Context: an optimization exercise on an open-source flow, tuned for small area. The choices shown serve that exercise and are no tape-out recipe. Function was checked by simulation only, so behaviour that the tests miss may differ from the original. Not every run is shown, and edits may drop behaviour that the tests do not exercise. Power and IR drop assume default switching activity.

==> flow/design.v <==
`timescale 1ns / 1ps
module axis_hit #(parameter W = 10)
    (input [W-1:0] pr, input pr_lt20, input [W-1:0] o, output hit);
  wire [W:0] u = {1'b0, pr} - {1'b0, o};
  wire low40 = (u[5:0] < 6'd40);
  wire low20 = (u[5:0] >= 6'd20);
  assign hit = (u[W-1:6] == 0) && low40 && (!u[W] || (pr_lt20 && low20));
endmodule
module collision_detect (input [20:0] object, input active,
    input [9:0] prx, input prx_lt20, input [8:0] pry, input pry_lt20,
    output collided);
  wire hx, hy;
  axis_hit #(10) ax(.pr(prx), .pr_lt20(prx_lt20), .o(object[19:10]), .hit(hx));
  axis_hit #(9) ay(.pr(pry), .pr_lt20(pry_lt20), .o(object[8:0]), .hit(hy));
  assign collided = active && object[20] && hx && hy;
endmodule
`timescale 1ns / 1ps
`timescale 1ns / 1ps
`timescale 1ns / 1ps
`timescale 1ns / 1ps
module race_controller (
    input clk,
    input rst,
    input A1, B1, start1, Z1, up1, down1, left1, right1, steer_left1, steer_right1,
    input A2, B2, start2, Z2, up2, down2, left2, right2, steer_left2, steer_right2,
    input phase_loaded,
    input [20:0] imap_item_box1,
    input [20:0] imap_item_box2,
    input [20:0] imap_item_box3,
    input [20:0] imap_item_box4,
    input [20:0] imap_item_box5,
    input [20:0] imap_item_box6,
    input [20:0] imap_item_box7,
    input [20:0] imap_item_box8,
    input [1:0] map_type,
    input [3:0] min_tens, input [3:0] min_ones,
    input [3:0] sec_tens, input [3:0] sec_ones,
    input [3:0] ms_tens, input [3:0] ms_ones,
    input [9:0] car1_x, input [8:0] car1_y,
    input [9:0] car2_x, input [8:0] car2_y,
    output reg [2:0] phase,
    output in_loading_phase,
    output reg [2:0] selected_character1, output reg [2:0] selected_character2,
    output reg character_selected1, output reg character_selected2,
    output reg ready_for_race,
    output reg [1:0] laps_completed1, output reg [1:0] laps_completed2,
    output reg race_begin,
    output reg [1:0] oym_counter,
    output reg [1:0] finish_place1, output reg [1:0] finish_place2,
    output reg [3:0] fmin_tens1, output reg [3:0] fmin_ones1, output reg [3:0] fsec_tens1,
    output reg [3:0] fsec_ones1, output reg [3:0] fms_tens1, output reg [3:0] fms_ones1,
    output reg [3:0] fmin_tens2, output reg [3:0] fmin_ones2, output reg [3:0] fsec_tens2,
    output reg [3:0] fsec_ones2, output reg [3:0] fms_tens2, output reg [3:0] fms_ones2,
    output [1:0] owned_item1, output [1:0] owned_item2,
    output picking_item1, output picking_item2,
    output car1_banana_buff, output car1_mushroom_buff, output car1_lightning_buff,
    output car2_banana_buff, output car2_mushroom_buff, output car2_lightning_buff,
    output lightning_used, output banana_placed, output mushroom_used,
    output [20:0] item_box1,
    output [20:0] item_box2,
    output [20:0] item_box3,
    output [20:0] item_box4,
    output [20:0] item_box5,
    output [20:0] item_box6,
    output [20:0] item_box7,
    output [20:0] item_box8,
    output [20:0] banana1,
    output [20:0] banana2,
    output [20:0] banana3,
    output [20:0] banana4,
    output [20:0] banana5,
    output [20:0] banana6,
    output [20:0] banana7,
    output [20:0] banana8,
    output reg lap_completed1, output reg correct_direction1,
    output reg lap_completed2, output reg correct_direction2,
    output reg [9:0] imap_x, output reg [8:0] imap_y,
    output forward1, output backward1, output turn_left1, output turn_right1,
    output [1:0] speed1,
    output forward2, output backward2, output turn_left2, output turn_right2,
    output [1:0] speed2
    );
  localparam [14-1:0] SEC_END = 10000;
  wire ph_start   = phase == 0;
  wire ph_csel    = phase == 1;
  wire ph_racing  = phase == 2;
  wire ph_ld_race = phase == 5;
  assign in_loading_phase = phase[2] ^ (phase[1] & phase[0]);   
  wire [9:0] c1_prx = car1_x + 10'd10;
  wire [8:0] c1_pry = car1_y + 9'd10;
  wire [9:0] c2_prx = car2_x + 10'd10;
  wire [8:0] c2_pry = car2_y + 9'd10;
  wire c1_prx_lt20 = c1_prx < 10'd20;
  wire c1_pry_lt20 = c1_pry < 9'd20;
  wire c2_prx_lt20 = c2_prx < 10'd20;
  wire c2_pry_lt20 = c2_pry < 9'd20;
  wire [20:0] obj [0:15];
  wire [15:0] obj_active;
  wire [15:0] hit1, hit2;
  genvar gi;
  generate
    for (gi = 0; gi < 16; gi = gi + 1) begin : coll
      collision_detect cd1(.object(obj[gi]), .active(obj_active[gi]),
          .prx(c1_prx), .prx_lt20(c1_prx_lt20), .pry(c1_pry), .pry_lt20(c1_pry_lt20),
          .collided(hit1[gi]));
      collision_detect cd2(.object(obj[gi]), .active(obj_active[gi]),
          .prx(c2_prx), .prx_lt20(c2_prx_lt20), .pry(c2_pry), .pry_lt20(c2_pry_lt20),
          .collided(hit2[gi]));
    end
  endgenerate
  wire item_box_hit1 = |hit1[7:0];
  wire item_box_hit2 = |hit2[7:0];
  wire banana_hit1 = |hit1[15:8];
  wire banana_hit2 = |hit2[15:8];
  wire [7:0] box_hit = hit1[7:0] | hit2[7:0];
  wire [7:0] ban_hit = hit1[15:8] | hit2[15:8];
  reg prev_lap_completed1, prev_lap_completed2;
  reg [19:0] box_pos [0:7];
  wire [20:0] imap_box [0:7];
  assign imap_box[0] = imap_item_box1;
  assign imap_box[1] = imap_item_box2;
  assign imap_box[2] = imap_item_box3;
  assign imap_box[3] = imap_item_box4;
  assign imap_box[4] = imap_item_box5;
  assign imap_box[5] = imap_item_box6;
  assign imap_box[6] = imap_item_box7;
  assign imap_box[7] = imap_item_box8;
  wire go_race = ph_csel && ready_for_race && (start1 || start2);
  wire lap_ev1 = ph_racing && !prev_lap_completed1 && lap_completed1;
  wire lap_ev2 = ph_racing && !prev_lap_completed2 && lap_completed2;
  wire fin1 = lap_ev1 && laps_completed1 == 2'd2;
  wire fin2 = lap_ev2 && laps_completed2 == 2'd2;
  wire fp1_zero = finish_place1 == 2'd0;
  wire fp2_zero = finish_place2 == 2'd0;
  wire set_ft1 = (fin1 && fp2_zero) || (fin2 && fp1_zero);
  wire set_ft2 = (fin1 && !fp2_zero) || (fin2 && !fp1_zero);
  function [2:0] move_sel(input [2:0] s, input [2:0] o, input l, input r, input d, input u);
    begin
      move_sel = s;
      if (l && s[1:0] != 2'b00 && s - 3'd1 != o) move_sel = s - 3'd1;
      if (r && s[1:0] != 2'b11 && s + 3'd1 != o) move_sel = s + 3'd1;
      if (d && !s[2] && s + 3'd4 != o) move_sel = s + 3'd4;
      if (u && s[2] && s - 3'd4 != o) move_sel = s - 3'd4;
    end
  endfunction
  integer k;
  always @(posedge clk) begin
    if (rst) begin
      phase <= 3;
      selected_character1 <= 0;
      selected_character2 <= 1;
      character_selected1 <= 0;
      character_selected2 <= 0;
      ready_for_race <= 0;
      laps_completed1 <= 0;
      laps_completed2 <= 0;
      finish_place1 <= 0;
      finish_place2 <= 0;
      prev_lap_completed1 <= 0;
      prev_lap_completed2 <= 0;
    end
    else begin
      prev_lap_completed1 <= lap_completed1;
      prev_lap_completed2 <= lap_completed2;
      case (phase)
        3: if (phase_loaded) phase <= 0;
        0: if (A1 || start1 || A2 || start2) phase <= 4;
        4: if (phase_loaded) phase <= 1;
        1: if (go_race) phase <= 5;
        5: if (phase_loaded) phase <= 2;
        2: if (!fp1_zero && !fp2_zero) phase <= 6;
        6: if (phase_loaded) phase <= 7;
        default: if (start1 || start2) phase <= 4;
      endcase
      if (phase == 4) begin
        selected_character1 <= 0;
        selected_character2 <= 1;
        ready_for_race <= 0;
        character_selected1 <= 0;
        character_selected2 <= 0;
      end
      if (ph_csel) begin
        ready_for_race <= character_selected1 && character_selected2;
        if (!character_selected1) begin
          selected_character1 <= move_sel(selected_character1, selected_character2, left1, right1, down1, up1);
          if (A1) character_selected1 <= 1;
        end
        else if (B1) character_selected1 <= 0;
        if (!character_selected2) begin
          selected_character2 <= move_sel(selected_character2, selected_character1, left2, right2, down2, up2);
          if (A2) character_selected2 <= 1;
        end
        else if (B2) character_selected2 <= 0;
      end
      if (ph_ld_race) begin
        laps_completed1 <= 0;
        laps_completed2 <= 0;
        finish_place1 <= 0;
        finish_place2 <= 0;
      end
      if (lap_ev1) begin
        if (fin1) begin
          finish_place1 <= fp2_zero ? 2'd1 : 2'd2;
          laps_completed1 <= 2'd3;
        end
        else if (laps_completed1 < 2) laps_completed1 <= laps_completed1 + 2'd1;
      end
      if (lap_ev2) begin
        if (fin2) begin
          finish_place2 <= fp1_zero ? 2'd1 : 2'd2;
          laps_completed2 <= 2'd3;
        end
        else if (laps_completed2 < 2) laps_completed2 <= laps_completed2 + 2'd1;
      end
    end
  end
  always @(posedge clk) begin
    if (rst) begin
      for (k = 0; k < 8; k = k + 1) box_pos[k] <= 0;
    end
    else if (go_race) begin
      for (k = 0; k < 8; k = k + 1) box_pos[k] <= imap_box[k][19:0];
    end
  end
  always @(posedge clk) begin
    if (rst || ph_ld_race) begin
      {fmin_tens1, fmin_ones1, fsec_tens1, fsec_ones1, fms_tens1, fms_ones1} <= 0;
      {fmin_tens2, fmin_ones2, fsec_tens2, fsec_ones2, fms_tens2, fms_ones2} <= 0;
    end
    else begin
      if (set_ft1)
        {fmin_tens1, fmin_ones1, fsec_tens1, fsec_ones1, fms_tens1, fms_ones1} <=
            {min_tens, min_ones, sec_tens, sec_ones, ms_tens, ms_ones};
      if (set_ft2)
        {fmin_tens2, fmin_ones2, fsec_tens2, fsec_ones2, fms_tens2, fms_ones2} <=
            {min_tens, min_ones, sec_tens, sec_ones, ms_tens, ms_ones};
    end
  end
  reg [14-1:0] oym_clk;
  always @(posedge clk) begin
    if (rst || ph_ld_race) begin
      race_begin <= 0;
      oym_counter <= 0;
      oym_clk <= 0;
    end
    else if (ph_racing && !race_begin) begin
      if (oym_clk == SEC_END) begin
        oym_clk <= 0;
        if (oym_counter == 2) race_begin <= 1;
        else oym_counter <= oym_counter + 2'd1;
      end
      else oym_clk <= oym_clk + 1'b1;
    end
  end
  reg [14-1:0] second_counter;
  reg [2:0] box_timer [0:7];
  wire second_tick = second_counter == SEC_END;
  always @(posedge clk) begin
    if (rst) begin
      second_counter <= 0;
      for (k = 0; k < 8; k = k + 1) box_timer[k] <= 5;
    end
    else begin
      second_counter <= second_tick ? {14{1'b0}} : second_counter + 1'b1;
      for (k = 0; k < 8; k = k + 1) begin
        if (box_hit[k]) box_timer[k] <= 0;
        else if (second_tick && box_timer[k] != 5)
          box_timer[k] <= box_timer[k] + 3'd1;
      end
    end
  end
  wire [20:0] box_out [0:7];
  generate
    for (gi = 0; gi < 8; gi = gi + 1) begin : boxo
      assign box_out[gi] = {box_timer[gi] == 5 && imap_box[gi][20], box_pos[gi]};
      assign obj[gi] = box_out[gi];
      assign obj_active[gi] = 1'b1;
    end
  endgenerate
  assign item_box1 = box_out[0];
  assign item_box2 = box_out[1];
  assign item_box3 = box_out[2];
  assign item_box4 = box_out[3];
  assign item_box5 = box_out[4];
  assign item_box6 = box_out[5];
  assign item_box7 = box_out[6];
  assign item_box8 = box_out[7];
  wire brst = rst || ph_ld_race;
  reg [1:0] owned [0:1];
  reg picking [0:1];
  reg [1:0] pick_cnt [0:1];
  reg [14-1:0] pick_clk [0:1];
  reg [10:0] rot_clk [0:1];
  reg place_banana [0:1];
  reg use_lightning [0:1];
  reg use_mushroom [0:1];
  reg ban_buff [0:1];
  reg mush_buff [0:1];
  reg [1:0] light_cnt [0:1];
  reg [14-1:0] ban_clk [0:1];
  reg [14-1:0] mush_clk [0:1];
  reg [14-1:0] light_clk [0:1];
  wire [1:0] bm_box_hit = {item_box_hit2, item_box_hit1};
  wire [1:0] bm_ban_hit = {banana_hit2, banana_hit1};
  wire [1:0] bm_Z = {Z2, Z1};
  wire [1:0] bm_light_hit = {use_lightning[0], use_lightning[1]};
  integer c;
  always @(posedge clk) begin
    for (c = 0; c < 2; c = c + 1) begin
      if (brst) begin
        owned[c] <= 0;
        picking[c] <= 0;
        pick_cnt[c] <= 0;
        pick_clk[c] <= 0;
        rot_clk[c] <= 0;
        place_banana[c] <= 0;
        use_lightning[c] <= 0;
        use_mushroom[c] <= 0;
        ban_buff[c] <= 0;
        mush_buff[c] <= 0;
        light_cnt[c] <= 0;
        ban_clk[c] <= 0;
        mush_clk[c] <= 0;
        light_clk[c] <= 0;
      end
      else begin
        if (bm_box_hit[c]) picking[c] <= 1;
        if (bm_light_hit[c]) light_cnt[c] <= 3;
        if (bm_ban_hit[c]) ban_buff[c] <= 1;
        if (picking[c]) begin
          if (pick_clk[c] != SEC_END) pick_clk[c] <= pick_clk[c] + 1'b1;
          else begin
            pick_clk[c] <= 0;
            if (pick_cnt[c] != 2) pick_cnt[c] <= pick_cnt[c] + 2'd1;
            else begin
              picking[c] <= 0;
              pick_cnt[c] <= 0;
            end
          end
          if (rot_clk[c] != 1200) rot_clk[c] <= rot_clk[c] + 1'b1;
          else begin
            rot_clk[c] <= 0;
            owned[c] <= (owned[c] == 2'd3) ? 2'd1 : owned[c] + 2'd1;
          end
        end
        else if (owned[c] != 0) begin
          if (bm_Z[c]) begin
            owned[c] <= 0;
            case (owned[c])
              1: place_banana[c] <= 1;
              2: begin mush_buff[c] <= 1; use_mushroom[c] <= 1; end
              default: use_lightning[c] <= 1;
            endcase
          end
        end
        else begin
          place_banana[c] <= 0;
          use_lightning[c] <= 0;
          use_mushroom[c] <= 0;
        end
        if (ban_buff[c]) begin
          if (ban_clk[c] != SEC_END) ban_clk[c] <= ban_clk[c] + 1'b1;
          else begin ban_clk[c] <= 0; ban_buff[c] <= 0; end
        end
        if (mush_buff[c]) begin
          if (mush_clk[c] != SEC_END) mush_clk[c] <= mush_clk[c] + 1'b1;
          else begin mush_clk[c] <= 0; mush_buff[c] <= 0; end
        end
        if (light_cnt[c] != 0) begin
          if (light_clk[c] != SEC_END) light_clk[c] <= light_clk[c] + 1'b1;
          else begin light_clk[c] <= 0; light_cnt[c] <= light_cnt[c] - 2'd1; end
        end
      end
    end
  end
  assign owned_item1 = owned[0];
  assign owned_item2 = owned[1];
  assign picking_item1 = picking[0];
  assign picking_item2 = picking[1];
  assign car1_banana_buff = ban_buff[0];
  assign car2_banana_buff = ban_buff[1];
  assign car1_mushroom_buff = mush_buff[0];
  assign car2_mushroom_buff = mush_buff[1];
  assign car1_lightning_buff = light_cnt[0] != 0;
  assign car2_lightning_buff = light_cnt[1] != 0;
  assign lightning_used = use_lightning[0] || use_lightning[1];
  assign banana_placed = place_banana[0] || place_banana[1];
  assign mushroom_used = use_mushroom[0] || use_mushroom[1];
  reg [19:0] ban [0:7];      
  reg [13-1:0] ban_grace [0:7];
  wire [7:0] ban_present;
  wire [7:0] ban_active;
  generate
    for (gi = 0; gi < 8; gi = gi + 1) begin : bano
      assign ban_present[gi] = ban[gi][19];
      assign ban_active[gi] = ban_grace[gi] == 0;
      assign obj[8 + gi] = {ban[gi][19:9], 1'b0, ban[gi][8:0]};
      assign obj_active[8 + gi] = ban_active[gi];
    end
  endgenerate
  assign banana1 = obj[8];
  assign banana2 = obj[9];
  assign banana3 = obj[10];
  assign banana4 = obj[11];
  assign banana5 = obj[12];
  assign banana6 = obj[13];
  assign banana7 = obj[14];
  assign banana8 = obj[15];
  wire [7:0] free_slot;
  assign free_slot[0] = !ban_present[0] || (&ban_present);
  generate
    for (gi = 1; gi < 8; gi = gi + 1) begin : fslot
      assign free_slot[gi] = !ban_present[gi] && (&ban_present[gi-1:0]);
    end
  endgenerate
  wire any_place = place_banana[0] || place_banana[1];
  wire [18:0] place_pos = place_banana[1] ? {car2_x, car2_y} : {car1_x, car1_y};
  always @(posedge clk) begin
    for (k = 0; k < 8; k = k + 1) begin
      if (rst) begin
        ban[k] <= 0;
        ban_grace[k] <= 0;
      end
      else begin
        if (ban_hit[k] && ban_active[k]) ban[k] <= 0;
        else if (any_place && free_slot[k]) ban[k] <= {1'b1, place_pos};
        if (!ban_active[k]) ban_grace[k] <= ban_grace[k] - 1'b1;
        else if (any_place && free_slot[k]) ban_grace[k] <= 5000;
      end
    end
  end
  reg [6:0] delta_cnt;    
  wire update_deltas = delta_cnt == 7'd101;
  always @(posedge clk) begin
    if (rst || update_deltas) delta_cnt <= 0;
    else delta_cnt <= delta_cnt + 1'b1;
  end
  reg [9:0] prev_x [0:1];
  reg [8:0] prev_y [0:1];
  reg [9:0] dlx [0:1][0:3];
  reg [8:0] dly [0:1][0:3];
  wire [9:0] cx [0:1];
  wire [8:0] cy [0:1];
  assign cx[0] = car1_x; assign cy[0] = car1_y;
  assign cx[1] = car2_x; assign cy[1] = car2_y;
  wire [10:0] ddx [0:1];
  wire [9:0] ddy [0:1];
  assign ddx[0] = {1'b0, car1_x} - {1'b0, prev_x[0]};
  assign ddx[1] = {1'b0, car2_x} - {1'b0, prev_x[1]};
  assign ddy[0] = {1'b0, car1_y} - {1'b0, prev_y[0]};
  assign ddy[1] = {1'b0, car2_y} - {1'b0, prev_y[1]};
  wire [1:0] dx_nz = {ddx[1][9:0] != 0, ddx[0][9:0] != 0};
  wire [1:0] dy_nz = {ddy[1][8:0] != 0, ddy[0][8:0] != 0};
  wire [3:0] dir [0:1];
  assign dir[0] = {turn_right1, turn_left1, backward1, forward1};
  assign dir[1] = {turn_right2, turn_left2, backward2, forward2};
  integer d;
  always @(posedge clk) begin
    for (c = 0; c < 2; c = c + 1) begin
      if (rst) begin
        prev_x[c] <= cx[c];
        prev_y[c] <= cy[c];
        for (d = 0; d < 4; d = d + 1) begin
          dlx[c][d] <= 0;
          dly[c][d] <= 0;
        end
      end
      else if (update_deltas) begin
        prev_x[c] <= cx[c];
        prev_y[c] <= cy[c];
        for (d = 0; d < 4; d = d + 1) begin
          if (dir[c][d] && dx_nz[c]) dlx[c][d] <= ddx[c][9:0];
          if (dir[c][d] && dy_nz[c]) dly[c][d] <= ddy[c][8:0];
        end
      end
    end
  end
  wire [9:0] px [0:1][0:3];
  wire [8:0] py [0:1][0:3];
  wire wall_pos [0:1][0:3];
  genvar gc, gd;
  generate
    for (gc = 0; gc < 2; gc = gc + 1) begin : probe_c
      for (gd = 0; gd < 4; gd = gd + 1) begin : probe_d
        assign px[gc][gd] = cx[gc] + dlx[gc][gd];
        assign py[gc][gd] = cy[gc] + dly[gc][gd];
        assign wall_pos[gc][gd] = px[gc][gd] >= 10'd640 || py[gc][gd] >= 9'd480 || py[gc][gd] == 9'd0;
      end
    end
  endgenerate
  reg [4:0] imap_counter;
  reg [1:0] cur_mt [0:1];
  reg prev_fin [0:1];
  reg wall_mt [0:1][0:3];
  always @(posedge clk) begin
    if (rst) begin
      imap_counter <= 0;
      imap_x <= 0;
      imap_y <= 0;
      for (c = 0; c < 2; c = c + 1) begin
        cur_mt[c] <= 0;
        prev_fin[c] <= 0;
        for (d = 0; d < 4; d = d + 1) wall_mt[c][d] <= 0;
      end
    end
    else begin
      imap_counter <= imap_counter + 1'b1;
      case (imap_counter)
        5'd0:  begin imap_x <= car1_x; imap_y <= car1_y; end
        5'd2:  begin prev_fin[0] <= cur_mt[0] == 3; cur_mt[0] <= map_type;
                     imap_x <= px[0][0]; imap_y <= py[0][0]; end
        5'd4:  begin wall_mt[0][0] <= map_type == 2; imap_x <= px[0][1]; imap_y <= py[0][1]; end
        5'd6:  begin wall_mt[0][1] <= map_type == 2; imap_x <= px[0][2]; imap_y <= py[0][2]; end
        5'd8:  begin wall_mt[0][2] <= map_type == 2; imap_x <= px[0][3]; imap_y <= py[0][3]; end
        5'd10: begin wall_mt[0][3] <= map_type == 2; imap_x <= car2_x; imap_y <= car2_y; end
        5'd12: begin prev_fin[1] <= cur_mt[1] == 3; cur_mt[1] <= map_type;
                     imap_x <= px[1][0]; imap_y <= py[1][0]; end
        5'd14: begin wall_mt[1][0] <= map_type == 2; imap_x <= px[1][1]; imap_y <= py[1][1]; end
        5'd16: begin wall_mt[1][1] <= map_type == 2; imap_x <= px[1][2]; imap_y <= py[1][2]; end
        5'd18: begin wall_mt[1][2] <= map_type == 2; imap_x <= px[1][3]; imap_y <= py[1][3]; end
        5'd20: begin wall_mt[1][3] <= map_type == 2; end
        default: ;
      endcase
    end
  end
  wire wall [0:1][0:3];
  generate
    for (gc = 0; gc < 2; gc = gc + 1) begin : wall_c
      for (gd = 0; gd < 4; gd = gd + 1) begin : wall_d
        assign wall[gc][gd] = wall_mt[gc][gd] || wall_pos[gc][gd];
      end
    end
  endgenerate
  wire [1:0] fin_in = {cur_mt[1] == 3, cur_mt[0] == 3};
  wire [1:0] dx_neg = {ddx[1][10], ddx[0][10]};
  always @(posedge clk) begin
    if (rst) begin
      correct_direction1 <= 1;
      lap_completed1 <= 0;
      correct_direction2 <= 1;
      lap_completed2 <= 0;
    end
    else begin
      if (!prev_fin[0] && fin_in[0] && !dx_neg[0] && dx_nz[0] && correct_direction1) lap_completed1 <= 1;
      if (prev_fin[0] && !fin_in[0]) begin
        if (!dx_neg[0]) begin lap_completed1 <= 0; correct_direction1 <= 1; end
        else correct_direction1 <= 0;
      end
      if (!prev_fin[1] && fin_in[1] && !dx_neg[1] && dx_nz[1] && correct_direction2) lap_completed2 <= 1;
      if (prev_fin[1] && !fin_in[1]) begin
        if (!dx_neg[1]) begin lap_completed2 <= 0; correct_direction2 <= 1; end
        else correct_direction2 <= 0;
      end
    end
  end
  function [1:0] speed_of(input [1:0] mt, input mush, input light);
    begin
      case (mt)
        1: speed_of = mush ? 2 : 1;
        2: speed_of = 1;
        default: speed_of = mush ? 3 : (light ? 1 : 2);
      endcase
    end
  endfunction
  assign speed1 = speed_of(cur_mt[0], car1_mushroom_buff, car1_lightning_buff);
  assign speed2 = speed_of(cur_mt[1], car2_mushroom_buff, car2_lightning_buff);
  wire inv1 = car1_banana_buff || car1_lightning_buff;
  wire inv2 = car2_banana_buff || car2_lightning_buff;
  assign forward1 = A1 && (!wall[0][0] || wall[0][1]) && race_begin;
  assign backward1 = B1 && (!wall[0][1] || wall[0][0]) && race_begin;
  assign turn_left1 = (inv1 ? steer_right1 : steer_left1) && (!wall[0][2] || wall[0][3]) && race_begin;
  assign turn_right1 = (inv1 ? steer_left1 : steer_right1) && (!wall[0][3] || wall[0][2]) && race_begin;
  assign forward2 = A2 && (!wall[1][0] || wall[1][1]) && race_begin;
  assign backward2 = B2 && (!wall[1][1] || wall[1][0]) && race_begin;
  assign turn_left2 = (inv2 ? steer_right2 : steer_left2) && (!wall[1][2] || wall[1][3]) && race_begin;
  assign turn_right2 = (inv2 ? steer_left2 : steer_right2) && (!wall[1][3] || wall[1][2]) && race_begin;
endmodule
==> flow/run.sh <==
#!/bin/bash
# synth_recipe.tcl (not shown) runs the flow's synth.tcl, then flattens the netlist and writes it again
# the make line also repeats each setting of config.mk as NAME=value (left out here)
make -C /OpenROAD-flow-scripts/flow DESIGN_CONFIG=/design/flow/config.mk WORK_HOME=/design/flow/orfs CLKGATE_MAP_FILE= SYNTH_SCRIPT=/design/flow/synth_recipe.tcl finish
==> flow/config.mk <==
export PLATFORM = sky130hd
export DESIGN_NAME = race_controller
export DESIGN_NICKNAME = race_controller
export VERILOG_FILES = /design/flow/design.v
export SDC_FILE = /design/flow/constraint.sdc
export NUM_CORES = 4
export LEC_CHECK = 0
export CAP_MARGIN = 20
export CORE_MARGIN = 2
export CORE_UTILIZATION = 40
export PLACE_DENSITY = 0.6
export SLEW_MARGIN = 20
==> flow/constraint.sdc <==
create_clock -name core_clock -period 12.0 [get_ports {clk}]
set_input_delay 2.4000 -clock core_clock [delete_from_list [all_inputs] [get_ports {clk}]]
set_output_delay 2.4000 -clock core_clock [all_outputs]
set_load 0.01 [all_outputs]
==> results.yml, run 1 <==
finish:
  diodes: 9
  fill_cells: 18034
  reg_top3: "ban (160), box_pos (160), ban_grace (104)"
  multi_input_area_share_pct: 58.7
  fin_nets: 11271
  stdcell_area_sq_um: 88600
  inverters: 613
  flops_and_latches: 946
  clkbuf_count: 167
  sh_seq_area_pct: 21.8
  nMultiInputCombCells: 7578
yosys:
  ys_types: 89
  synth_cells: 9427
  synth_seq_cells: 946
  synth-seq-area-share_pct: 26.0
  synth_edf_count: 38
global_route:
  top_usage_layer: "met2"
  grt-ovfl-total: 0
  grt_pass1_wl_mm: 421
  grt_pass1_vias: 68492
  grt_use_met2_pct: 48.3
  grt_max_degree: 161
die:
  row_count: 158
  dieArea_sq_um: 189000
critical_path:
  critPathMostFrequentCell: "nor3_1"
  reg2reg_from: "dly[5][0]$_SDFFE_PP0P_"
  path_delay_family: "buffers and inverters"
  rr_endpoint: "dlx[5][3]$_SDFFE_PP0P_"
  crit_type: "in -> out"
  cp_slowest_cell: "clkdlybuf4s50_1"
  ff2ff_path_depth: 12
  cp-startpoint: "car2_x[1]"
  slowest_delay_ns: 1.06
worst_hold_path:
  min_from: "fsec_ones2[3]$_SDFFE_PP0P_"
  hold_class: "reg -> reg"
  min_path_cells: 2
timing:
  finalHoldViolCount: 0
  fin_tns_setup_ns: 0
  slew_headroom_pct: 19.8
  fin_crit_sh_pct: 80.4
  finalCriticalPeriod_ns: 9.64
  skew_ns: 0.0588
  worst_pin_slew_ns: 1.20
  rsz0062_at_grt: "false"
  final.setup.worst_slack_ns: 2.36
clocking:
  clock-root-buffer: "clkbuf_16"
  cts_tree: "done"
  cts_htree_levels: 3
  cts_resized: 0
  clock-sinks: 946
  postCtsSetupBuffers: 0
  cts.path.max_buffers: 3
detailed_routing:
  wire_per_inst_um: 22.7
  drcViolationCount: 0
  drtAntennaViolNets: 0
placement:
  gp_congestion: 0.957
power:
  power_w: 0.0103
outcome:
  status: "no timing/DRC/antenna violations"
run 1: per-layer routing:
metal	share of wire [%]	up-vias	routed length, um
li1	-	35055	-
met1	41	34535	117000
met2	46	2447	132000
met3	6.3	732	18000
met4	7.3	12	21000
met5	0.028	-	80
run 1: cell families after synthesis:
logic type	Yosys count	share of synthesized area, %
other	1	0.00505
multiplexers	167	2.27
AO/OA/AOI/OAI	2609	22.6
buffers and inverters	910	4.65
XOR/XNOR	631	7.44
AND/OR/NAND/NOR	3220	20.3
flip-flops	946	26.0
adder cells (fa/ha/maj)	943	16.7
run 1: cell usage in the layout, fill, tap and decap left out, types with 111 or more instances in the layout:
cell             count
ha_1               858
clkdlybuf4s50_1    703
buf_4              115
nor3_1             228
o21ai_0            511
xnor2_1            286
inv_1              608
nand3_1            171
a21o_1             140
nand2_1            892
a21oi_1            803
o21a_1             147
dfxtp_1            907
nor2_1            1073
a211oi_1           284
xor2_1             323
clkbuf_16          115
nand2b_1           111
mux2i_1            151
run 1: synth_stat cells, drive strengths merged, types with 43 or more instances:
cell type	n	area share, %
a211oi	284	2.9
a21o	140	1.4
a21oi	804	5.4
a221oi	43	0.52
a31oi	58	0.49
and3	78	0.66
clkbuf	270	1.4
dfxtp	908	24
fa	84	2.3
ha	859	14
inv	612	3.1
mux2i	157	2.1
nand2	894	4.5
nand2b	111	0.93
nand3	171	1.2
nand4	72	0.61
nor2	1079	5.5
nor2b	108	0.91
nor3	233	1.6
nor4	76	0.64
o211ai	68	0.69
o21a	147	1.5
o21ai	517	3.5
o21bai	54	0.55
o22ai	44	0.37
o31a	43	0.51
or2	76	0.64
or3	96	0.81
or4	47	0.48
xnor2	300	3.5
xor2	331	3.9
run 1: worst min-delay path, stage by stage, from the launching register on:
cell,delay [ns]
dfxtp_1,0.31
nand2_1,0.05
a21oi_1,0.05
run 1: worst max-delay path by stage:
stage | end | slack (ns) | cells past startpoint
2_1_floorplan | backward2 | 4.70 | 12
3_5_place_dp | backward2 | 2.56 | 12
3_3_place_gp | backward2 | 2.52 | 12
4_1_cts | backward2 | 2.53 | 12
5_1_grt | backward2 | 2.18 | 12
6_report | backward2 | 2.36 | 12
run 1: report_power, final:
part / switching [W] / total [W] / internal [W]
clock: 0.00149 / 0.00357 / 0.00209
combinational: 0.00196 / 0.00325 / 0.00129
sequential: 0.000153 / 0.00347 / 0.00332
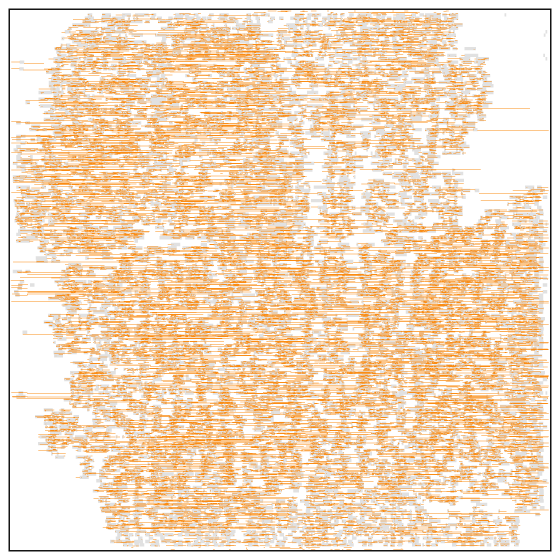
Figure 1: run 1, met1 routing.
The wires run mostly horizontal. The layer carries 117 mm of wire. The layer holds 41% of the routed length.

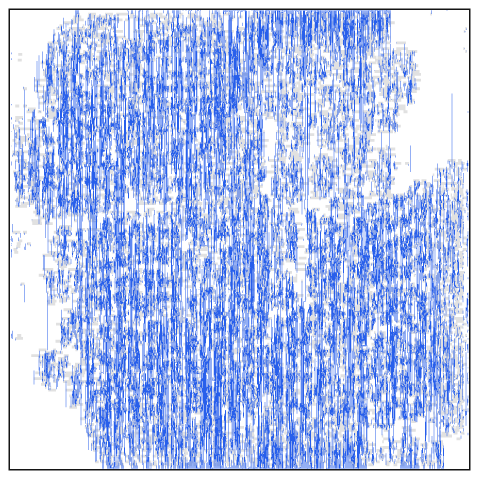
Figure 2: run 1, metal 2.
The layer holds 46% of the routed length. 9332 nets have wire on it. The longest straight run is 138 um.

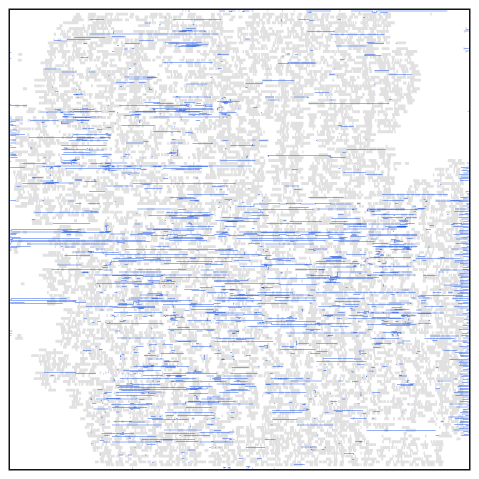
Figure 3: run 1, M3 wires.
The layer holds 6.3% of the routed length. The layer carries 18000 um of wire. The longest straight run is 132 um. The wires run mostly horizontal.
GR Util met3: 4.08%
vias: 72.8k
final wirelength: 288 mm

Figure 4. CTS result over the die (run 1).
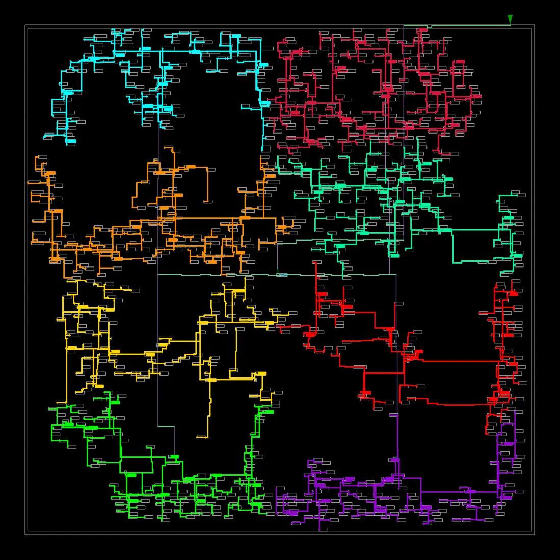

## Run 2: what changed since run 1
--- a/flow/design.v
+++ b/flow/design.v
@@ -1,16 +1,56 @@
 `timescale 1ns / 1ps
+module cmaj(input a, input b, input c, output y);
+  assign y = (a & b) | (a & c) | (b & c);
+endmodule
+module cblk2(input [1:0] a, input [1:0] b, input c, output y);
+  wire m = (a[0] & b[0]) | (a[0] & c) | (b[0] & c);
+  assign y = (a[1] & b[1]) | (a[1] & m) | (b[1] & m);
+endmodule
+module cchain #(parameter W = 10, parameter GE = 1)
+    (input [W-1:0] o, input [W-1:0] nt, output y);
+  wire [W:0] c;
+  assign c[1] = GE ? (o[0] | nt[0]) : (o[0] & nt[0]);
+  genvar k;
+  generate
+    for (k = 1; k + 1 < W; k = k + 2) begin : b2
+      cblk2 s(.a(o[k+1:k]), .b(nt[k+1:k]), .c(c[k]), .y(c[k+2]));
+    end
+    if ((W - 1) % 2 == 1) begin : b1
+      cmaj s(.a(o[W-1]), .b(nt[W-1]), .c(c[W-1]), .y(c[W]));
+    end
+  endgenerate
+  assign y = c[W];
+endmodule
 module axis_hit #(parameter W = 10)
-    (input [W-1:0] pr, input pr_lt20, input [W-1:0] o, output hit);
-  wire [W:0] u = {1'b0, pr} - {1'b0, o};
-  wire low40 = (u[5:0] < 6'd40);
-  wire low20 = (u[5:0] >= 6'd20);
-  assign hit = (u[W-1:6] == 0) && low40 && (!u[W] || (pr_lt20 && low20));
+    (input [W-1:0] o, input ohz, input [W-1:0] nt1, input [W-1:0] nt2,
+     input [4:0] npr5, input wrap, output hit);
+  wire ge1, gt2, gtp;
+  cchain #(W, 1) c1(.o(o), .nt(nt1), .y(ge1));
+  cchain #(W, 0) c2(.o(o), .nt(nt2), .y(gt2));
+  cchain #(5, 0) c3(.o(o[4:0]), .nt(npr5), .y(gtp));
+  assign hit = (ge1 & ~gt2) | (wrap & ohz & ~gtp);
+endmodule
+module axis_car #(parameter W = 10)
+    (input [W-1:0] c, output [W-1:0] nt1, output [W-1:0] nt2, output [4:0] npr5,
+     output wrap);
+  wire [W-1:0] pr = c + 10;
+  wire [W-1:0] pl = c - 10;
+  wire [W-1:0] prm39 = c - 29;
+  assign wrap = pr < 20;
+  wire clamp = !wrap && pr < 39;
+  assign nt1 = clamp ? {W{1'b1}} : ~prm39;
+  assign nt2 = wrap ? ~pl : ~pr;
+  assign npr5 = ~pr[4:0];
 endmodule
 module collision_detect (input [20:0] object, input active,
-    input [9:0] prx, input prx_lt20, input [8:0] pry, input pry_lt20,
+    input [1:0] ohz,           
+    input [9:0] xnt1, input [9:0] xnt2, input [4:0] xnpr5, input xwrap,
+    input [8:0] ynt1, input [8:0] ynt2, input [4:0] ynpr5, input ywrap,
     output collided);
   wire hx, hy;
-  axis_hit #(10) ax(.pr(prx), .pr_lt20(prx_lt20), .o(object[19:10]), .hit(hx));
-  axis_hit #(9) ay(.pr(pry), .pr_lt20(pry_lt20), .o(object[8:0]), .hit(hy));
-  assign collided = active && object[20] && hx && hy;
+  axis_hit #(10) ax(.o(object[19:10]), .ohz(ohz[0]), .nt1(xnt1), .nt2(xnt2),
+      .npr5(xnpr5), .wrap(xwrap), .hit(hx));
+  axis_hit #(9) ay(.o(object[8:0]), .ohz(ohz[1]), .nt1(ynt1), .nt2(ynt2),
+      .npr5(ynpr5), .wrap(ywrap), .hit(hy));
+  assign collided = active & hx & hy;
 endmodule
@@ -82,4 +122,22 @@
     );
-  localparam [14-1:0] SEC_END = 10000;
-  wire ph_start   = phase == 0;
+  localparam [13:0] SEC_END   = 14'd6219;    
+  localparam [14:0] PICK_END  = 15'd5426;    
+  localparam [10:0] ROT_END   = 11'd158;     
+  localparam [12:0] GRACE_START = 13'd7972;  
+  localparam [6:0]  DELTA_END = 7'd45;       
+  function [13:0] sec_next(input [13:0] s);
+    sec_next = {s[12:0], ~(s[13] ^ s[12])};
+  endfunction
+  function [14:0] pick_next(input [14:0] s);
+    pick_next = {s[13:0], ~(s[14] ^ s[13])};
+  endfunction
+  function [10:0] rot_next(input [10:0] s);
+    rot_next = {s[9:0], ~(s[10] ^ s[8])};
+  endfunction
+  function [12:0] grace_next(input [12:0] s);
+    grace_next = {s[11:0], ~(s[12] ^ s[3])};
+  endfunction
+  function [6:0] delta_next(input [6:0] s);
+    delta_next = {s[5:0], ~(s[6] ^ s[5])};
+  endfunction
   wire ph_csel    = phase == 1;
@@ -88,12 +146,12 @@
   assign in_loading_phase = phase[2] ^ (phase[1] & phase[0]);   
-  wire [9:0] c1_prx = car1_x + 10'd10;
-  wire [8:0] c1_pry = car1_y + 9'd10;
-  wire [9:0] c2_prx = car2_x + 10'd10;
-  wire [8:0] c2_pry = car2_y + 9'd10;
-  wire c1_prx_lt20 = c1_prx < 10'd20;
-  wire c1_pry_lt20 = c1_pry < 9'd20;
-  wire c2_prx_lt20 = c2_prx < 10'd20;
-  wire c2_pry_lt20 = c2_pry < 9'd20;
+  wire [9:0] c1_xnt1, c1_xnt2, c2_xnt1, c2_xnt2;
+  wire [8:0] c1_ynt1, c1_ynt2, c2_ynt1, c2_ynt2;
+  wire [4:0] c1_xnpr5, c1_ynpr5, c2_xnpr5, c2_ynpr5;
+  wire c1_xwrap, c1_ywrap, c2_xwrap, c2_ywrap;
+  axis_car #(10) c1x(.c(car1_x), .nt1(c1_xnt1), .nt2(c1_xnt2), .npr5(c1_xnpr5), .wrap(c1_xwrap));
+  axis_car #(9)  c1y(.c(car1_y), .nt1(c1_ynt1), .nt2(c1_ynt2), .npr5(c1_ynpr5), .wrap(c1_ywrap));
+  axis_car #(10) c2x(.c(car2_x), .nt1(c2_xnt1), .nt2(c2_xnt2), .npr5(c2_xnpr5), .wrap(c2_xwrap));
+  axis_car #(9)  c2y(.c(car2_y), .nt1(c2_ynt1), .nt2(c2_ynt2), .npr5(c2_ynpr5), .wrap(c2_ywrap));
   wire [20:0] obj [0:15];
-  wire [15:0] obj_active;
+  wire [15:0] obj_active;       
   wire [15:0] hit1, hit2;
@@ -102,7 +160,10 @@
     for (gi = 0; gi < 16; gi = gi + 1) begin : coll
-      collision_detect cd1(.object(obj[gi]), .active(obj_active[gi]),
-          .prx(c1_prx), .prx_lt20(c1_prx_lt20), .pry(c1_pry), .pry_lt20(c1_pry_lt20),
+      wire [1:0] ohz = {obj[gi][8:5] == 4'd0, obj[gi][19:15] == 5'd0};
+      collision_detect cd1(.object(obj[gi]), .active(obj_active[gi]), .ohz(ohz),
+          .xnt1(c1_xnt1), .xnt2(c1_xnt2), .xnpr5(c1_xnpr5), .xwrap(c1_xwrap),
+          .ynt1(c1_ynt1), .ynt2(c1_ynt2), .ynpr5(c1_ynpr5), .ywrap(c1_ywrap),
           .collided(hit1[gi]));
-      collision_detect cd2(.object(obj[gi]), .active(obj_active[gi]),
-          .prx(c2_prx), .prx_lt20(c2_prx_lt20), .pry(c2_pry), .pry_lt20(c2_pry_lt20),
+      collision_detect cd2(.object(obj[gi]), .active(obj_active[gi]), .ohz(ohz),
+          .xnt1(c2_xnt1), .xnt2(c2_xnt2), .xnpr5(c2_xnpr5), .xwrap(c2_xwrap),
+          .ynt1(c2_ynt1), .ynt2(c2_ynt2), .ynpr5(c2_ynpr5), .ywrap(c2_ywrap),
           .collided(hit2[gi]));
@@ -238,4 +299,7 @@
   end
-  reg [14-1:0] oym_clk;
+  reg [13:0] oym_clk;
+  wire oym_tick = oym_clk == SEC_END;
+  wire oym_run = ph_racing && !race_begin;
   always @(posedge clk) begin
+    oym_clk <= (oym_run && !oym_tick) ? sec_next(oym_clk) : 14'd0;
     if (rst || ph_ld_race) begin
@@ -243,14 +307,9 @@
       oym_counter <= 0;
-      oym_clk <= 0;
     end
-    else if (ph_racing && !race_begin) begin
-      if (oym_clk == SEC_END) begin
-        oym_clk <= 0;
-        if (oym_counter == 2) race_begin <= 1;
-        else oym_counter <= oym_counter + 2'd1;
-      end
-      else oym_clk <= oym_clk + 1'b1;
+    else if (oym_run && oym_tick) begin
+      if (oym_counter == 2) race_begin <= 1;
+      else oym_counter <= oym_counter + 2'd1;
     end
   end
-  reg [14-1:0] second_counter;
+  reg [13:0] second_counter;
   reg [2:0] box_timer [0:7];
@@ -258,13 +317,8 @@
   always @(posedge clk) begin
-    if (rst) begin
-      second_counter <= 0;
-      for (k = 0; k < 8; k = k + 1) box_timer[k] <= 5;
-    end
-    else begin
-      second_counter <= second_tick ? {14{1'b0}} : second_counter + 1'b1;
-      for (k = 0; k < 8; k = k + 1) begin
-        if (box_hit[k]) box_timer[k] <= 0;
-        else if (second_tick && box_timer[k] != 5)
-          box_timer[k] <= box_timer[k] + 3'd1;
-      end
+    second_counter <= (rst || second_tick) ? 14'd0 : sec_next(second_counter);
+    for (k = 0; k < 8; k = k + 1) begin
+      if (rst) box_timer[k] <= 3'b100;
+      else if (box_hit[k]) box_timer[k] <= 3'b000;
+      else if (second_tick && !(box_timer[k][2] && !box_timer[k][1]))
+        box_timer[k] <= {box_timer[k][1:0], ~box_timer[k][2]};
     end
@@ -274,5 +328,5 @@
     for (gi = 0; gi < 8; gi = gi + 1) begin : boxo
-      assign box_out[gi] = {box_timer[gi] == 5 && imap_box[gi][20], box_pos[gi]};
+      assign box_out[gi] = {box_timer[gi][2] && !box_timer[gi][1] && imap_box[gi][20], box_pos[gi]};
       assign obj[gi] = box_out[gi];
-      assign obj_active[gi] = 1'b1;
+      assign obj_active[gi] = box_out[gi][20];
     end
@@ -290,4 +344,3 @@
   reg picking [0:1];
-  reg [1:0] pick_cnt [0:1];
-  reg [14-1:0] pick_clk [0:1];
+  reg [14:0] pick_clk [0:1];
   reg [10:0] rot_clk [0:1];
@@ -299,5 +352,5 @@
   reg [1:0] light_cnt [0:1];
-  reg [14-1:0] ban_clk [0:1];
-  reg [14-1:0] mush_clk [0:1];
-  reg [14-1:0] light_clk [0:1];
+  reg [13:0] ban_clk [0:1];
+  reg [13:0] mush_clk [0:1];
+  reg [13:0] light_clk [0:1];
   wire [1:0] bm_box_hit = {item_box_hit2, item_box_hit1};
@@ -309,2 +362,6 @@
     for (c = 0; c < 2; c = c + 1) begin
+      pick_clk[c] <= (!brst && picking[c] && pick_clk[c] != PICK_END) ? pick_next(pick_clk[c]) : 15'd0;
+      ban_clk[c] <= (!brst && ban_buff[c] && ban_clk[c] != SEC_END) ? sec_next(ban_clk[c]) : 14'd0;
+      mush_clk[c] <= (!brst && mush_buff[c] && mush_clk[c] != SEC_END) ? sec_next(mush_clk[c]) : 14'd0;
+      light_clk[c] <= (!brst && light_cnt[c] != 0 && light_clk[c] != SEC_END) ? sec_next(light_clk[c]) : 14'd0;
       if (brst) begin
@@ -312,4 +369,2 @@
         picking[c] <= 0;
-        pick_cnt[c] <= 0;
-        pick_clk[c] <= 0;
         rot_clk[c] <= 0;
@@ -321,5 +376,2 @@
         light_cnt[c] <= 0;
-        ban_clk[c] <= 0;
-        mush_clk[c] <= 0;
-        light_clk[c] <= 0;
       end
@@ -330,12 +382,4 @@
         if (picking[c]) begin
-          if (pick_clk[c] != SEC_END) pick_clk[c] <= pick_clk[c] + 1'b1;
-          else begin
-            pick_clk[c] <= 0;
-            if (pick_cnt[c] != 2) pick_cnt[c] <= pick_cnt[c] + 2'd1;
-            else begin
-              picking[c] <= 0;
-              pick_cnt[c] <= 0;
-            end
-          end
-          if (rot_clk[c] != 1200) rot_clk[c] <= rot_clk[c] + 1'b1;
+          if (pick_clk[c] == PICK_END) picking[c] <= 0;
+          if (rot_clk[c] != ROT_END) rot_clk[c] <= rot_next(rot_clk[c]);
           else begin
@@ -360,14 +404,5 @@
         end
-        if (ban_buff[c]) begin
-          if (ban_clk[c] != SEC_END) ban_clk[c] <= ban_clk[c] + 1'b1;
-          else begin ban_clk[c] <= 0; ban_buff[c] <= 0; end
-        end
-        if (mush_buff[c]) begin
-          if (mush_clk[c] != SEC_END) mush_clk[c] <= mush_clk[c] + 1'b1;
-          else begin mush_clk[c] <= 0; mush_buff[c] <= 0; end
-        end
-        if (light_cnt[c] != 0) begin
-          if (light_clk[c] != SEC_END) light_clk[c] <= light_clk[c] + 1'b1;
-          else begin light_clk[c] <= 0; light_cnt[c] <= light_cnt[c] - 2'd1; end
-        end
+        if (ban_buff[c] && ban_clk[c] == SEC_END) ban_buff[c] <= 0;
+        if (mush_buff[c] && mush_clk[c] == SEC_END) mush_buff[c] <= 0;
+        if (light_cnt[c] != 0 && light_clk[c] == SEC_END) light_cnt[c] <= light_cnt[c] - 2'd1;
       end
@@ -389,4 +424,5 @@
   reg [19:0] ban [0:7];      
-  reg [13-1:0] ban_grace [0:7];
+  reg [12:0] ban_grace [0:7];
   wire [7:0] ban_present;
+  wire [7:0] grace_end;
   wire [7:0] ban_active;
@@ -395,3 +431,4 @@
       assign ban_present[gi] = ban[gi][19];
-      assign ban_active[gi] = ban_grace[gi] == 0;
+      assign grace_end[gi] = ban_grace[gi] == 13'd0;
+      assign ban_active[gi] = ban_present[gi] && grace_end[gi];
       assign obj[8 + gi] = {ban[gi][19:9], 1'b0, ban[gi][8:0]};
@@ -419,19 +456,13 @@
     for (k = 0; k < 8; k = k + 1) begin
-      if (rst) begin
-        ban[k] <= 0;
-        ban_grace[k] <= 0;
-      end
-      else begin
-        if (ban_hit[k] && ban_active[k]) ban[k] <= 0;
-        else if (any_place && free_slot[k]) ban[k] <= {1'b1, place_pos};
-        if (!ban_active[k]) ban_grace[k] <= ban_grace[k] - 1'b1;
-        else if (any_place && free_slot[k]) ban_grace[k] <= 5000;
-      end
+      if (rst || (ban_hit[k] && ban_active[k])) ban[k] <= 0;
+      else if (any_place && free_slot[k]) ban[k] <= {1'b1, place_pos};
+      if (rst) ban_grace[k] <= 13'd0;
+      else if (!grace_end[k]) ban_grace[k] <= grace_next(ban_grace[k]);
+      else if (any_place && free_slot[k]) ban_grace[k] <= GRACE_START;
     end
   end
-  reg [6:0] delta_cnt;    
-  wire update_deltas = delta_cnt == 7'd101;
+  reg [6:0] delta_cnt;
+  wire update_deltas = delta_cnt == DELTA_END;
   always @(posedge clk) begin
-    if (rst || update_deltas) delta_cnt <= 0;
-    else delta_cnt <= delta_cnt + 1'b1;
+    delta_cnt <= (rst || update_deltas) ? 7'd0 : delta_next(delta_cnt);
   end
--- a/flow/config.mk
+++ b/flow/config.mk
@@ -12 +12,3 @@
 export SLEW_MARGIN = 20
+export SYNTH_HIERARCHICAL = 1
+export SYNTH_MINIMUM_KEEP_SIZE = 0
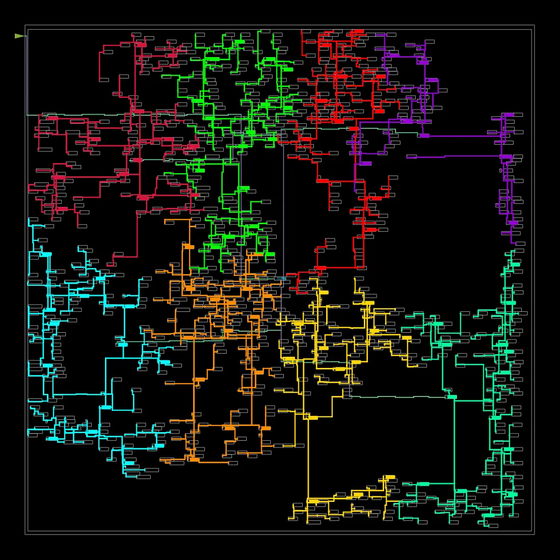
Figure 5: run 2, CTS result over the die.
H-tree depth: 3
root buffer cell: clkbuf_16

==> results.yml, run 2 <==
outcome:
  status: "no timing/DRC/antenna violations"
detailed_routing:
  drtAntennaViolNets: 0
  vias_per_cell: 6.10
  drcViolationCount: 0
yosys:
  synth_xor_xnor_area_share_pct: 3.03
  synth_top_family_by_area: "compound AO/OA/AOI/OAI gates"
  synth_seq_cells: 944
  synth_edf_count: 38
  synthAdderAreaFrac_pct: 6.30
  yosysMostFrequentCell: "nand2_1"
  synthTopCellsByCount: "nand2_1 (1480), a21oi_1 (1109), dfxtp_1 (906)"
  synthSimpleGateAreaFrac_pct: 21.9
  synth_compound_area_share_pct: 31.3
  ys_types: 121
  synth_cells: 8284
  synth_mux_area_share_pct: 2.86
  yosysTopAreaCell: "dfxtp_1"
  synth_area_leaders: "dfxtp_1 (29%), nand2_1 (9.0%), a21oi_1 (8.9%)"
  synth-seq-area-share_pct: 31.1
power:
  power_w: 0.00822
  power_leakage_nw: 26.9
finish:
  layout_commonest_cell: "nand2_1"
  fill_cells: 15088
  final_cell_mix: "nand2_1 (1478), a21oi_1 (1102), dfxtp_1 (905)"
  stdcell_area_sq_um: 75700
timing:
  fin_tns_setup_ns: 0
  final.setup.worst_slack_ns: 2.33
  finalHoldViolCount: 0
  slew_headroom_pct: 19.1
  worst_pin_slew_ns: 1.21
  skew_ns: 0.0609
  finalCriticalPeriod_ns: 9.67
  fin_crit_sh_pct: 80.6
  rsz0062_at_grt: "false"
clocking:
  cts_resized: 0
  clock-sinks: 944
  cts_tree: "done"
  cts.path.max_buffers: 3
  postCtsSetupBuffers: 0
  clkTransAtPathRegs_ns: 0.06
global_route:
  grt_pass1_wl_mm: 390
  grt_pass1_vias: 61336
  grt-ovfl-total: 0
  grt_max_degree: 162
die:
  dieArea_sq_um: 158000
  row_count: 144
worst_hold_path:
  min_from: "pick_clk[0][4]$_SDFF_PN0_"
  hold_class: "reg -> reg"
  min_path_cells: 1
critical_path:
  rr_endpoint: "dly[4][7]$_SDFFE_PP0P_"
  crit_type: "in -> out"
  reg2reg_from: "prev_y[1][0]$_DFFE_PP_"
placement:
  gp_congestion: 0.953
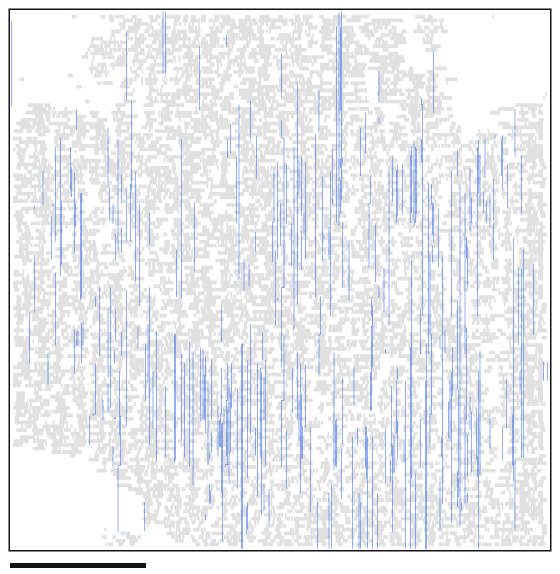
Figure 6: run 2, met4 routing.
Scale bar: 100 um.
The wires run mostly vertical. 230 nets have wire on it.
vias: 67.9k
final wirelength: 267 mm

[run 2: cell types whose count changed in the layout (fill, tap and decap cells not counted), moves of 397 or more]
cell,change
nor2_1,-654
o21ai_1,+638
ha_1,-635
o22ai_1,+612
nand2_1,+586
o21ai_0,-397
[run 2: power by group]
part	internal [W]	switching, W
Clock	0.00197	0.00146
Combinational	0.000503	0.00103
Sequential	0.00321	0.0000469
Total	0.00569	0.00254
[run 2: worst max path at each step]
stage	start	end	slack, ns	depth (start not counted)
final	car2_y[0]	turn_right2	2.33	12
after floorplan	car2_x[1]	ban[0][10]$_SDFFE_PP0P_	4.08	17
after global placement	car2_y[0]	turn_right2	2.50	12
after global routing	car1_y[0]	backward1	2.10	12
after CTS	car1_y[0]	backward1	2.45	11
after detailed placement	car1_y[0]	backward1	2.47	11
[run 2: kinds of logic after synthesis]
logic type | count (synthesis)
multiplexers | 176
AO/OA/AOI/OAI | 3209
other | 1
buffers and inverters | 532
AND/OR/NAND/NOR | 2904
XOR/XNOR | 211
flip-flops | 944
adder cells (fa/ha/maj) | 307
[run 2: metal layers]
metal | wire (um) | global-route usage [%]
met5 | 85 | 0
met2 | 119000 | 51.1
met3 | 24000 | 5.91
met4 | 14800 | 16.1
met1 | 109000 | 41.4
[run 2: cell type report]
type                            count  area [sq um]  area share [%]
Antenna cell                        9          22.5          0.0297
Clock inverter                     41           484           0.639
Sequential cell                   944         19300            25.5
Multi-Input combinational cell   6815         41000            54.1
Inverter                          259           977            1.29
Tap cell                         2044          2560            3.38
Clock buffer                      160          3180            4.20
Timing Repair Buffer              860          8240            10.9
[run 2: worst max-delay path, stage by stage]
cell and delay (ns):
clkdlybuf4s50_1 0.84, ha_1 0.49, fa_1 0.44, a211o_1 0.33
a2111oi_2 0.31, nor3_1 0.15, or4_1 0.48, o221ai_1 0.23
a31oi_1 0.14, o31ai_1 0.23, nor3b_1 0.56, clkdlybuf4s50_1 0.65
[run 2: Yosys stat by module (local to each module, per instance), excerpt]
module            cells  cell area (sq um)  times used  flip-flops and latches
cmaj                  1               11.3          64                       0
collision_detect      1               6.26          32                       0
race_controller    4842              43000           1                     944
cblk2                 4               20.0         640                       0
Figure 7. M3 wires (run 2).
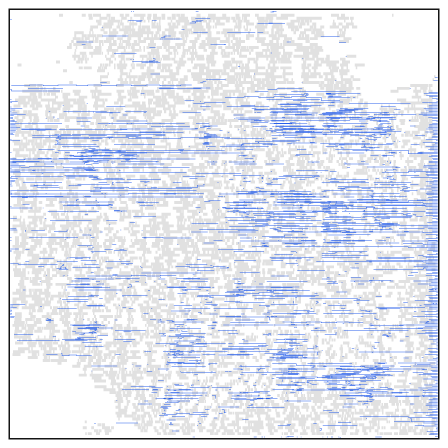

## Run 3: what changed since run 2
==> flow/flow/run.sh (new file) <==
#!/bin/bash
# The standard layout, with two changes:
#  - the port buffers are sky130_fd_sc_hd__buf_1 (one buffer on every port, as
#    in the standard flow, but the smallest buffer cell);
#  - clock tree synthesis clusters the flip-flops under clkbuf_4 leaf buffers
#    and inserts no dummy loads.
set -euo pipefail
export BUFFER_PORTS_ARGS="-buffer_cell sky130_fd_sc_hd__buf_1"
export CTS_ARGS="-sink_clustering_enable -repair_clock_nets -dont_use_dummy_load -buf_list {sky130_fd_sc_hd__clkbuf_4} -sink_clustering_size 10 -sink_clustering_max_diameter 40"
bash standard.sh > standard_flow.log 2>&1
==> flow/standard.sh (new file) <==
#!/bin/bash
# synth_recipe.tcl (not shown) runs the flow's synth.tcl, then flattens the netlist and writes it again
# the make line also repeats each setting of config.mk as NAME=value (left out here)
make -C /OpenROAD-flow-scripts/flow DESIGN_CONFIG=/design/flow/config.mk WORK_HOME=/design/flow/orfs CLKGATE_MAP_FILE= SYNTH_SCRIPT=/design/flow/synth_recipe.tcl "${@:-finish}"
--- a/flow/config.mk
+++ b/flow/config.mk
@@ -9,4 +9,4 @@
 export CORE_MARGIN = 2
-export CORE_UTILIZATION = 40
-export PLACE_DENSITY = 0.6
+export CORE_UTILIZATION = 55
+export PLACE_DENSITY = 0.7
 export SLEW_MARGIN = 20
removed: flow/run.sh
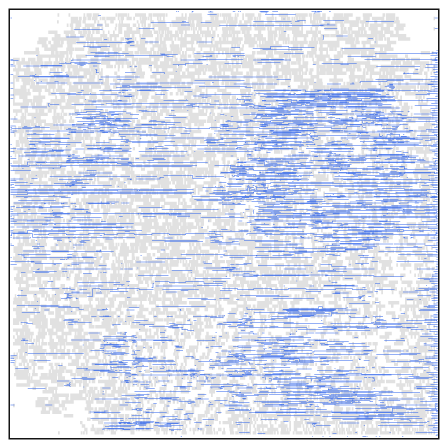
Figure 8: run 3, M3 wires.
The layer carries 30.6 mm of wire. The wires run mostly horizontal. 1154 nets have wire on it. The longest straight run is 151 um.
vias: 69.0k
GR Util met3: 11.8%
final wirelength: 249 mm

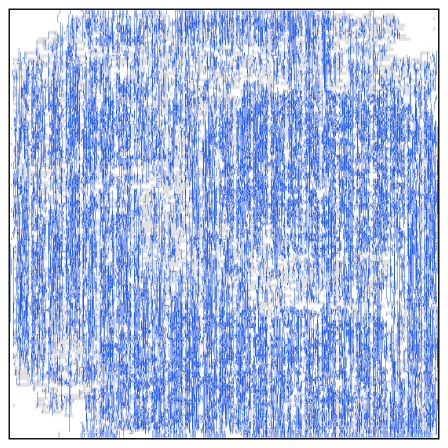
Figure 9: run 3, metal 2.
The layer holds 43% of the routed length. The wires run mostly vertical. 7623 nets have wire on it. The longest straight run is 158 um.

==> results.yml, run 3 <==
global_route:
  grt_usage_pct: 41.0
  grt_pass1_wl_mm: 370
  grt_max_degree: 201
  grt_pass1_vias: 61414
  grt-ovfl-total: 0
yosys:
  yosys.area.top_type_share_pct: 29.2
  synth_area_leaders: "dfxtp_1 (29%), nand2_1 (9.0%), a21oi_1 (8.9%)"
  synth_edf_count: 38
  ys_types: 121
  synth_seq_cells: 944
  yosysMostFrequentCell: "nand2_1"
  yosys_warnings: 55
  synth-seq-area-share_pct: 31.1
  yosysTopAreaCell: "dfxtp_1"
  synth_cells: 8284
  syn_area_sq_um: 62100
  synthTopCellsByCount: "nand2_1 (1480), a21oi_1 (1109), dfxtp_1 (906)"
power:
  sequentialPowerShare_pct: 51.4
  power_leakage_nw: 24.0
  combPwrFrac_pct: 22.4
  switching_share_pct: 33.9
  power_switching_w: 0.00214
  clockPowerShare_pct: 26.2
  power_w: 0.00632
  intPower_w: 0.00418
detailed_routing:
  wire_per_inst_um: 23.7
  drcViolationCount: 0
  drtAntennaViolNets: 0
  vias_per_cell: 6.56
clocking:
  clock-sinks: 944
  cts_made_buffers: 147
  cts_tree: "done"
  clock-root-buffer: "clkbuf_4"
  clkTransAtPathRegs_ns: 0.11
  cts.path.max_buffers: 3
  postCtsSetupBuffers: 0
  cts_resized: 0
  cts_htree_levels: 4
die:
  row_count: 123
  fp.coreArea_sq_um: 112000
  die_h_um: 340
  dieArea_sq_um: 116000
run:
  cap_violations: 0
finish:
  final_cell_mix: "nand2_1 (1471), a21oi_1 (1102), dfxtp_1 (906)"
  layout_commonest_cell: "nand2_1"
  reg_top3: "ban (160), box_pos (160), ban_grace (104)"
  fin_nets: 9503
  stdcell_area_sq_um: 68000
  post-route-util_pct: 60.6
worst_hold_path:
  hold_class: "reg -> reg"
outcome:
  status: "no timing/DRC/antenna violations"
timing:
  final.setup.worst_slack_ns: 3.30
  skew_ns: 0.108
  finalHoldViolCount: 0
  setup_viol: 0
  rsz0062_at_grt: "false"
  slew_headroom_pct: 13.2
  fin_tns_setup_ns: 0
  worst_pin_slew_ns: 1.30
  finalCriticalPeriod_ns: 8.70
  fin_crit_sh_pct: 72.5
critical_path:
  required_ns: 9.60
  crit_type: "in -> out"
  critical_path_peak_fanout: 15
placement:
  gp_congestion: 0.989
  post-place-ws_ns: 2.76
[run 3: cell types whose count changed in the layout (fill, tap and decap cells not counted), sizes merged]
| cell | change |
|---|---|
| clkbuf | -7 |
| clkinvlp | -7 |
| inv | -8 |
| buf | +671 |
| clkinv | -20 |
| diode | +5 |
| bufinv | -6 |
| clkdlybuf4s50 | -699 |
[run 3: power by group through the flow]
stage	sequential (W)	clock [W]	combinational, W
final	0.00325	0.00166	0.00142
after global routing	0.00326	0.00181	0.00150
after CTS	0.00325	0.00169	0.00135
after detailed placement	0.00332	0	0.00135
after global placement	0.00332	0	0.00132
after floorplan	0.00331	0	0.000846
[run 3: cell type report]
| class | instances | area, sq um |
|---|---|---|
| well taps | 1500 | 1880 |
| multi-input cells | 6815 | 41000 |
| inverters | 259 | 977 |
| flip-flops and latches | 944 | 19300 |
| repair buffers | 838 | 3720 |
| diodes | 14 | 35.0 |
| fillers | 10507 | 44200 |
| clock buffers | 147 | 1100 |
[run 3: per-layer routing]
metal	global-route usage (%)	routed length [um]	share of wire (%)
met2	62.5	107000	43
met3	11.8	30600	12
met5	0	78	0.031
met4	27.2	18600	7.4
met1	50.3	92800	37
[run 3: cell families (layout without fill, tap and decap cells)]
family / Yosys count / count (layout) / share of synthesized area [%]
multiplexers: 176 / 176 / 2.86
AO/OA/AOI/OAI: 3209 / 3209 / 31.3
adder cells (fa/ha/maj): 307 / 307 / 6.30
AND/OR/NAND/NOR: 2904 / 2904 / 21.9
flip-flops: 944 / 944 / 31.1
buffers and inverters: 532 / 1244 / 3.53
other: 1 / 22 / 0.00604
XOR/XNOR: 211 / 211 / 3.03
[run 3: critical path: stages]
cell	delay [ns]
buf_1	0.35
ha_1	0.38
fa_1	0.40
a21o_1	0.19
a221oi_2	0.31
xnor2_1	0.14
or4_1	0.55
a2111oi_0	0.50
or4_4	0.25
a41oi_4	0.34
and2_2	0.34
buf_1	0.12
[run 3: final timing paths]
path | from | end | slack [ns] | cells past startpoint
setup reg to reg | phase[0]$_SDFFE_PP1P_ | box_pos[1][0]$_SDFFE_PP0P_ | 7.57 | 8
hold reg to reg | oym_clk[7]$_SDFF_PN0_ | oym_clk[8]$_SDFF_PN0_ | 0.41 | 1
setup / recovery | car1_y[0] | backward1 | 3.30 | 12
hold / removal | oym_clk[7]$_SDFF_PN0_ | oym_clk[8]$_SDFF_PN0_ | 0.41 | 1
Figure 10. Met1 routing (run 3).
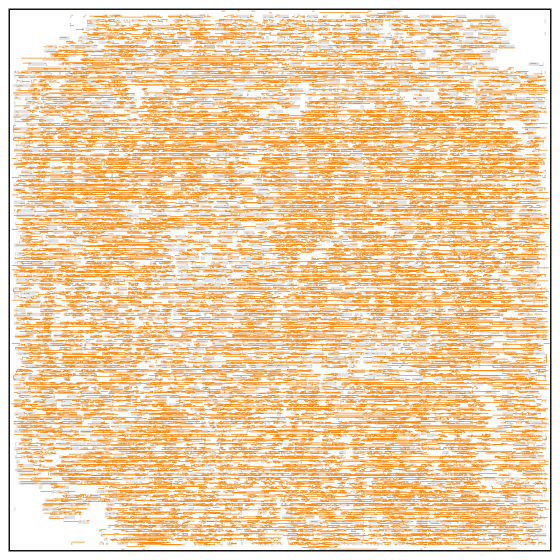

## Run 4: files that changed since run 3, shown whole
==> flow/design.v <==
`timescale 1ns / 1ps
module carry2(input [1:0] a, input [1:0] b, output y);
  wire c1 = a[0] | b[0];
  assign y = (a[1] & b[1]) | (a[1] & c1) | (b[1] & c1);
endmodule
module axis_hit #(parameter W = 10)
    (input [W-1:0] o, input [W-1:0] nt1, input wrap, input clamp, output hit);
  wire [W:0] c;
  wire [W-1:0] d;
  carry2 c01(.a(o[1:0]), .b(nt1[1:0]), .y(c[2]));
  genvar k;
  generate
    for (k = 2; k < W; k = k + 1) begin : f
      fadd u(.a(o[k]), .b(nt1[k]), .c(c[k]), .s(d[k]), .co(c[k+1]));
    end
  endgenerate
  wire lt40 = (d[W-1:6] == 0) && !(d[5] && (d[4] || d[3]));
  wire ge20 = d[5] || (d[4] && (d[3] || d[2]));
  assign hit = lt40 && !(o[W-1] && (clamp || (wrap && ge20)));
endmodule
module axis_car #(parameter W = 10)
    (input [W-1:0] c, output [W-1:0] nt1, output wrap, output clamp);
  localparam [W-1:0] M29 = -29;
  localparam [W-1:0] TOP10 = -10;
  wire [W-1:0] t1;
  add_const #(W, M29) am(.a(c), .s(t1));
  assign nt1 = ~t1;
  assign wrap = c >= TOP10 || c < 10;
  assign clamp = c >= 10 && c < 29;
endmodule
module collision_detect (input [20:0] object, input active,
    input [9:0] xnt1, input xwrap, input xclamp,
    input [8:0] ynt1, input ywrap, input yclamp,
    output collided);
  wire hx, hy;
  axis_hit #(10) ax(.o(object[19:10]), .nt1(xnt1), .wrap(xwrap), .clamp(xclamp), .hit(hx));
  axis_hit #(9) ay(.o(object[8:0]), .nt1(ynt1), .wrap(ywrap), .clamp(yclamp), .hit(hy));
  assign collided = active & hx & hy;
endmodule
`timescale 1ns / 1ps
`timescale 1ns / 1ps
module fadd(input a, input b, input c, output s, output co);
  assign {co, s} = a + b + c;
endmodule
module hadd(input a, input b, output s, output co);
  assign {co, s} = a + b;
endmodule
module xnor2m(input a, input b, output y);
  assign y = ~(a ^ b);
endmodule
module rca_add #(parameter W = 10) (input [W-1:0] a, input [W-1:0] b, output [W-1:0] s, output co);
  wire [W:0] c;
  hadd h0(.a(a[0]), .b(b[0]), .s(s[0]), .co(c[1]));
  genvar k;
  generate
    for (k = 1; k < W; k = k + 1) begin : f
      fadd u(.a(a[k]), .b(b[k]), .c(c[k]), .s(s[k]), .co(c[k+1]));
    end
  endgenerate
  assign co = c[W];
endmodule
module rca_sub #(parameter W = 10) (input [W-1:0] a, input [W-1:0] b, output [W-1:0] d, output borrow);
  wire [W:0] c;
  wire [W-1:0] nb = ~b;
  assign c[0] = 1'b1;
  genvar k;
  generate
    for (k = 0; k < W; k = k + 1) begin : f
      fadd u(.a(a[k]), .b(nb[k]), .c(c[k]), .s(d[k]), .co(c[k+1]));
    end
  endgenerate
  assign borrow = ~c[W];
endmodule
module add_const #(parameter W = 10, parameter [W-1:0] K = 1) (input [W-1:0] a, output [W-1:0] s);
  function integer lowest_one(input [W-1:0] v);
    integer i;
    begin
      lowest_one = W;
      for (i = W - 1; i >= 0; i = i - 1) if (v[i]) lowest_one = i;
    end
  endfunction
  localparam integer F = lowest_one(K);
  wire [W:0] c;
  genvar k;
  generate
    for (k = 0; k < W; k = k + 1) begin : b
      if (k < F) begin : low
        assign s[k] = a[k];
      end
      else if (k == F) begin : first
        assign s[k] = ~a[k];
        assign c[k+1] = a[k];
      end
      else if (k == W - 1) begin : top
        assign s[k] = K[k] ? ~(a[k] ^ c[k]) : (a[k] ^ c[k]);
      end
      else if (K[k]) begin : one
        xnor2m x(.a(a[k]), .b(c[k]), .y(s[k]));
        assign c[k+1] = a[k] | c[k];
      end
      else begin : zero
        hadd h(.a(a[k]), .b(c[k]), .s(s[k]), .co(c[k+1]));
      end
    end
  endgenerate
endmodule
module ldbit(input en, input d, input hold, input q, output y);
  assign y = (en & d) | (hold & q);
endmodule
module ldmux #(parameter W = 1) (input en, input [W-1:0] d, input hold, input [W-1:0] q, output [W-1:0] y);
  genvar k;
  generate
    for (k = 0; k < W; k = k + 1) begin : b
      ldbit u(.en(en), .d(d[k]), .hold(hold), .q(q[k]), .y(y[k]));
    end
  endgenerate
endmodule
module ao222n(input [2:0] s, input [2:0] d, output y);
  assign y = ~|(s & d);
endmodule
module nand4m(input [3:0] a, output y);
  assign y = ~&a;
endmodule
module aosel11(input [10:0] s, input [10:0] d, output y);
  wire [3:0] t;
  ao222n g0(.s(s[2:0]), .d(d[2:0]), .y(t[0]));
  ao222n g1(.s(s[5:3]), .d(d[5:3]), .y(t[1]));
  ao222n g2(.s(s[8:6]), .d(d[8:6]), .y(t[2]));
  ao222n g3(.s({s[10:9], s[10]}), .d({d[10:9], d[10]}), .y(t[3]));
  nand4m g4(.a(t), .y(y));
endmodule
module lfsr_alt #(parameter N = 14, parameter TAP = 13) (input [N-1:0] p, input cond, output [N-1:0] pn);
  wire ncond = ~cond;
  wire top = (N % 2 == 0) ? ~p[N-1] : p[N-1];      
  wire tap = (TAP % 2 == 0) ? ~p[TAP-1] : p[TAP-1];  
  assign pn[0] = cond & ~(top ^ tap);
  genvar k;
  generate
    for (k = 1; k < N; k = k + 1) begin : b
      if (k % 2 == 1) begin : odd
        assign pn[k] = ~(cond & p[k-1]);
      end
      else begin : even
        assign pn[k] = ~(ncond | p[k-1]);
      end
    end
  endgenerate
endmodule
`timescale 1ns / 1ps
`timescale 1ns / 1ps
module race_controller (
    input clk,
    input rst,
    input A1, B1, start1, Z1, up1, down1, left1, right1, steer_left1, steer_right1,
    input A2, B2, start2, Z2, up2, down2, left2, right2, steer_left2, steer_right2,
    input phase_loaded,
    input [20:0] imap_item_box1,
    input [20:0] imap_item_box2,
    input [20:0] imap_item_box3,
    input [20:0] imap_item_box4,
    input [20:0] imap_item_box5,
    input [20:0] imap_item_box6,
    input [20:0] imap_item_box7,
    input [20:0] imap_item_box8,
    input [1:0] map_type,
    input [3:0] min_tens, input [3:0] min_ones,
    input [3:0] sec_tens, input [3:0] sec_ones,
    input [3:0] ms_tens, input [3:0] ms_ones,
    input [9:0] car1_x, input [8:0] car1_y,
    input [9:0] car2_x, input [8:0] car2_y,
    output reg [2:0] phase,
    output in_loading_phase,
    output reg [2:0] selected_character1, output reg [2:0] selected_character2,
    output reg character_selected1, output reg character_selected2,
    output reg ready_for_race,
    output reg [1:0] laps_completed1, output reg [1:0] laps_completed2,
    output reg race_begin,
    output reg [1:0] oym_counter,
    output reg [1:0] finish_place1, output reg [1:0] finish_place2,
    output reg [3:0] fmin_tens1, output reg [3:0] fmin_ones1, output reg [3:0] fsec_tens1,
    output reg [3:0] fsec_ones1, output reg [3:0] fms_tens1, output reg [3:0] fms_ones1,
    output reg [3:0] fmin_tens2, output reg [3:0] fmin_ones2, output reg [3:0] fsec_tens2,
    output reg [3:0] fsec_ones2, output reg [3:0] fms_tens2, output reg [3:0] fms_ones2,
    output [1:0] owned_item1, output [1:0] owned_item2,
    output picking_item1, output picking_item2,
    output car1_banana_buff, output car1_mushroom_buff, output car1_lightning_buff,
    output car2_banana_buff, output car2_mushroom_buff, output car2_lightning_buff,
    output lightning_used, output banana_placed, output mushroom_used,
    output [20:0] item_box1,
    output [20:0] item_box2,
    output [20:0] item_box3,
    output [20:0] item_box4,
    output [20:0] item_box5,
    output [20:0] item_box6,
    output [20:0] item_box7,
    output [20:0] item_box8,
    output [20:0] banana1,
    output [20:0] banana2,
    output [20:0] banana3,
    output [20:0] banana4,
    output [20:0] banana5,
    output [20:0] banana6,
    output [20:0] banana7,
    output [20:0] banana8,
    output reg lap_completed1, output reg correct_direction1,
    output reg lap_completed2, output reg correct_direction2,
    output reg [9:0] imap_x, output reg [8:0] imap_y,
    output forward1, output backward1, output turn_left1, output turn_right1,
    output [1:0] speed1,
    output forward2, output backward2, output turn_left2, output turn_right2,
    output [1:0] speed2
    );
  localparam [13:0] SEC_END   = 14'd6219;    
  localparam [14:0] PICK_END  = 15'd5426;    
  localparam [10:0] ROT_END   = 11'd158;     
  localparam [12:0] GRACE_START = 13'd7972;  
  localparam [6:0]  DELTA_END = 7'd45;       
  localparam [13:0] ALT14 = 14'h2AAA;
  localparam [14:0] ALT15 = 15'h2AAA;
  localparam [6:0]  ALT7  = 7'h2A;
  localparam [13:0] SEC_P   = SEC_END ^ ALT14;
  localparam [14:0] PICK_P  = PICK_END ^ ALT15;
  localparam [6:0]  DELTA_P = DELTA_END ^ ALT7;
  function [10:0] rot_next(input [10:0] s);
    rot_next = {s[9:0], ~(s[10] ^ s[8])};
  endfunction
  function [12:0] grace_next(input [12:0] s);
    grace_next = {s[11:0], ~(s[12] ^ s[3])};
  endfunction
  wire ph_csel    = phase == 1;
  wire ph_racing  = phase == 2;
  wire ph_ld_race = phase == 5;
  assign in_loading_phase = phase[2] ^ (phase[1] & phase[0]);   
  wire [9:0] c1_xnt1, c2_xnt1;
  wire [8:0] c1_ynt1, c2_ynt1;
  wire c1_xwrap, c1_ywrap, c2_xwrap, c2_ywrap;
  wire c1_xclamp, c1_yclamp, c2_xclamp, c2_yclamp;
  axis_car #(10) c1x(.c(car1_x), .nt1(c1_xnt1), .wrap(c1_xwrap), .clamp(c1_xclamp));
  axis_car #(9)  c1y(.c(car1_y), .nt1(c1_ynt1), .wrap(c1_ywrap), .clamp(c1_yclamp));
  axis_car #(10) c2x(.c(car2_x), .nt1(c2_xnt1), .wrap(c2_xwrap), .clamp(c2_xclamp));
  axis_car #(9)  c2y(.c(car2_y), .nt1(c2_ynt1), .wrap(c2_ywrap), .clamp(c2_yclamp));
  wire [20:0] obj [0:15];
  wire [15:0] obj_active;       
  wire [15:0] hit1, hit2;
  genvar gi;
  generate
    for (gi = 0; gi < 16; gi = gi + 1) begin : coll
      collision_detect cd1(.object(obj[gi]), .active(obj_active[gi]),
          .xnt1(c1_xnt1), .xwrap(c1_xwrap), .xclamp(c1_xclamp),
          .ynt1(c1_ynt1), .ywrap(c1_ywrap), .yclamp(c1_yclamp),
          .collided(hit1[gi]));
      collision_detect cd2(.object(obj[gi]), .active(obj_active[gi]),
          .xnt1(c2_xnt1), .xwrap(c2_xwrap), .xclamp(c2_xclamp),
          .ynt1(c2_ynt1), .ywrap(c2_ywrap), .yclamp(c2_yclamp),
          .collided(hit2[gi]));
    end
  endgenerate
  wire item_box_hit1 = |hit1[7:0];
  wire item_box_hit2 = |hit2[7:0];
  wire banana_hit1 = |hit1[15:8];
  wire banana_hit2 = |hit2[15:8];
  wire [7:0] box_hit = hit1[7:0] | hit2[7:0];
  wire [7:0] ban_hit = hit1[15:8] | hit2[15:8];
  reg prev_lap_completed1, prev_lap_completed2;
  reg [19:0] box_pos [0:7];
  wire [20:0] imap_box [0:7];
  assign imap_box[0] = imap_item_box1;
  assign imap_box[1] = imap_item_box2;
  assign imap_box[2] = imap_item_box3;
  assign imap_box[3] = imap_item_box4;
  assign imap_box[4] = imap_item_box5;
  assign imap_box[5] = imap_item_box6;
  assign imap_box[6] = imap_item_box7;
  assign imap_box[7] = imap_item_box8;
  wire go_race = ph_csel && ready_for_race && (start1 || start2);
  wire lap_ev1 = ph_racing && !prev_lap_completed1 && lap_completed1;
  wire lap_ev2 = ph_racing && !prev_lap_completed2 && lap_completed2;
  wire fin1 = lap_ev1 && laps_completed1 == 2'd2;
  wire fin2 = lap_ev2 && laps_completed2 == 2'd2;
  wire fp1_zero = finish_place1 == 2'd0;
  wire fp2_zero = finish_place2 == 2'd0;
  wire set_ft1 = (fin1 && fp2_zero) || (fin2 && fp1_zero);
  wire set_ft2 = (fin1 && !fp2_zero) || (fin2 && !fp1_zero);
  function [2:0] move_sel(input [2:0] s, input [2:0] o, input l, input r, input d, input u);
    begin
      move_sel = s;
      if (l && s[1:0] != 2'b00 && s - 3'd1 != o) move_sel = s - 3'd1;
      if (r && s[1:0] != 2'b11 && s + 3'd1 != o) move_sel = s + 3'd1;
      if (d && !s[2] && s + 3'd4 != o) move_sel = s + 3'd4;
      if (u && s[2] && s - 3'd4 != o) move_sel = s - 3'd4;
    end
  endfunction
  integer k;
  always @(posedge clk) begin
    if (rst) begin
      phase <= 3;
      selected_character1 <= 0;
      selected_character2 <= 1;
      character_selected1 <= 0;
      character_selected2 <= 0;
      ready_for_race <= 0;
      laps_completed1 <= 0;
      laps_completed2 <= 0;
      finish_place1 <= 0;
      finish_place2 <= 0;
      prev_lap_completed1 <= 0;
      prev_lap_completed2 <= 0;
    end
    else begin
      prev_lap_completed1 <= lap_completed1;
      prev_lap_completed2 <= lap_completed2;
      case (phase)
        3: if (phase_loaded) phase <= 0;
        0: if (A1 || start1 || A2 || start2) phase <= 4;
        4: if (phase_loaded) phase <= 1;
        1: if (go_race) phase <= 5;
        5: if (phase_loaded) phase <= 2;
        2: if (!fp1_zero && !fp2_zero) phase <= 6;
        6: if (phase_loaded) phase <= 7;
        default: if (start1 || start2) phase <= 4;
      endcase
      if (phase == 4) begin
        selected_character1 <= 0;
        selected_character2 <= 1;
        ready_for_race <= 0;
        character_selected1 <= 0;
        character_selected2 <= 0;
      end
      if (ph_csel) begin
        ready_for_race <= character_selected1 && character_selected2;
        if (!character_selected1) begin
          selected_character1 <= move_sel(selected_character1, selected_character2, left1, right1, down1, up1);
          if (A1) character_selected1 <= 1;
        end
        else if (B1) character_selected1 <= 0;
        if (!character_selected2) begin
          selected_character2 <= move_sel(selected_character2, selected_character1, left2, right2, down2, up2);
          if (A2) character_selected2 <= 1;
        end
        else if (B2) character_selected2 <= 0;
      end
      if (ph_ld_race) begin
        laps_completed1 <= 0;
        laps_completed2 <= 0;
        finish_place1 <= 0;
        finish_place2 <= 0;
      end
      if (lap_ev1) begin
        if (fin1) begin
          finish_place1 <= fp2_zero ? 2'd1 : 2'd2;
          laps_completed1 <= 2'd3;
        end
        else if (laps_completed1 < 2) laps_completed1 <= laps_completed1 + 2'd1;
      end
      if (lap_ev2) begin
        if (fin2) begin
          finish_place2 <= fp1_zero ? 2'd1 : 2'd2;
          laps_completed2 <= 2'd3;
        end
        else if (laps_completed2 < 2) laps_completed2 <= laps_completed2 + 2'd1;
      end
    end
  end
  wire [159:0] box_pos_q, box_pos_d, box_pos_in;
  generate
    for (gi = 0; gi < 8; gi = gi + 1) begin : bpos
      assign box_pos_q[gi*20 +: 20] = box_pos[gi];
      assign box_pos_in[gi*20 +: 20] = imap_box[gi][19:0];
    end
  endgenerate
  ldmux #(160) box_pos_mux(.en(!rst && go_race), .d(box_pos_in), .hold(!rst && !go_race),
      .q(box_pos_q), .y(box_pos_d));
  always @(posedge clk) begin
    for (k = 0; k < 8; k = k + 1) box_pos[k] <= box_pos_d[k*20 +: 20];
  end
  wire ft_clr = rst || ph_ld_race;
  wire [23:0] ft_now = {min_tens, min_ones, sec_tens, sec_ones, ms_tens, ms_ones};
  wire [23:0] ft1_q = {fmin_tens1, fmin_ones1, fsec_tens1, fsec_ones1, fms_tens1, fms_ones1};
  wire [23:0] ft2_q = {fmin_tens2, fmin_ones2, fsec_tens2, fsec_ones2, fms_tens2, fms_ones2};
  wire [23:0] ft1_d, ft2_d;
  ldmux #(24) ft1_mux(.en(!ft_clr && set_ft1), .d(ft_now), .hold(!ft_clr && !set_ft1), .q(ft1_q), .y(ft1_d));
  ldmux #(24) ft2_mux(.en(!ft_clr && set_ft2), .d(ft_now), .hold(!ft_clr && !set_ft2), .q(ft2_q), .y(ft2_d));
  always @(posedge clk) begin
    {fmin_tens1, fmin_ones1, fsec_tens1, fsec_ones1, fms_tens1, fms_ones1} <= ft1_d;
    {fmin_tens2, fmin_ones2, fsec_tens2, fsec_ones2, fms_tens2, fms_ones2} <= ft2_d;
  end
  reg [13:0] oym_clk;
  wire oym_tick = oym_clk == SEC_P;
  wire oym_run = ph_racing && !race_begin;
  wire [13:0] oym_clk_d;
  lfsr_alt #(14, 13) oym_step(.p(oym_clk), .cond(oym_run && !oym_tick), .pn(oym_clk_d));
  always @(posedge clk) begin
    oym_clk <= oym_clk_d;
    if (rst || ph_ld_race) begin
      race_begin <= 0;
      oym_counter <= 0;
    end
    else if (oym_run && oym_tick) begin
      if (oym_counter == 2) race_begin <= 1;
      else oym_counter <= oym_counter + 2'd1;
    end
  end
  reg [13:0] second_counter;
  reg [2:0] box_timer [0:7];
  wire second_tick = second_counter == SEC_P;
  wire [13:0] second_counter_d;
  lfsr_alt #(14, 13) sec_step(.p(second_counter), .cond(!rst && !second_tick), .pn(second_counter_d));
  always @(posedge clk) begin
    second_counter <= second_counter_d;
    for (k = 0; k < 8; k = k + 1) begin
      if (rst) box_timer[k] <= 3'b100;
      else if (box_hit[k]) box_timer[k] <= 3'b000;
      else if (second_tick && !(box_timer[k][2] && !box_timer[k][1]))
        box_timer[k] <= {box_timer[k][1:0], ~box_timer[k][2]};
    end
  end
  wire [20:0] box_out [0:7];
  generate
    for (gi = 0; gi < 8; gi = gi + 1) begin : boxo
      assign box_out[gi] = {box_timer[gi][2] && !box_timer[gi][1] && imap_box[gi][20], box_pos[gi]};
      assign obj[gi] = box_out[gi];
      assign obj_active[gi] = box_out[gi][20];
    end
  endgenerate
  assign item_box1 = box_out[0];
  assign item_box2 = box_out[1];
  assign item_box3 = box_out[2];
  assign item_box4 = box_out[3];
  assign item_box5 = box_out[4];
  assign item_box6 = box_out[5];
  assign item_box7 = box_out[6];
  assign item_box8 = box_out[7];
  wire brst = rst || ph_ld_race;
  reg [1:0] owned [0:1];
  reg picking [0:1];
  reg [14:0] pick_clk [0:1];
  reg [10:0] rot_clk [0:1];
  reg place_banana [0:1];
  reg use_lightning [0:1];
  reg use_mushroom [0:1];
  reg ban_buff [0:1];
  reg mush_buff [0:1];
  reg [1:0] light_cnt [0:1];
  reg [13:0] ban_clk [0:1];
  reg [13:0] mush_clk [0:1];
  reg [13:0] light_clk [0:1];
  wire [1:0] bm_box_hit = {item_box_hit2, item_box_hit1};
  wire [1:0] bm_ban_hit = {banana_hit2, banana_hit1};
  wire [1:0] bm_Z = {Z2, Z1};
  wire [1:0] bm_light_hit = {use_lightning[0], use_lightning[1]};
  wire [1:0] pick_end, ban_end, mush_end, light_end;
  wire [14:0] pick_clk_d [0:1];
  wire [13:0] ban_clk_d [0:1];
  wire [13:0] mush_clk_d [0:1];
  wire [13:0] light_clk_d [0:1];
  generate
    for (gi = 0; gi < 2; gi = gi + 1) begin : bclk
      assign pick_end[gi] = pick_clk[gi] == PICK_P;
      assign ban_end[gi] = ban_clk[gi] == SEC_P;
      assign mush_end[gi] = mush_clk[gi] == SEC_P;
      assign light_end[gi] = light_clk[gi] == SEC_P;
      lfsr_alt #(15, 14) ps(.p(pick_clk[gi]), .cond(!brst && picking[gi] && !pick_end[gi]), .pn(pick_clk_d[gi]));
      lfsr_alt #(14, 13) bs(.p(ban_clk[gi]), .cond(!brst && ban_buff[gi] && !ban_end[gi]), .pn(ban_clk_d[gi]));
      lfsr_alt #(14, 13) ms(.p(mush_clk[gi]), .cond(!brst && mush_buff[gi] && !mush_end[gi]), .pn(mush_clk_d[gi]));
      lfsr_alt #(14, 13) ls(.p(light_clk[gi]), .cond(!brst && light_cnt[gi] != 0 && !light_end[gi]), .pn(light_clk_d[gi]));
    end
  endgenerate
  integer c;
  always @(posedge clk) begin
    for (c = 0; c < 2; c = c + 1) begin
      pick_clk[c] <= pick_clk_d[c];
      ban_clk[c] <= ban_clk_d[c];
      mush_clk[c] <= mush_clk_d[c];
      light_clk[c] <= light_clk_d[c];
      if (brst) begin
        owned[c] <= 0;
        picking[c] <= 0;
        rot_clk[c] <= 0;
        place_banana[c] <= 0;
        use_lightning[c] <= 0;
        use_mushroom[c] <= 0;
        ban_buff[c] <= 0;
        mush_buff[c] <= 0;
        light_cnt[c] <= 0;
      end
      else begin
        if (bm_box_hit[c]) picking[c] <= 1;
        if (bm_light_hit[c]) light_cnt[c] <= 3;
        if (bm_ban_hit[c]) ban_buff[c] <= 1;
        if (picking[c]) begin
          if (pick_end[c]) picking[c] <= 0;
          if (rot_clk[c] != ROT_END) rot_clk[c] <= rot_next(rot_clk[c]);
          else begin
            rot_clk[c] <= 0;
            owned[c] <= (owned[c] == 2'd3) ? 2'd1 : owned[c] + 2'd1;
          end
        end
        else if (owned[c] != 0) begin
          if (bm_Z[c]) begin
            owned[c] <= 0;
            case (owned[c])
              1: place_banana[c] <= 1;
              2: begin mush_buff[c] <= 1; use_mushroom[c] <= 1; end
              default: use_lightning[c] <= 1;
            endcase
          end
        end
        else begin
          place_banana[c] <= 0;
          use_lightning[c] <= 0;
          use_mushroom[c] <= 0;
        end
        if (ban_buff[c] && ban_end[c]) ban_buff[c] <= 0;
        if (mush_buff[c] && mush_end[c]) mush_buff[c] <= 0;
        if (light_cnt[c] != 0 && light_end[c]) light_cnt[c] <= light_cnt[c] - 2'd1;
      end
    end
  end
  assign owned_item1 = owned[0];
  assign owned_item2 = owned[1];
  assign picking_item1 = picking[0];
  assign picking_item2 = picking[1];
  assign car1_banana_buff = ban_buff[0];
  assign car2_banana_buff = ban_buff[1];
  assign car1_mushroom_buff = mush_buff[0];
  assign car2_mushroom_buff = mush_buff[1];
  assign car1_lightning_buff = light_cnt[0] != 0;
  assign car2_lightning_buff = light_cnt[1] != 0;
  assign lightning_used = use_lightning[0] || use_lightning[1];
  assign banana_placed = place_banana[0] || place_banana[1];
  assign mushroom_used = use_mushroom[0] || use_mushroom[1];
  reg [19:0] ban [0:7];      
  reg [12:0] ban_grace [0:7];
  wire [7:0] ban_present;
  wire [7:0] grace_end;
  wire [7:0] ban_active;
  generate
    for (gi = 0; gi < 8; gi = gi + 1) begin : bano
      assign ban_present[gi] = ban[gi][19];
      assign grace_end[gi] = ban_grace[gi] == 13'd0;
      assign ban_active[gi] = ban_present[gi] && grace_end[gi];
      assign obj[8 + gi] = {ban[gi][19:9], 1'b0, ban[gi][8:0]};
      assign obj_active[8 + gi] = ban_active[gi];
    end
  endgenerate
  assign banana1 = obj[8];
  assign banana2 = obj[9];
  assign banana3 = obj[10];
  assign banana4 = obj[11];
  assign banana5 = obj[12];
  assign banana6 = obj[13];
  assign banana7 = obj[14];
  assign banana8 = obj[15];
  wire [7:0] free_slot;
  assign free_slot[0] = !ban_present[0] || (&ban_present);
  generate
    for (gi = 1; gi < 8; gi = gi + 1) begin : fslot
      assign free_slot[gi] = !ban_present[gi] && (&ban_present[gi-1:0]);
    end
  endgenerate
  wire any_place = place_banana[0] || place_banana[1];
  wire [18:0] place_pos = place_banana[1] ? {car2_x, car2_y} : {car1_x, car1_y};
  wire [19:0] ban_d [0:7];
  generate
    for (gi = 0; gi < 8; gi = gi + 1) begin : banmux
      wire clr = rst || (ban_hit[gi] && ban_active[gi]);
      wire ld = any_place && free_slot[gi];
      ldmux #(20) m(.en(!clr && ld), .d({1'b1, place_pos}), .hold(!clr && !ld), .q(ban[gi]), .y(ban_d[gi]));
    end
  endgenerate
  always @(posedge clk) begin
    for (k = 0; k < 8; k = k + 1) begin
      ban[k] <= ban_d[k];
      if (rst) ban_grace[k] <= 13'd0;
      else if (!grace_end[k]) ban_grace[k] <= grace_next(ban_grace[k]);
      else if (any_place && free_slot[k]) ban_grace[k] <= GRACE_START;
    end
  end
  reg [6:0] delta_cnt;
  wire update_deltas = delta_cnt == DELTA_P;
  wire [6:0] delta_cnt_d;
  lfsr_alt #(7, 6) dstep(.p(delta_cnt), .cond(!rst && !update_deltas), .pn(delta_cnt_d));
  always @(posedge clk) begin
    delta_cnt <= delta_cnt_d;
  end
  reg [9:0] prev_x [0:1];
  reg [8:0] prev_y [0:1];
  reg [9:0] dlx [0:1][0:3];
  reg [8:0] dly [0:1][0:3];
  wire [9:0] cx [0:1];
  wire [8:0] cy [0:1];
  assign cx[0] = car1_x; assign cy[0] = car1_y;
  assign cx[1] = car2_x; assign cy[1] = car2_y;
  wire [10:0] ddx [0:1];
  wire [9:0] ddy [0:1];
  rca_sub #(10) sx0(.a(car1_x), .b(prev_x[0]), .d(ddx[0][9:0]), .borrow(ddx[0][10]));
  rca_sub #(10) sx1(.a(car2_x), .b(prev_x[1]), .d(ddx[1][9:0]), .borrow(ddx[1][10]));
  rca_sub #(9) sy0(.a(car1_y), .b(prev_y[0]), .d(ddy[0][8:0]), .borrow(ddy[0][9]));
  rca_sub #(9) sy1(.a(car2_y), .b(prev_y[1]), .d(ddy[1][8:0]), .borrow(ddy[1][9]));
  wire [1:0] dx_nz = {ddx[1][9:0] != 0, ddx[0][9:0] != 0};
  wire [1:0] dy_nz = {ddy[1][8:0] != 0, ddy[0][8:0] != 0};
  wire [3:0] dir [0:1];
  assign dir[0] = {turn_right1, turn_left1, backward1, forward1};
  assign dir[1] = {turn_right2, turn_left2, backward2, forward2};
  wire prev_ld = rst || update_deltas;
  wire [18:0] prev_d [0:1];
  wire [9:0] dlx_d [0:1][0:3];
  wire [8:0] dly_d [0:1][0:3];
  genvar gc, gd;
  generate
    for (gc = 0; gc < 2; gc = gc + 1) begin : dmux_c
      ldmux #(19) pm(.en(prev_ld), .d({cx[gc], cy[gc]}), .hold(!prev_ld), .q({prev_x[gc], prev_y[gc]}), .y(prev_d[gc]));
      for (gd = 0; gd < 4; gd = gd + 1) begin : dmux_d
        wire ldx = update_deltas && dir[gc][gd] && dx_nz[gc];
        wire ldy = update_deltas && dir[gc][gd] && dy_nz[gc];
        ldmux #(10) mx(.en(!rst && ldx), .d(ddx[gc][9:0]), .hold(!rst && !ldx), .q(dlx[gc][gd]), .y(dlx_d[gc][gd]));
        ldmux #(9) my(.en(!rst && ldy), .d(ddy[gc][8:0]), .hold(!rst && !ldy), .q(dly[gc][gd]), .y(dly_d[gc][gd]));
      end
    end
  endgenerate
  integer d;
  always @(posedge clk) begin
    for (c = 0; c < 2; c = c + 1) begin
      {prev_x[c], prev_y[c]} <= prev_d[c];
      for (d = 0; d < 4; d = d + 1) begin
        dlx[c][d] <= dlx_d[c][d];
        dly[c][d] <= dly_d[c][d];
      end
    end
  end
  wire [9:0] px [0:1][0:3];
  wire [8:0] py [0:1][0:3];
  wire wall_pos [0:1][0:3];
  generate
    for (gc = 0; gc < 2; gc = gc + 1) begin : probe_c
      for (gd = 0; gd < 4; gd = gd + 1) begin : probe_d
        wire cox, coy;
        rca_add #(10) ax(.a(cx[gc]), .b(dlx[gc][gd]), .s(px[gc][gd]), .co(cox));
        rca_add #(9) ay(.a(cy[gc]), .b(dly[gc][gd]), .s(py[gc][gd]), .co(coy));
        assign wall_pos[gc][gd] = px[gc][gd] >= 10'd640 || py[gc][gd] >= 9'd480 || py[gc][gd] == 9'd0;
      end
    end
  endgenerate
  wire [10:0] imap_sel;
  wire imap_ld = !rst && !imap_counter[0] && imap_counter <= 5'd18;
  generate
    for (gi = 0; gi < 10; gi = gi + 1) begin : isel
      assign imap_sel[gi] = imap_ld && imap_counter[4:1] == gi;
    end
  endgenerate
  assign imap_sel[10] = !rst && !imap_ld;
  wire [18:0] imap_src [0:10];
  assign imap_src[0] = {car1_x, car1_y};
  assign imap_src[1] = {px[0][0], py[0][0]};
  assign imap_src[2] = {px[0][1], py[0][1]};
  assign imap_src[3] = {px[0][2], py[0][2]};
  assign imap_src[4] = {px[0][3], py[0][3]};
  assign imap_src[5] = {car2_x, car2_y};
  assign imap_src[6] = {px[1][0], py[1][0]};
  assign imap_src[7] = {px[1][1], py[1][1]};
  assign imap_src[8] = {px[1][2], py[1][2]};
  assign imap_src[9] = {px[1][3], py[1][3]};
  assign imap_src[10] = {imap_x, imap_y};
  wire [18:0] imap_d;
  generate
    for (gi = 0; gi < 19; gi = gi + 1) begin : imux
      wire [10:0] col;
      genvar gj;
      for (gj = 0; gj < 11; gj = gj + 1) begin : src
        assign col[gj] = imap_src[gj][gi];
      end
      aosel11 m(.s(imap_sel), .d(col), .y(imap_d[gi]));
    end
  endgenerate
  always @(posedge clk) {imap_x, imap_y} <= imap_d;
  reg [4:0] imap_counter;
  reg [1:0] cur_mt [0:1];
  reg prev_fin [0:1];
  reg wall_mt [0:1][0:3];
  always @(posedge clk) begin
    if (rst) begin
      imap_counter <= 0;
      for (c = 0; c < 2; c = c + 1) begin
        cur_mt[c] <= 0;
        prev_fin[c] <= 0;
        for (d = 0; d < 4; d = d + 1) wall_mt[c][d] <= 0;
      end
    end
    else begin
      imap_counter <= imap_counter + 1'b1;
      case (imap_counter)
        5'd2:  begin prev_fin[0] <= cur_mt[0] == 3; cur_mt[0] <= map_type;end
        5'd4:  begin wall_mt[0][0] <= map_type == 2; end
        5'd6:  begin wall_mt[0][1] <= map_type == 2; end
        5'd8:  begin wall_mt[0][2] <= map_type == 2; end
        5'd10: begin wall_mt[0][3] <= map_type == 2; end
        5'd12: begin prev_fin[1] <= cur_mt[1] == 3; cur_mt[1] <= map_type;end
        5'd14: begin wall_mt[1][0] <= map_type == 2; end
        5'd16: begin wall_mt[1][1] <= map_type == 2; end
        5'd18: begin wall_mt[1][2] <= map_type == 2; end
        5'd20: begin wall_mt[1][3] <= map_type == 2; end
        default: ;
      endcase
    end
  end
  wire wall [0:1][0:3];
  generate
    for (gc = 0; gc < 2; gc = gc + 1) begin : wall_c
      for (gd = 0; gd < 4; gd = gd + 1) begin : wall_d
        assign wall[gc][gd] = wall_mt[gc][gd] || wall_pos[gc][gd];
      end
    end
  endgenerate
  wire [1:0] fin_in = {cur_mt[1] == 3, cur_mt[0] == 3};
  wire [1:0] dx_neg = {ddx[1][10], ddx[0][10]};
  always @(posedge clk) begin
    if (rst) begin
      correct_direction1 <= 1;
      lap_completed1 <= 0;
      correct_direction2 <= 1;
      lap_completed2 <= 0;
    end
    else begin
      if (!prev_fin[0] && fin_in[0] && !dx_neg[0] && dx_nz[0] && correct_direction1) lap_completed1 <= 1;
      if (prev_fin[0] && !fin_in[0]) begin
        if (!dx_neg[0]) begin lap_completed1 <= 0; correct_direction1 <= 1; end
        else correct_direction1 <= 0;
      end
      if (!prev_fin[1] && fin_in[1] && !dx_neg[1] && dx_nz[1] && correct_direction2) lap_completed2 <= 1;
      if (prev_fin[1] && !fin_in[1]) begin
        if (!dx_neg[1]) begin lap_completed2 <= 0; correct_direction2 <= 1; end
        else correct_direction2 <= 0;
      end
    end
  end
  function [1:0] speed_of(input [1:0] mt, input mush, input light);
    begin
      case (mt)
        1: speed_of = mush ? 2 : 1;
        2: speed_of = 1;
        default: speed_of = mush ? 3 : (light ? 1 : 2);
      endcase
    end
  endfunction
  assign speed1 = speed_of(cur_mt[0], car1_mushroom_buff, car1_lightning_buff);
  assign speed2 = speed_of(cur_mt[1], car2_mushroom_buff, car2_lightning_buff);
  wire inv1 = car1_banana_buff || car1_lightning_buff;
  wire inv2 = car2_banana_buff || car2_lightning_buff;
  assign forward1 = A1 && (!wall[0][0] || wall[0][1]) && race_begin;
  assign backward1 = B1 && (!wall[0][1] || wall[0][0]) && race_begin;
  assign turn_left1 = (inv1 ? steer_right1 : steer_left1) && (!wall[0][2] || wall[0][3]) && race_begin;
  assign turn_right1 = (inv1 ? steer_left1 : steer_right1) && (!wall[0][3] || wall[0][2]) && race_begin;
  assign forward2 = A2 && (!wall[1][0] || wall[1][1]) && race_begin;
  assign backward2 = B2 && (!wall[1][1] || wall[1][0]) && race_begin;
  assign turn_left2 = (inv2 ? steer_right2 : steer_left2) && (!wall[1][2] || wall[1][3]) && race_begin;
  assign turn_right2 = (inv2 ? steer_left2 : steer_right2) && (!wall[1][3] || wall[1][2]) && race_begin;
endmodule
==> flow/flow/run.sh <==
#!/bin/bash
# The standard layout, with two changes:
#  - the port buffers are sky130_fd_sc_hd__buf_1 (one buffer on every port, as
#    in the standard flow, but the smallest buffer cell);
#  - clock tree synthesis clusters the flip-flops under clkbuf_4 leaf buffers
#    and inserts no dummy loads.
set -euo pipefail
export BUFFER_PORTS_ARGS="-buffer_cell sky130_fd_sc_hd__buf_1"
export CTS_ARGS="-sink_clustering_enable -repair_clock_nets -dont_use_dummy_load -buf_list {sky130_fd_sc_hd__clkbuf_4} -sink_clustering_size 8 -sink_clustering_max_diameter 35"
bash standard.sh > standard_flow.log 2>&1
==> flow/config.mk <==
export PLATFORM = sky130hd
export DESIGN_NAME = race_controller
export DESIGN_NICKNAME = race_controller
export VERILOG_FILES = /design/flow/design.v
export SDC_FILE = /design/flow/constraint.sdc
export NUM_CORES = 4
export LEC_CHECK = 0
export CAP_MARGIN = 20
export CORE_MARGIN = 2
export CORE_UTILIZATION = 60
export PLACE_DENSITY = 0.72
export SLEW_MARGIN = 20
export SYNTH_HIERARCHICAL = 1
export SYNTH_MINIMUM_KEEP_SIZE = 0
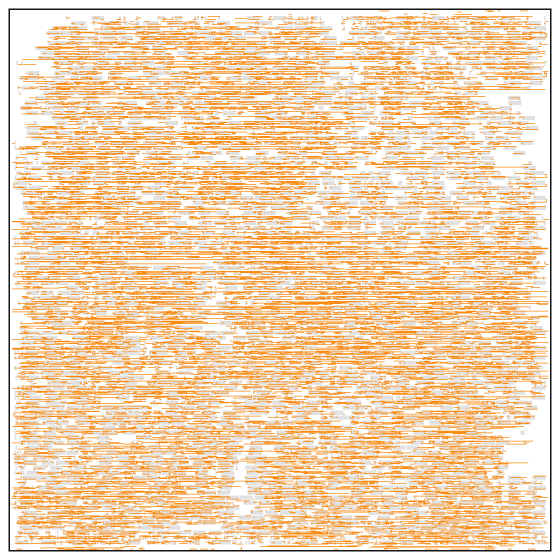
Figure 11: run 4, met1 routing.
The layer carries 63.7 mm of wire. 5804 nets have wire on it. The longest straight run is 105 um. The wires run mostly horizontal. The layer holds 39% of the routed length.
met1 Resource Use GR: 50.2%
final wirelength: 162 mm
vias: 40.6k

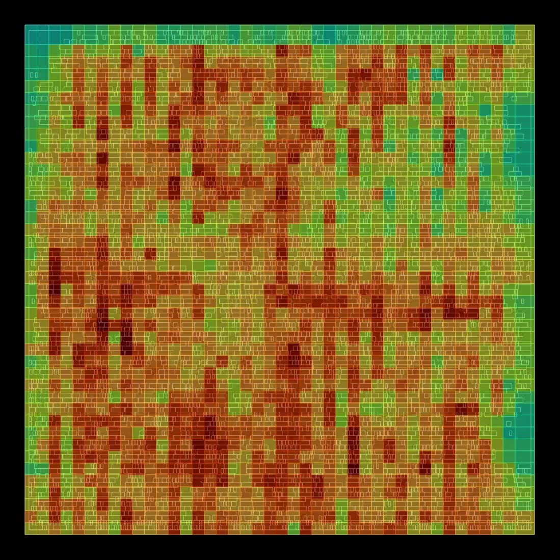
Figure 12: run 4, routing congestion map.
GR Util met3: 11.6%
gr busiest metal: met2
All-Layer GR Usage: 37.3%
met2 usage: 56.1%
wire per inst: 25.2 um

==> results.yml, run 4 <==
die:
  fp.coreArea_sq_um: 83600
  start_util_pct: 60.4
  chipWidth_um: 294
  row_count: 106
  die_h_um: 294
  ios: 713
  dieArea_sq_um: 86500
finish:
  area_growth_syn_to_layout_pct: 11.5
  final_cell_mix: "dfxtp_1 (944), buf_1 (702), fa_1 (654)"
  drive_gt1_share_pct: 8.35
  fin_nets: 6279
  reg_top3: "ban (160), box_pos (160), ban_grace (104)"
  final_cells: 6404
  fill_cells: 6743
  layout_commonest_cell: "dfxtp_1"
detailed_routing:
  drcViolationCount: 0
  drtAntennaViolNets: 0
  drtIter0Drc: 4398
  vias_per_cell: 6.33
  drtPass1Iterations: 9
critical_path:
  critPathMostFrequentCell: "fa_1"
  required_ns: 9.60
  crit_type: "in -> out"
  cp_slowest_cell: "fa_1"
  startpoint_type: "input pin"
  slowest_delay_ns: 0.47
  ff2ff_path_depth: 16
  cp-end-kind: "output pin"
  crit_chain: "buf_1 > ha_1 > fa_1 > fa_1 > fa_1 > fa_1 > fa_1 > fa_1 > fa_1 > fa_1 > fa_1 > o21ai_0 > nand2_1 > a31oi_1 > o211ai_1 > inv_1 > buf_1"
  arrival_ns: 7.80
  rr_endpoint: "dlx[3][1]$_DFF_P_"
  reg2reg_from: "prev_x[0][0]$_DFF_P_"
  critical_path_peak_fanout: 12
  r2r_slack_ns: 5.44
timing:
  final.setup.worst_slack_ns: 1.80
  maxSlewViolCount: 0
  skew_ns: 0.0983
  rsz0062_at_grt: "false"
  finalCriticalPeriod_ns: 10.20
  slew_headroom_pct: 27.0
  fin_crit_sh_pct: 85.0
  finalHoldViolCount: 0
  fmax_mhz: 98.1
  setup_viol: 0
  fin_tns_setup_ns: 0
  worst_pin_slew_ns: 1.09
placement:
  io_buffers: 704
  gp_congestion: 0.921
  dp.cells: 6228
  place_hpwl_mm: 118
  post-place-ws_ns: 1.98
clocking:
  clock_latency_ns: 1.11
  cts_htree_levels: 4
  postCtsSetupBuffers: 0
  hold_buffers: 0
  clkTransAtPathRegs_ns: 0.08
  cts_tree: "done"
  clock-root-buffer: "clkbuf_4"
  clock-sinks: 944
  cts_made_buffers: 167
  cts_resized: 0
  cts.path.max_buffers: 3
yosys:
  yosys_warnings: 55
  synth_cells: 4408
  syn_area_per_cell_sq_um: 11.5
  syn_area_sq_um: 50500
worst_hold_path:
  min_path_cells: 1
  holdPathEnd: "second_counter[8]$_DFF_P_"
  min_from: "second_counter[7]$_DFF_P_"
  hold_class: "reg -> reg"
global_route:
  grt_pass1_vias: 39684
  antenna_found_initial: 15
  grt_pass1_wl_mm: 242
  grt-ovfl-total: 0
  grt_max_degree: 89
power:
  power_leakage_nw: 22.6
  powerDensity_nw_per_um2: 109
  ir_worst_vdd_v: 0.000107
run:
  cap_violations: 0
outcome:
  status: "no timing/DRC/antenna violations"
run 4: cell types whose count changed in the layout (fill, tap and decap cells not counted), moves of 192 or more:
cell | previous run | this run
nand2_1 | 1471 | 250
o21ai_1 | 643 | 16
a211oi_1 | 197 | 5
a22o_1 | 3 | 558
and2_1 | 267 | 29
o22ai_1 | 656 | 0
fa_1 | 20 | 654
a21oi_1 | 1102 | 181
run 4: area by class of cell:
cell class	instances	area, sq um	area share [%]
diodes	9	22.5	0.0400
clock buffers	167	1250	2.23
inverters	154	578	1.03
multi-input cells	3253	30900	54.8
flip-flops and latches	944	18900	33.6
well taps	1080	1350	2.40
repair buffers	797	3350	5.94
run 4: per-layer routing:
layer,part of all wire [%],vias up
met4,4.2,8
met1,39,20103
li1,-,17862
met5,0.028,-
met2,45,2155
met3,12,434
run 4: worst max path at each step:
stage	start	end	depth (start not counted)	slack, ns
after floorplan	rst	box_pos[0][0]$_DFF_P_	5	0.06
after global placement	car1_x[0]	forward1	17	2.08
after detailed placement	car1_x[0]	forward1	17	1.98
after CTS	car1_x[0]	forward1	17	1.93
after global routing	car2_x[0]	forward2	17	1.68
final	car1_x[0]	forward1	17	1.80
run 4: worst max-delay path: cells and delay by family:
kind	cells	cell delay (ns)
adders and majority gates	10	4.04
buffers and inverters	3	0.74
AOI/OAI and AO/OA	3	0.53
and+or+nand+nor	1	0.08
run 4: stage by stage:
step / utilization (%) / hold WS, ns / power, W / area [sq um]
floorplan: - / 0.353 / 0.00402 / 50600
global placement: 65.8 / 0.363 / 0.00441 / 55000
detailed placement: 65.8 / 0.366 / 0.00443 / 55000
CTS: 67.3 / 0.326 / 0.00613 / 56300
global route: 67.4 / 0.331 / 0.00640 / 56300
finish: 67.4 / 0.337 / 0.00611 / 56300
run 4: where the power goes:
group	internal [W]	total, W	switching [W]
clock	0.000633	0.00172	0.00109
sequential	0.00319	0.00324	0.0000575
combinational	0.000398	0.00115	0.000751
total	0.00422	0.00611	0.00190
Figure 13. Met4 routing (run 4).
Scale bar: 100 um.
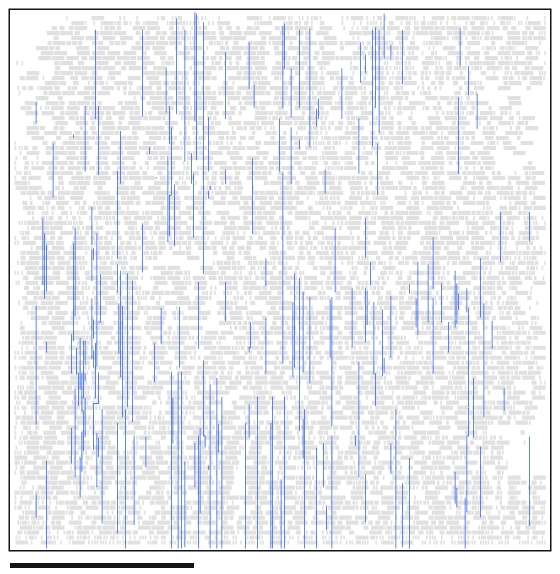

## Run 5: what changed since run 4
--- a/flow/design.v
+++ b/flow/design.v
@@ -5,6 +5,5 @@
 endmodule
-module axis_hit #(parameter W = 10)
-    (input [W-1:0] o, input [W-1:0] nt1, input wrap, input clamp, output hit);
+module axis_diff #(parameter W = 10)
+    (input [W-1:0] o, input [W-1:0] nt1, output [W-1:2] d);
   wire [W:0] c;
-  wire [W-1:0] d;
   carry2 c01(.a(o[1:0]), .b(nt1[1:0]), .y(c[2]));
@@ -16,5 +15,2 @@
   endgenerate
-  wire lt40 = (d[W-1:6] == 0) && !(d[5] && (d[4] || d[3]));
-  wire ge20 = d[5] || (d[4] && (d[3] || d[2]));
-  assign hit = lt40 && !(o[W-1] && (clamp || (wrap && ge20)));
 endmodule
@@ -30,11 +26,2 @@
 endmodule
-module collision_detect (input [20:0] object, input active,
-    input [9:0] xnt1, input xwrap, input xclamp,
-    input [8:0] ynt1, input ywrap, input yclamp,
-    output collided);
-  wire hx, hy;
-  axis_hit #(10) ax(.o(object[19:10]), .nt1(xnt1), .wrap(xwrap), .clamp(xclamp), .hit(hx));
-  axis_hit #(9) ay(.o(object[8:0]), .nt1(ynt1), .wrap(ywrap), .clamp(yclamp), .hit(hy));
-  assign collided = active & hx & hy;
-endmodule
 `timescale 1ns / 1ps
@@ -131,19 +118,2 @@
 endmodule
-module lfsr_alt #(parameter N = 14, parameter TAP = 13) (input [N-1:0] p, input cond, output [N-1:0] pn);
-  wire ncond = ~cond;
-  wire top = (N % 2 == 0) ? ~p[N-1] : p[N-1];      
-  wire tap = (TAP % 2 == 0) ? ~p[TAP-1] : p[TAP-1];  
-  assign pn[0] = cond & ~(top ^ tap);
-  genvar k;
-  generate
-    for (k = 1; k < N; k = k + 1) begin : b
-      if (k % 2 == 1) begin : odd
-        assign pn[k] = ~(cond & p[k-1]);
-      end
-      else begin : even
-        assign pn[k] = ~(ncond | p[k-1]);
-      end
-    end
-  endgenerate
-endmodule
 `timescale 1ns / 1ps
@@ -178,3 +148,3 @@
     output reg [1:0] oym_counter,
-    output reg [1:0] finish_place1, output reg [1:0] finish_place2,
+    output [1:0] finish_place1, output [1:0] finish_place2,
     output reg [3:0] fmin_tens1, output reg [3:0] fmin_ones1, output reg [3:0] fsec_tens1,
@@ -223,2 +193,32 @@
   localparam [6:0]  DELTA_P = DELTA_END ^ ALT7;
+  localparam [12:0] GRACE_ALT = 13'h0AAA;
+  function [12:0] grace_step(input [12:0] p, input step, input ldz);
+    reg [12:0] s, n;
+    begin
+      s = p ^ GRACE_ALT;
+      n = ({13{step}} & {s[11:0], ~(s[12] ^ s[3])}) | ({13{ldz}} & GRACE_START);
+      grace_step = n ^ GRACE_ALT;
+    end
+  endfunction
+  function [13:0] lfsr14_alt(input [13:0] p, input cond);
+    reg [13:0] s;
+    begin
+      s = p ^ ALT14;
+      lfsr14_alt = ({14{cond}} & {s[12:0], ~(s[13] ^ s[12])}) ^ ALT14;
+    end
+  endfunction
+  function [14:0] lfsr15_alt(input [14:0] p, input cond);
+    reg [14:0] s;
+    begin
+      s = p ^ ALT15;
+      lfsr15_alt = ({15{cond}} & {s[13:0], ~(s[14] ^ s[13])}) ^ ALT15;
+    end
+  endfunction
+  function [6:0] lfsr7_alt(input [6:0] p, input cond);
+    reg [6:0] s;
+    begin
+      s = p ^ ALT7;
+      lfsr7_alt = ({7{cond}} & {s[5:0], ~(s[6] ^ s[5])}) ^ ALT7;
+    end
+  endfunction
   function [10:0] rot_next(input [10:0] s);
@@ -226,5 +226,2 @@
   endfunction
-  function [12:0] grace_next(input [12:0] s);
-    grace_next = {s[11:0], ~(s[12] ^ s[3])};
-  endfunction
   wire ph_csel    = phase == 1;
@@ -241,2 +238,6 @@
   axis_car #(9)  c2y(.c(car2_y), .nt1(c2_ynt1), .wrap(c2_ywrap), .clamp(c2_yclamp));
+  function axis_in(input [9:2] d, input msb, input wrap, input clamp);
+    axis_in = (d[9:6] == 0) && !(d[5] && (d[4] || d[3])) &&
+              !(msb && (clamp || (wrap && (d[5] || (d[4] && (d[3] || d[2]))))));
+  endfunction
   wire [20:0] obj [0:15];
@@ -247,10 +248,12 @@
     for (gi = 0; gi < 16; gi = gi + 1) begin : coll
-      collision_detect cd1(.object(obj[gi]), .active(obj_active[gi]),
-          .xnt1(c1_xnt1), .xwrap(c1_xwrap), .xclamp(c1_xclamp),
-          .ynt1(c1_ynt1), .ywrap(c1_ywrap), .yclamp(c1_yclamp),
-          .collided(hit1[gi]));
-      collision_detect cd2(.object(obj[gi]), .active(obj_active[gi]),
-          .xnt1(c2_xnt1), .xwrap(c2_xwrap), .xclamp(c2_xclamp),
-          .ynt1(c2_ynt1), .ywrap(c2_ywrap), .yclamp(c2_yclamp),
-          .collided(hit2[gi]));
+      wire [9:2] dx1, dx2;
+      wire [8:2] dy1, dy2;
+      axis_diff #(10) ax1(.o(obj[gi][19:10]), .nt1(c1_xnt1), .d(dx1));
+      axis_diff #(9)  ay1(.o(obj[gi][8:0]), .nt1(c1_ynt1), .d(dy1));
+      axis_diff #(10) ax2(.o(obj[gi][19:10]), .nt1(c2_xnt1), .d(dx2));
+      axis_diff #(9)  ay2(.o(obj[gi][8:0]), .nt1(c2_ynt1), .d(dy2));
+      assign hit1[gi] = obj_active[gi] && axis_in(dx1, obj[gi][19], c1_xwrap, c1_xclamp) &&
+                        axis_in({1'b0, dy1}, obj[gi][8], c1_ywrap, c1_yclamp);
+      assign hit2[gi] = obj_active[gi] && axis_in(dx2, obj[gi][19], c2_xwrap, c2_xclamp) &&
+                        axis_in({1'b0, dy2}, obj[gi][8], c2_ywrap, c2_yclamp);
     end
@@ -279,4 +282,7 @@
   wire fin2 = lap_ev2 && laps_completed2 == 2'd2;
-  wire fp1_zero = finish_place1 == 2'd0;
-  wire fp2_zero = finish_place2 == 2'd0;
+  reg fsec1, fsec2;
+  wire fp1_zero = laps_completed1 != 2'd3;
+  wire fp2_zero = laps_completed2 != 2'd3;
+  assign finish_place1 = fp1_zero ? 2'd0 : (fsec1 ? 2'd2 : 2'd1);
+  assign finish_place2 = fp2_zero ? 2'd0 : (fsec2 ? 2'd2 : 2'd1);
   wire set_ft1 = (fin1 && fp2_zero) || (fin2 && fp1_zero);
@@ -303,4 +309,2 @@
       laps_completed2 <= 0;
-      finish_place1 <= 0;
-      finish_place2 <= 0;
       prev_lap_completed1 <= 0;
@@ -344,4 +348,2 @@
         laps_completed2 <= 0;
-        finish_place1 <= 0;
-        finish_place2 <= 0;
       end
@@ -349,3 +351,3 @@
         if (fin1) begin
-          finish_place1 <= fp2_zero ? 2'd1 : 2'd2;
+          fsec1 <= !fp2_zero;
           laps_completed1 <= 2'd3;
@@ -356,3 +358,3 @@
         if (fin2) begin
-          finish_place2 <= fp1_zero ? 2'd1 : 2'd2;
+          fsec2 <= !fp1_zero;
           laps_completed2 <= 2'd3;
@@ -390,3 +392,3 @@
   wire [13:0] oym_clk_d;
-  lfsr_alt #(14, 13) oym_step(.p(oym_clk), .cond(oym_run && !oym_tick), .pn(oym_clk_d));
+  assign oym_clk_d = lfsr14_alt(oym_clk, oym_run && !oym_tick);
   always @(posedge clk) begin
@@ -406,3 +408,3 @@
   wire [13:0] second_counter_d;
-  lfsr_alt #(14, 13) sec_step(.p(second_counter), .cond(!rst && !second_tick), .pn(second_counter_d));
+  assign second_counter_d = lfsr14_alt(second_counter, !rst && !second_tick);
   always @(posedge clk) begin
@@ -452,2 +454,4 @@
   wire [14:0] pick_clk_d [0:1];
+  wire [1:0] rot_end;
+  wire [10:0] rot_clk_d [0:1];
   wire [13:0] ban_clk_d [0:1];
@@ -458,2 +462,5 @@
       assign pick_end[gi] = pick_clk[gi] == PICK_P;
+      assign rot_end[gi] = rot_clk[gi] == ROT_END;
+      ldmux #(11) rs(.en(!brst && picking[gi] && !rot_end[gi]), .d(rot_next(rot_clk[gi])),
+          .hold(!brst && !picking[gi]), .q(rot_clk[gi]), .y(rot_clk_d[gi]));
       assign ban_end[gi] = ban_clk[gi] == SEC_P;
@@ -461,6 +468,6 @@
       assign light_end[gi] = light_clk[gi] == SEC_P;
-      lfsr_alt #(15, 14) ps(.p(pick_clk[gi]), .cond(!brst && picking[gi] && !pick_end[gi]), .pn(pick_clk_d[gi]));
-      lfsr_alt #(14, 13) bs(.p(ban_clk[gi]), .cond(!brst && ban_buff[gi] && !ban_end[gi]), .pn(ban_clk_d[gi]));
-      lfsr_alt #(14, 13) ms(.p(mush_clk[gi]), .cond(!brst && mush_buff[gi] && !mush_end[gi]), .pn(mush_clk_d[gi]));
-      lfsr_alt #(14, 13) ls(.p(light_clk[gi]), .cond(!brst && light_cnt[gi] != 0 && !light_end[gi]), .pn(light_clk_d[gi]));
+      assign pick_clk_d[gi] = lfsr15_alt(pick_clk[gi], !brst && picking[gi] && !pick_end[gi]);
+      assign ban_clk_d[gi] = lfsr14_alt(ban_clk[gi], !brst && ban_buff[gi] && !ban_end[gi]);
+      assign mush_clk_d[gi] = lfsr14_alt(mush_clk[gi], !brst && mush_buff[gi] && !mush_end[gi]);
+      assign light_clk_d[gi] = lfsr14_alt(light_clk[gi], !brst && light_cnt[gi] != 0 && !light_end[gi]);
     end
@@ -471,2 +478,3 @@
       pick_clk[c] <= pick_clk_d[c];
+      rot_clk[c] <= rot_clk_d[c];
       ban_clk[c] <= ban_clk_d[c];
@@ -477,3 +485,2 @@
         picking[c] <= 0;
-        rot_clk[c] <= 0;
         place_banana[c] <= 0;
@@ -491,7 +498,3 @@
           if (pick_end[c]) picking[c] <= 0;
-          if (rot_clk[c] != ROT_END) rot_clk[c] <= rot_next(rot_clk[c]);
-          else begin
-            rot_clk[c] <= 0;
-            owned[c] <= (owned[c] == 2'd3) ? 2'd1 : owned[c] + 2'd1;
-          end
+          if (rot_end[c]) owned[c] <= (owned[c] == 2'd3) ? 2'd1 : owned[c] + 2'd1;
         end
@@ -532,3 +535,4 @@
   reg [19:0] ban [0:7];      
-  reg [12:0] ban_grace [0:7];
+  reg [12:0] ban_grace [0:7];   
+  wire [12:0] ban_grace_d [0:7];
   wire [7:0] ban_present;
@@ -539,3 +543,5 @@
       assign ban_present[gi] = ban[gi][19];
-      assign grace_end[gi] = ban_grace[gi] == 13'd0;
+      assign grace_end[gi] = ban_grace[gi] == GRACE_ALT;
+      assign ban_grace_d[gi] = grace_step(ban_grace[gi], !rst && !grace_end[gi],
+          !rst && grace_end[gi] && any_place && free_slot[gi]);
       assign ban_active[gi] = ban_present[gi] && grace_end[gi];
@@ -573,5 +579,3 @@
       ban[k] <= ban_d[k];
-      if (rst) ban_grace[k] <= 13'd0;
-      else if (!grace_end[k]) ban_grace[k] <= grace_next(ban_grace[k]);
-      else if (any_place && free_slot[k]) ban_grace[k] <= GRACE_START;
+      ban_grace[k] <= ban_grace_d[k];
     end
@@ -581,3 +585,3 @@
   wire [6:0] delta_cnt_d;
-  lfsr_alt #(7, 6) dstep(.p(delta_cnt), .cond(!rst && !update_deltas), .pn(delta_cnt_d));
+  assign delta_cnt_d = lfsr7_alt(delta_cnt, !rst && !update_deltas);
   always @(posedge clk) begin
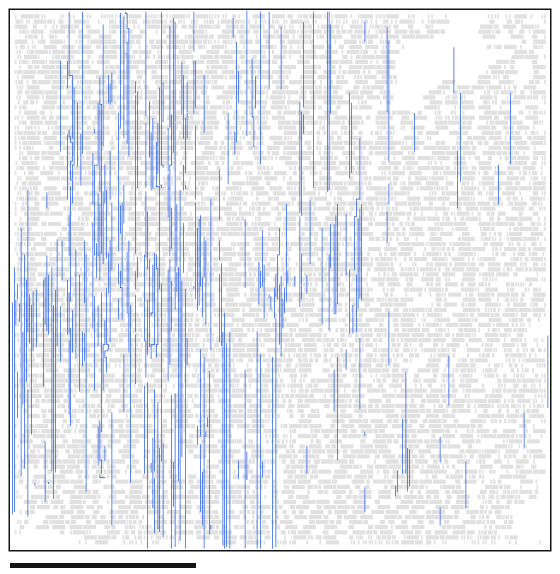
Figure 14: run 5, met4 routing.
Scale bar: 100 um.
The layer carries 12200 um of wire. 174 nets have wire on it. The layer holds 6.9% of the routed length.
vias: 41.3k
final wirelength: 178 mm

==> results.yml, run 5 <==
critical_path:
  rr_endpoint: "dlx[5][5]$_DFF_P_"
  crit_chain: "buf_1 > ha_1 > fa_1 > fa_1 > fa_1 > fa_1 > fa_1 > fa_1 > fa_1 > fa_1 > fa_1 > o21ai_0 > nand2_1 > a31oi_1 > nor2_1 > nor3b_1 > buf_1"
  critical_path_peak_fanout: 12
  critPathMostFrequentCell: "fa_1"
  cp.buffers_inverters: 2
  ff2ff_path_depth: 16
  arrival_ns: 8.03
  reg2reg_from: "prev_x[1][0]$_DFF_P_"
  required_ns: 9.60
  cp_slowest_cell: "nor3b_1"
  path_delay_family: "adder cells"
  r2r_slack_ns: 5.30
  crit_type: "in -> out"
  startpoint_type: "input pin"
  cp-end-kind: "output pin"
worst_hold_path:
  min_path_cells: 1
  holdPathEnd: "ban_grace[6][1]$_DFF_P_"
  min_from: "ban_grace[6][0]$_DFF_P_"
  hold_class: "reg -> reg"
timing:
  maxSlewViolCount: 0
  fmax_mhz: 95.8
  worst_pin_slew_ns: 1.16
  skew_ns: 0.128
  whs_ns: 0.302
  fin_crit_sh_pct: 86.9
  setup_viol: 0
  slew_headroom_pct: 22.0
  fin_tns_setup_ns: 0
  rsz0062_at_grt: "false"
yosys:
  syn_area_per_cell_sq_um: 11.6
  syn_area_sq_um: 49200
  synth_cells: 4226
  yosys_warnings: 55
power:
  ir_worst_vdd_v: 0.0000944
  power_leakage_nw: 22.4
  power_w: 0.00611
clocking:
  clock-root-buffer: "clkbuf_4"
  cts_tree: "done"
  hold_buffers: 0
  clock_latency_ns: 1.08
  postCtsSetupBuffers: 0
  cts_htree_levels: 4
  clock-sinks: 942
  cts_resized: 0
  clkTransAtPathRegs_ns: 0.09
  cts.path.max_buffers: 3
  cts_made_buffers: 168
placement:
  place_hpwl_mm: 130
  io_buffers: 704
  dpl-instance-area_sq_um: 53900
  gp_congestion: 1.01
global_route:
  grt-ovfl-total: 0
  antenna_found_initial: 7
  grt_pass1_wl_mm: 259
  grt_max_degree: 90
die:
  dieArea_sq_um: 84400
  ios: 713
  fp.coreArea_sq_um: 81700
  row_count: 105
  die_h_um: 290
  chipWidth_um: 290
finish:
  drive_gt1_share_pct: 7.36
  area_growth_syn_to_layout_pct: 12.1
  layout_commonest_cell: "dfxtp_1"
  reg_top3: "ban (160), box_pos (160), ban_grace (104)"
  fill_cells: 6543
  fin_nets: 6116
  stdcell_area_sq_um: 55200
  final_cell_mix: "dfxtp_1 (940), buf_1 (703), fa_1 (654)"
outcome:
  status: "no timing/DRC/antenna violations"
detailed_routing:
  drtAntennaViolNets: 0
  drtPass1Iterations: 16
  vias_per_cell: 6.64
  drcViolationCount: 0
  wire_per_inst_um: 28.6
run:
  cap_violations: 0
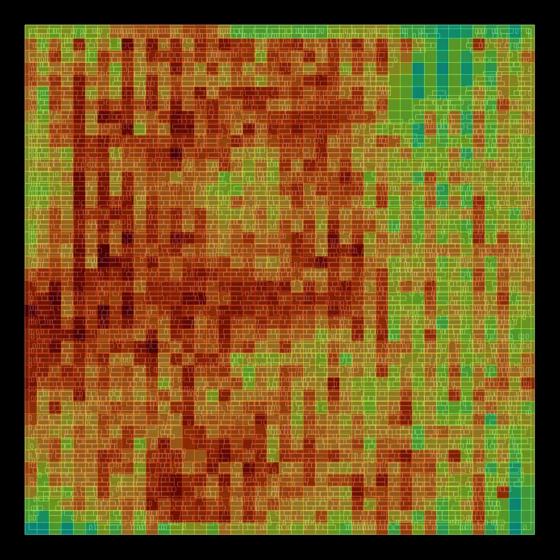
Figure 15: run 5, routing congestion map.
GR Util met3: 13.2%
All-Layer GR Usage: 41.6%

run 5: worst max path at each step:
stage,start,end,cells past startpoint
floorplan,rst,box_pos[0][0]$_DFF_P_,6
global placement,car1_x[0],turn_left1,17
detailed placement,car1_x[0],turn_left1,17
CTS,car1_x[0],turn_left1,17
global route,car1_x[0],turn_left1,17
finish,car1_x[0],turn_left1,17
run 5: where the power goes:
part	internal (W)	switching (W)	total [W]
logic	0.000381	0.000785	0.00117
clock network	0.000637	0.00110	0.00173
registers	0.00317	0.0000448	0.00321
total	0.00419	0.00193	0.00611
run 5: layer usage:
layer | vias up | wire length (um) | track usage, %
met1 | 20382 | 65600 | 53.9
met5 | - | 34 | 0
met4 | 6 | 12200 | 24.4
li1 | 17430 | - | -
met3 | 670 | 23500 | 13.2
met2 | 2836 | 76600 | 61.6
run 5: final cells by class:
type,instances,area [sq um],share of cell area (%)
Sequential cell,942,18900,34.2
Antenna cell,7,17.5,0.0317
Inverter,134,503,0.912
Timing Repair Buffer,811,3450,6.25
Tap cell,1070,1340,2.43
Clock buffer,168,1260,2.29
Multi-Input combinational cell,3091,29700,53.9
run 5: metrics by stage:
step | setup slack, ns | util [%] | std cells
after global routing | 1.37 | 67.5 | 6218
after CTS | 1.67 | 67.5 | 6215
after floorplan | 2.27 | - | 4240
after detailed placement | 1.67 | 65.9 | 6047
after global placement | 1.78 | 65.9 | 6046
final | 1.57 | 67.5 | 6223
Figure 16. Met1 routing (run 5).
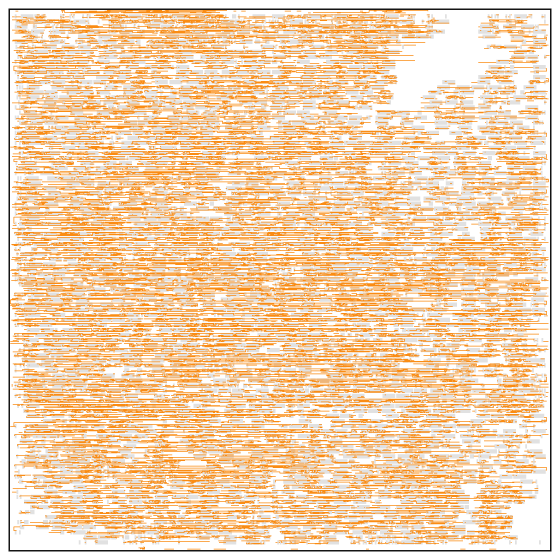

## Run 6: what changed since run 5
--- a/flow/design.v
+++ b/flow/design.v
@@ -17,10 +17,9 @@
 module axis_car #(parameter W = 10)
-    (input [W-1:0] c, output [W-1:0] nt1, output wrap, output clamp);
-  localparam [W-1:0] M29 = -29;
+    (input [W-1:0] nc, output [W-1:0] nt1, output wrap, output clamp);
+  localparam [W-1:0] K29 = 29;
   localparam [W-1:0] TOP10 = -10;
-  wire [W-1:0] t1;
-  add_const #(W, M29) am(.a(c), .s(t1));
-  assign nt1 = ~t1;
-  assign wrap = c >= TOP10 || c < 10;
-  assign clamp = c >= 10 && c < 29;
+  localparam [W-1:0] TOP29 = -29;
+  add_const #(W, K29) am(.a(nc), .s(nt1));
+  assign wrap = nc >= TOP10 || nc < 10;               
+  assign clamp = nc >= TOP29 && nc < TOP10;           
 endmodule
@@ -48,9 +47,12 @@
 endmodule
-module rca_sub #(parameter W = 10) (input [W-1:0] a, input [W-1:0] b, output [W-1:0] d, output borrow);
+module or2m(input a, input b, output y);
+  assign y = a | b;
+endmodule
+module rca_sub #(parameter W = 10) (input [W-1:0] a, input [W-1:0] nb, output [W-1:0] d, output borrow);
   wire [W:0] c;
-  wire [W-1:0] nb = ~b;
-  assign c[0] = 1'b1;
+  xnor2m x0(.a(a[0]), .b(nb[0]), .y(d[0]));
+  or2m o0(.a(a[0]), .b(nb[0]), .y(c[1]));
   genvar k;
   generate
-    for (k = 0; k < W; k = k + 1) begin : f
+    for (k = 1; k < W; k = k + 1) begin : f
       fadd u(.a(a[k]), .b(nb[k]), .c(c[k]), .s(d[k]), .co(c[k+1]));
@@ -234,6 +236,6 @@
   wire c1_xclamp, c1_yclamp, c2_xclamp, c2_yclamp;
-  axis_car #(10) c1x(.c(car1_x), .nt1(c1_xnt1), .wrap(c1_xwrap), .clamp(c1_xclamp));
-  axis_car #(9)  c1y(.c(car1_y), .nt1(c1_ynt1), .wrap(c1_ywrap), .clamp(c1_yclamp));
-  axis_car #(10) c2x(.c(car2_x), .nt1(c2_xnt1), .wrap(c2_xwrap), .clamp(c2_xclamp));
-  axis_car #(9)  c2y(.c(car2_y), .nt1(c2_ynt1), .wrap(c2_ywrap), .clamp(c2_yclamp));
+  axis_car #(10) c1x(.nc(~car1_x), .nt1(c1_xnt1), .wrap(c1_xwrap), .clamp(c1_xclamp));
+  axis_car #(9)  c1y(.nc(~car1_y), .nt1(c1_ynt1), .wrap(c1_ywrap), .clamp(c1_yclamp));
+  axis_car #(10) c2x(.nc(~car2_x), .nt1(c2_xnt1), .wrap(c2_xwrap), .clamp(c2_xclamp));
+  axis_car #(9)  c2y(.nc(~car2_y), .nt1(c2_ynt1), .wrap(c2_ywrap), .clamp(c2_yclamp));
   function axis_in(input [9:2] d, input msb, input wrap, input clamp);
@@ -292,6 +294,6 @@
       move_sel = s;
-      if (l && s[1:0] != 2'b00 && s - 3'd1 != o) move_sel = s - 3'd1;
-      if (r && s[1:0] != 2'b11 && s + 3'd1 != o) move_sel = s + 3'd1;
-      if (d && !s[2] && s + 3'd4 != o) move_sel = s + 3'd4;
-      if (u && s[2] && s - 3'd4 != o) move_sel = s - 3'd4;
+      if (l && s[1:0] != 2'b00 && {s[2], s[1:0] - 2'd1} != o) move_sel = {s[2], s[1:0] - 2'd1};
+      if (r && s[1:0] != 2'b11 && {s[2], s[1:0] + 2'd1} != o) move_sel = {s[2], s[1:0] + 2'd1};
+      if (d && !s[2] && {1'b1, s[1:0]} != o) move_sel = {1'b1, s[1:0]};
+      if (u && s[2] && {1'b0, s[1:0]} != o) move_sel = {1'b0, s[1:0]};
     end
@@ -589,4 +591,4 @@
   end
-  reg [9:0] prev_x [0:1];
-  reg [8:0] prev_y [0:1];
+  reg [9:0] prev_x [0:1];    
+  reg [8:0] prev_y [0:1];    
   reg [9:0] dlx [0:1][0:3];
@@ -599,6 +601,6 @@
   wire [9:0] ddy [0:1];
-  rca_sub #(10) sx0(.a(car1_x), .b(prev_x[0]), .d(ddx[0][9:0]), .borrow(ddx[0][10]));
-  rca_sub #(10) sx1(.a(car2_x), .b(prev_x[1]), .d(ddx[1][9:0]), .borrow(ddx[1][10]));
-  rca_sub #(9) sy0(.a(car1_y), .b(prev_y[0]), .d(ddy[0][8:0]), .borrow(ddy[0][9]));
-  rca_sub #(9) sy1(.a(car2_y), .b(prev_y[1]), .d(ddy[1][8:0]), .borrow(ddy[1][9]));
+  rca_sub #(10) sx0(.a(car1_x), .nb(prev_x[0]), .d(ddx[0][9:0]), .borrow(ddx[0][10]));
+  rca_sub #(10) sx1(.a(car2_x), .nb(prev_x[1]), .d(ddx[1][9:0]), .borrow(ddx[1][10]));
+  rca_sub #(9) sy0(.a(car1_y), .nb(prev_y[0]), .d(ddy[0][8:0]), .borrow(ddy[0][9]));
+  rca_sub #(9) sy1(.a(car2_y), .nb(prev_y[1]), .d(ddy[1][8:0]), .borrow(ddy[1][9]));
   wire [1:0] dx_nz = {ddx[1][9:0] != 0, ddx[0][9:0] != 0};
@@ -615,3 +617,3 @@
     for (gc = 0; gc < 2; gc = gc + 1) begin : dmux_c
-      ldmux #(19) pm(.en(prev_ld), .d({cx[gc], cy[gc]}), .hold(!prev_ld), .q({prev_x[gc], prev_y[gc]}), .y(prev_d[gc]));
+      ldmux #(19) pm(.en(prev_ld), .d(~{cx[gc], cy[gc]}), .hold(!prev_ld), .q({prev_x[gc], prev_y[gc]}), .y(prev_d[gc]));
       for (gd = 0; gd < 4; gd = gd + 1) begin : dmux_d
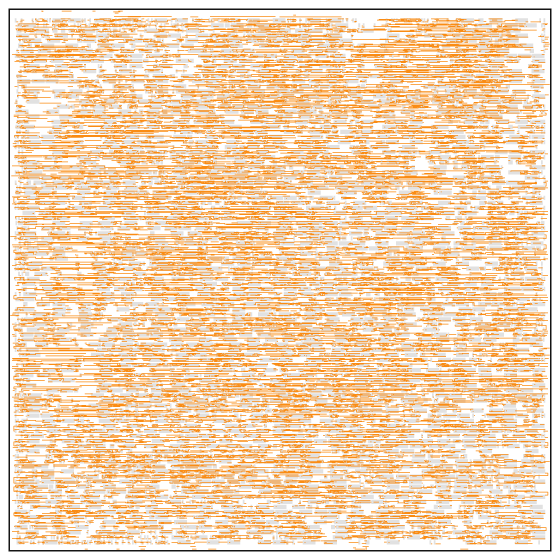
Figure 17: run 6, met1 routing.
The layer carries 61.8 mm of wire. The longest straight run is 70.8 um. The wires run mostly horizontal. The layer holds 35% of the routed length. 5541 nets have wire on it.

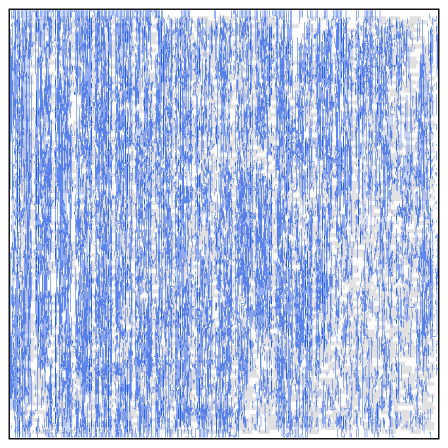
Figure 18: run 6, metal 2.
The layer holds 46% of the routed length. The longest straight run is 133 um. The layer carries 81.0 mm of wire. 5317 nets have wire on it.

==> results.yml, run 6 <==
outcome:
  status: "no timing/DRC/antenna violations"
placement:
  place_hpwl_mm: 137
  io_buffers: 704
  gp_congestion: 1.00
  post-place-ws_ns: 1.81
critical_path:
  crit_type: "in -> out"
  cp.buffers_inverters: 2
  required_ns: 9.60
  critical_path_peak_fanout: 9
  startpoint_type: "input pin"
  arrival_ns: 7.96
  r2r_slack_ns: 5.55
  path_delay_family: "adder cells"
global_route:
  grt_pass1_vias: 40251
  antenna_found_initial: 4
detailed_routing:
  drt_wl_total_mm: 175
  drtAntennaViolNets: 0
  drtPass1Iterations: 9
  wire_per_inst_um: 28.5
timing:
  fin_crit_sh_pct: 86.4
  slew_headroom_pct: 23.2
  finalCriticalPeriod_ns: 10.36
  fin_tns_setup_ns: 0
  final.setup.worst_slack_ns: 1.64
  maxSlewViolCount: 0
  finalHoldViolCount: 0
  rsz0062_at_grt: "false"
power:
  power_leakage_nw: 22.1
  ir_worst_vdd_v: 0.0000796
finish:
  post-route-util_pct: 68.1
  drive_gt1_share_pct: 6.94
  layout_commonest_cell: "dfxtp_1"
  regArea_sq_um: 18900
  final_cells: 6154
die:
  row_count: 104
  die_h_um: 290
  dieArea_sq_um: 84000
  chipWidth_um: 290
  start_util_pct: 60.8
worst_hold_path:
  hold_class: "reg -> reg"
  min_path_cells: 1
clocking:
  cts.path.max_buffers: 3
  postCtsSetupBuffers: 0
  hold_buffers: 0
  cts_made_buffers: 160
  cts_tree: "done"
run:
  cap_violations: 0
yosys:
  syn_area_per_cell_sq_um: 11.7
[run 6: cell count changes in the layout (fill, tap and decap cells not counted), sizes merged, moves of 7 or more]
cell	delta
o21a	-7
ha	+7
nand2	+24
o21ai	+19
mux2	-21
nor2	-20
inv	-41
buf	-8
clkbuf	-9
nor3	-7
[run 6: worst max path at each step]
stage	slack (ns)	endpoint	cells past startpoint	start
after global placement	1.89	turn_left2	17	car2_x[0]
after global routing	1.48	turn_left2	17	car2_x[0]
after detailed placement	1.81	turn_left2	17	car2_x[0]
after CTS	1.75	turn_left2	17	car2_x[0]
final	1.64	turn_left2	17	car2_x[0]
after floorplan	2.24	box_pos[0][0]$_DFF_P_	6	rst
[run 6: power breakdown]
group / total (W) / internal (W) / switching, W
clock: 0.00168 / 0.000608 / 0.00107
combinational: 0.00108 / 0.000360 / 0.000719
sequential: 0.00321 / 0.00317 / 0.0000479
[run 6: layer usage]
| layer | up-vias | GRT usage [%] | share of wire [%] |
|---|---|---|---|
| met5 | - | 0 | 0 |
| met4 | 0 | 27.5 | 7.9 |
| met3 | 580 | 12.7 | 11 |
| met2 | 2273 | 66.5 | 46 |
| met1 | 20076 | 48.7 | 35 |
| li1 | 17347 | - | - |
[run 6: final cells by class]
| class | count | area share, % |
|---|---|---|
| tap | 1060 | 2.41 |
| clock buffer | 160 | 2.18 |
| timing repair buffer | 802 | 6.19 |
| sequential | 942 | 34.3 |
| inverter | 93 | 0.635 |
| multi-input combinational | 3090 | 54.2 |
| antenna | 7 | 0.0319 |

-- static timing again, ports no longer ideal --
The flow's constraints put no driver on any port. The routed layouts listed below were extracted and timed again, unchanged, in two steps. Step 1 assumes that a clkbuf_16 drives the clock port and a buf_2 every other input. Step 2, shift: input delay + t, output delay - t, t = (earliest + latest rising clock arrival at the registers) / 2. This alone moves slack from input paths to output paths. Slacks: ideal ports / drivers / drivers and shift; pairs: ideal ports / drivers.
run	t (ns)	slack for setup (ns)
run 1	0.854	2.357 / 2.269 / 2.269
run 2	0.801	2.332 / 2.309 / 2.309
run 3	1.135	3.304 / 3.281 / 2.419
run 4	1.135	1.802 / 1.783 / 1.783
run 5	1.095	1.567 / 1.519 / 1.519
run 6	1.111	1.638 / 1.616 / 1.616
After both steps setup and hold are still met in every run listed.
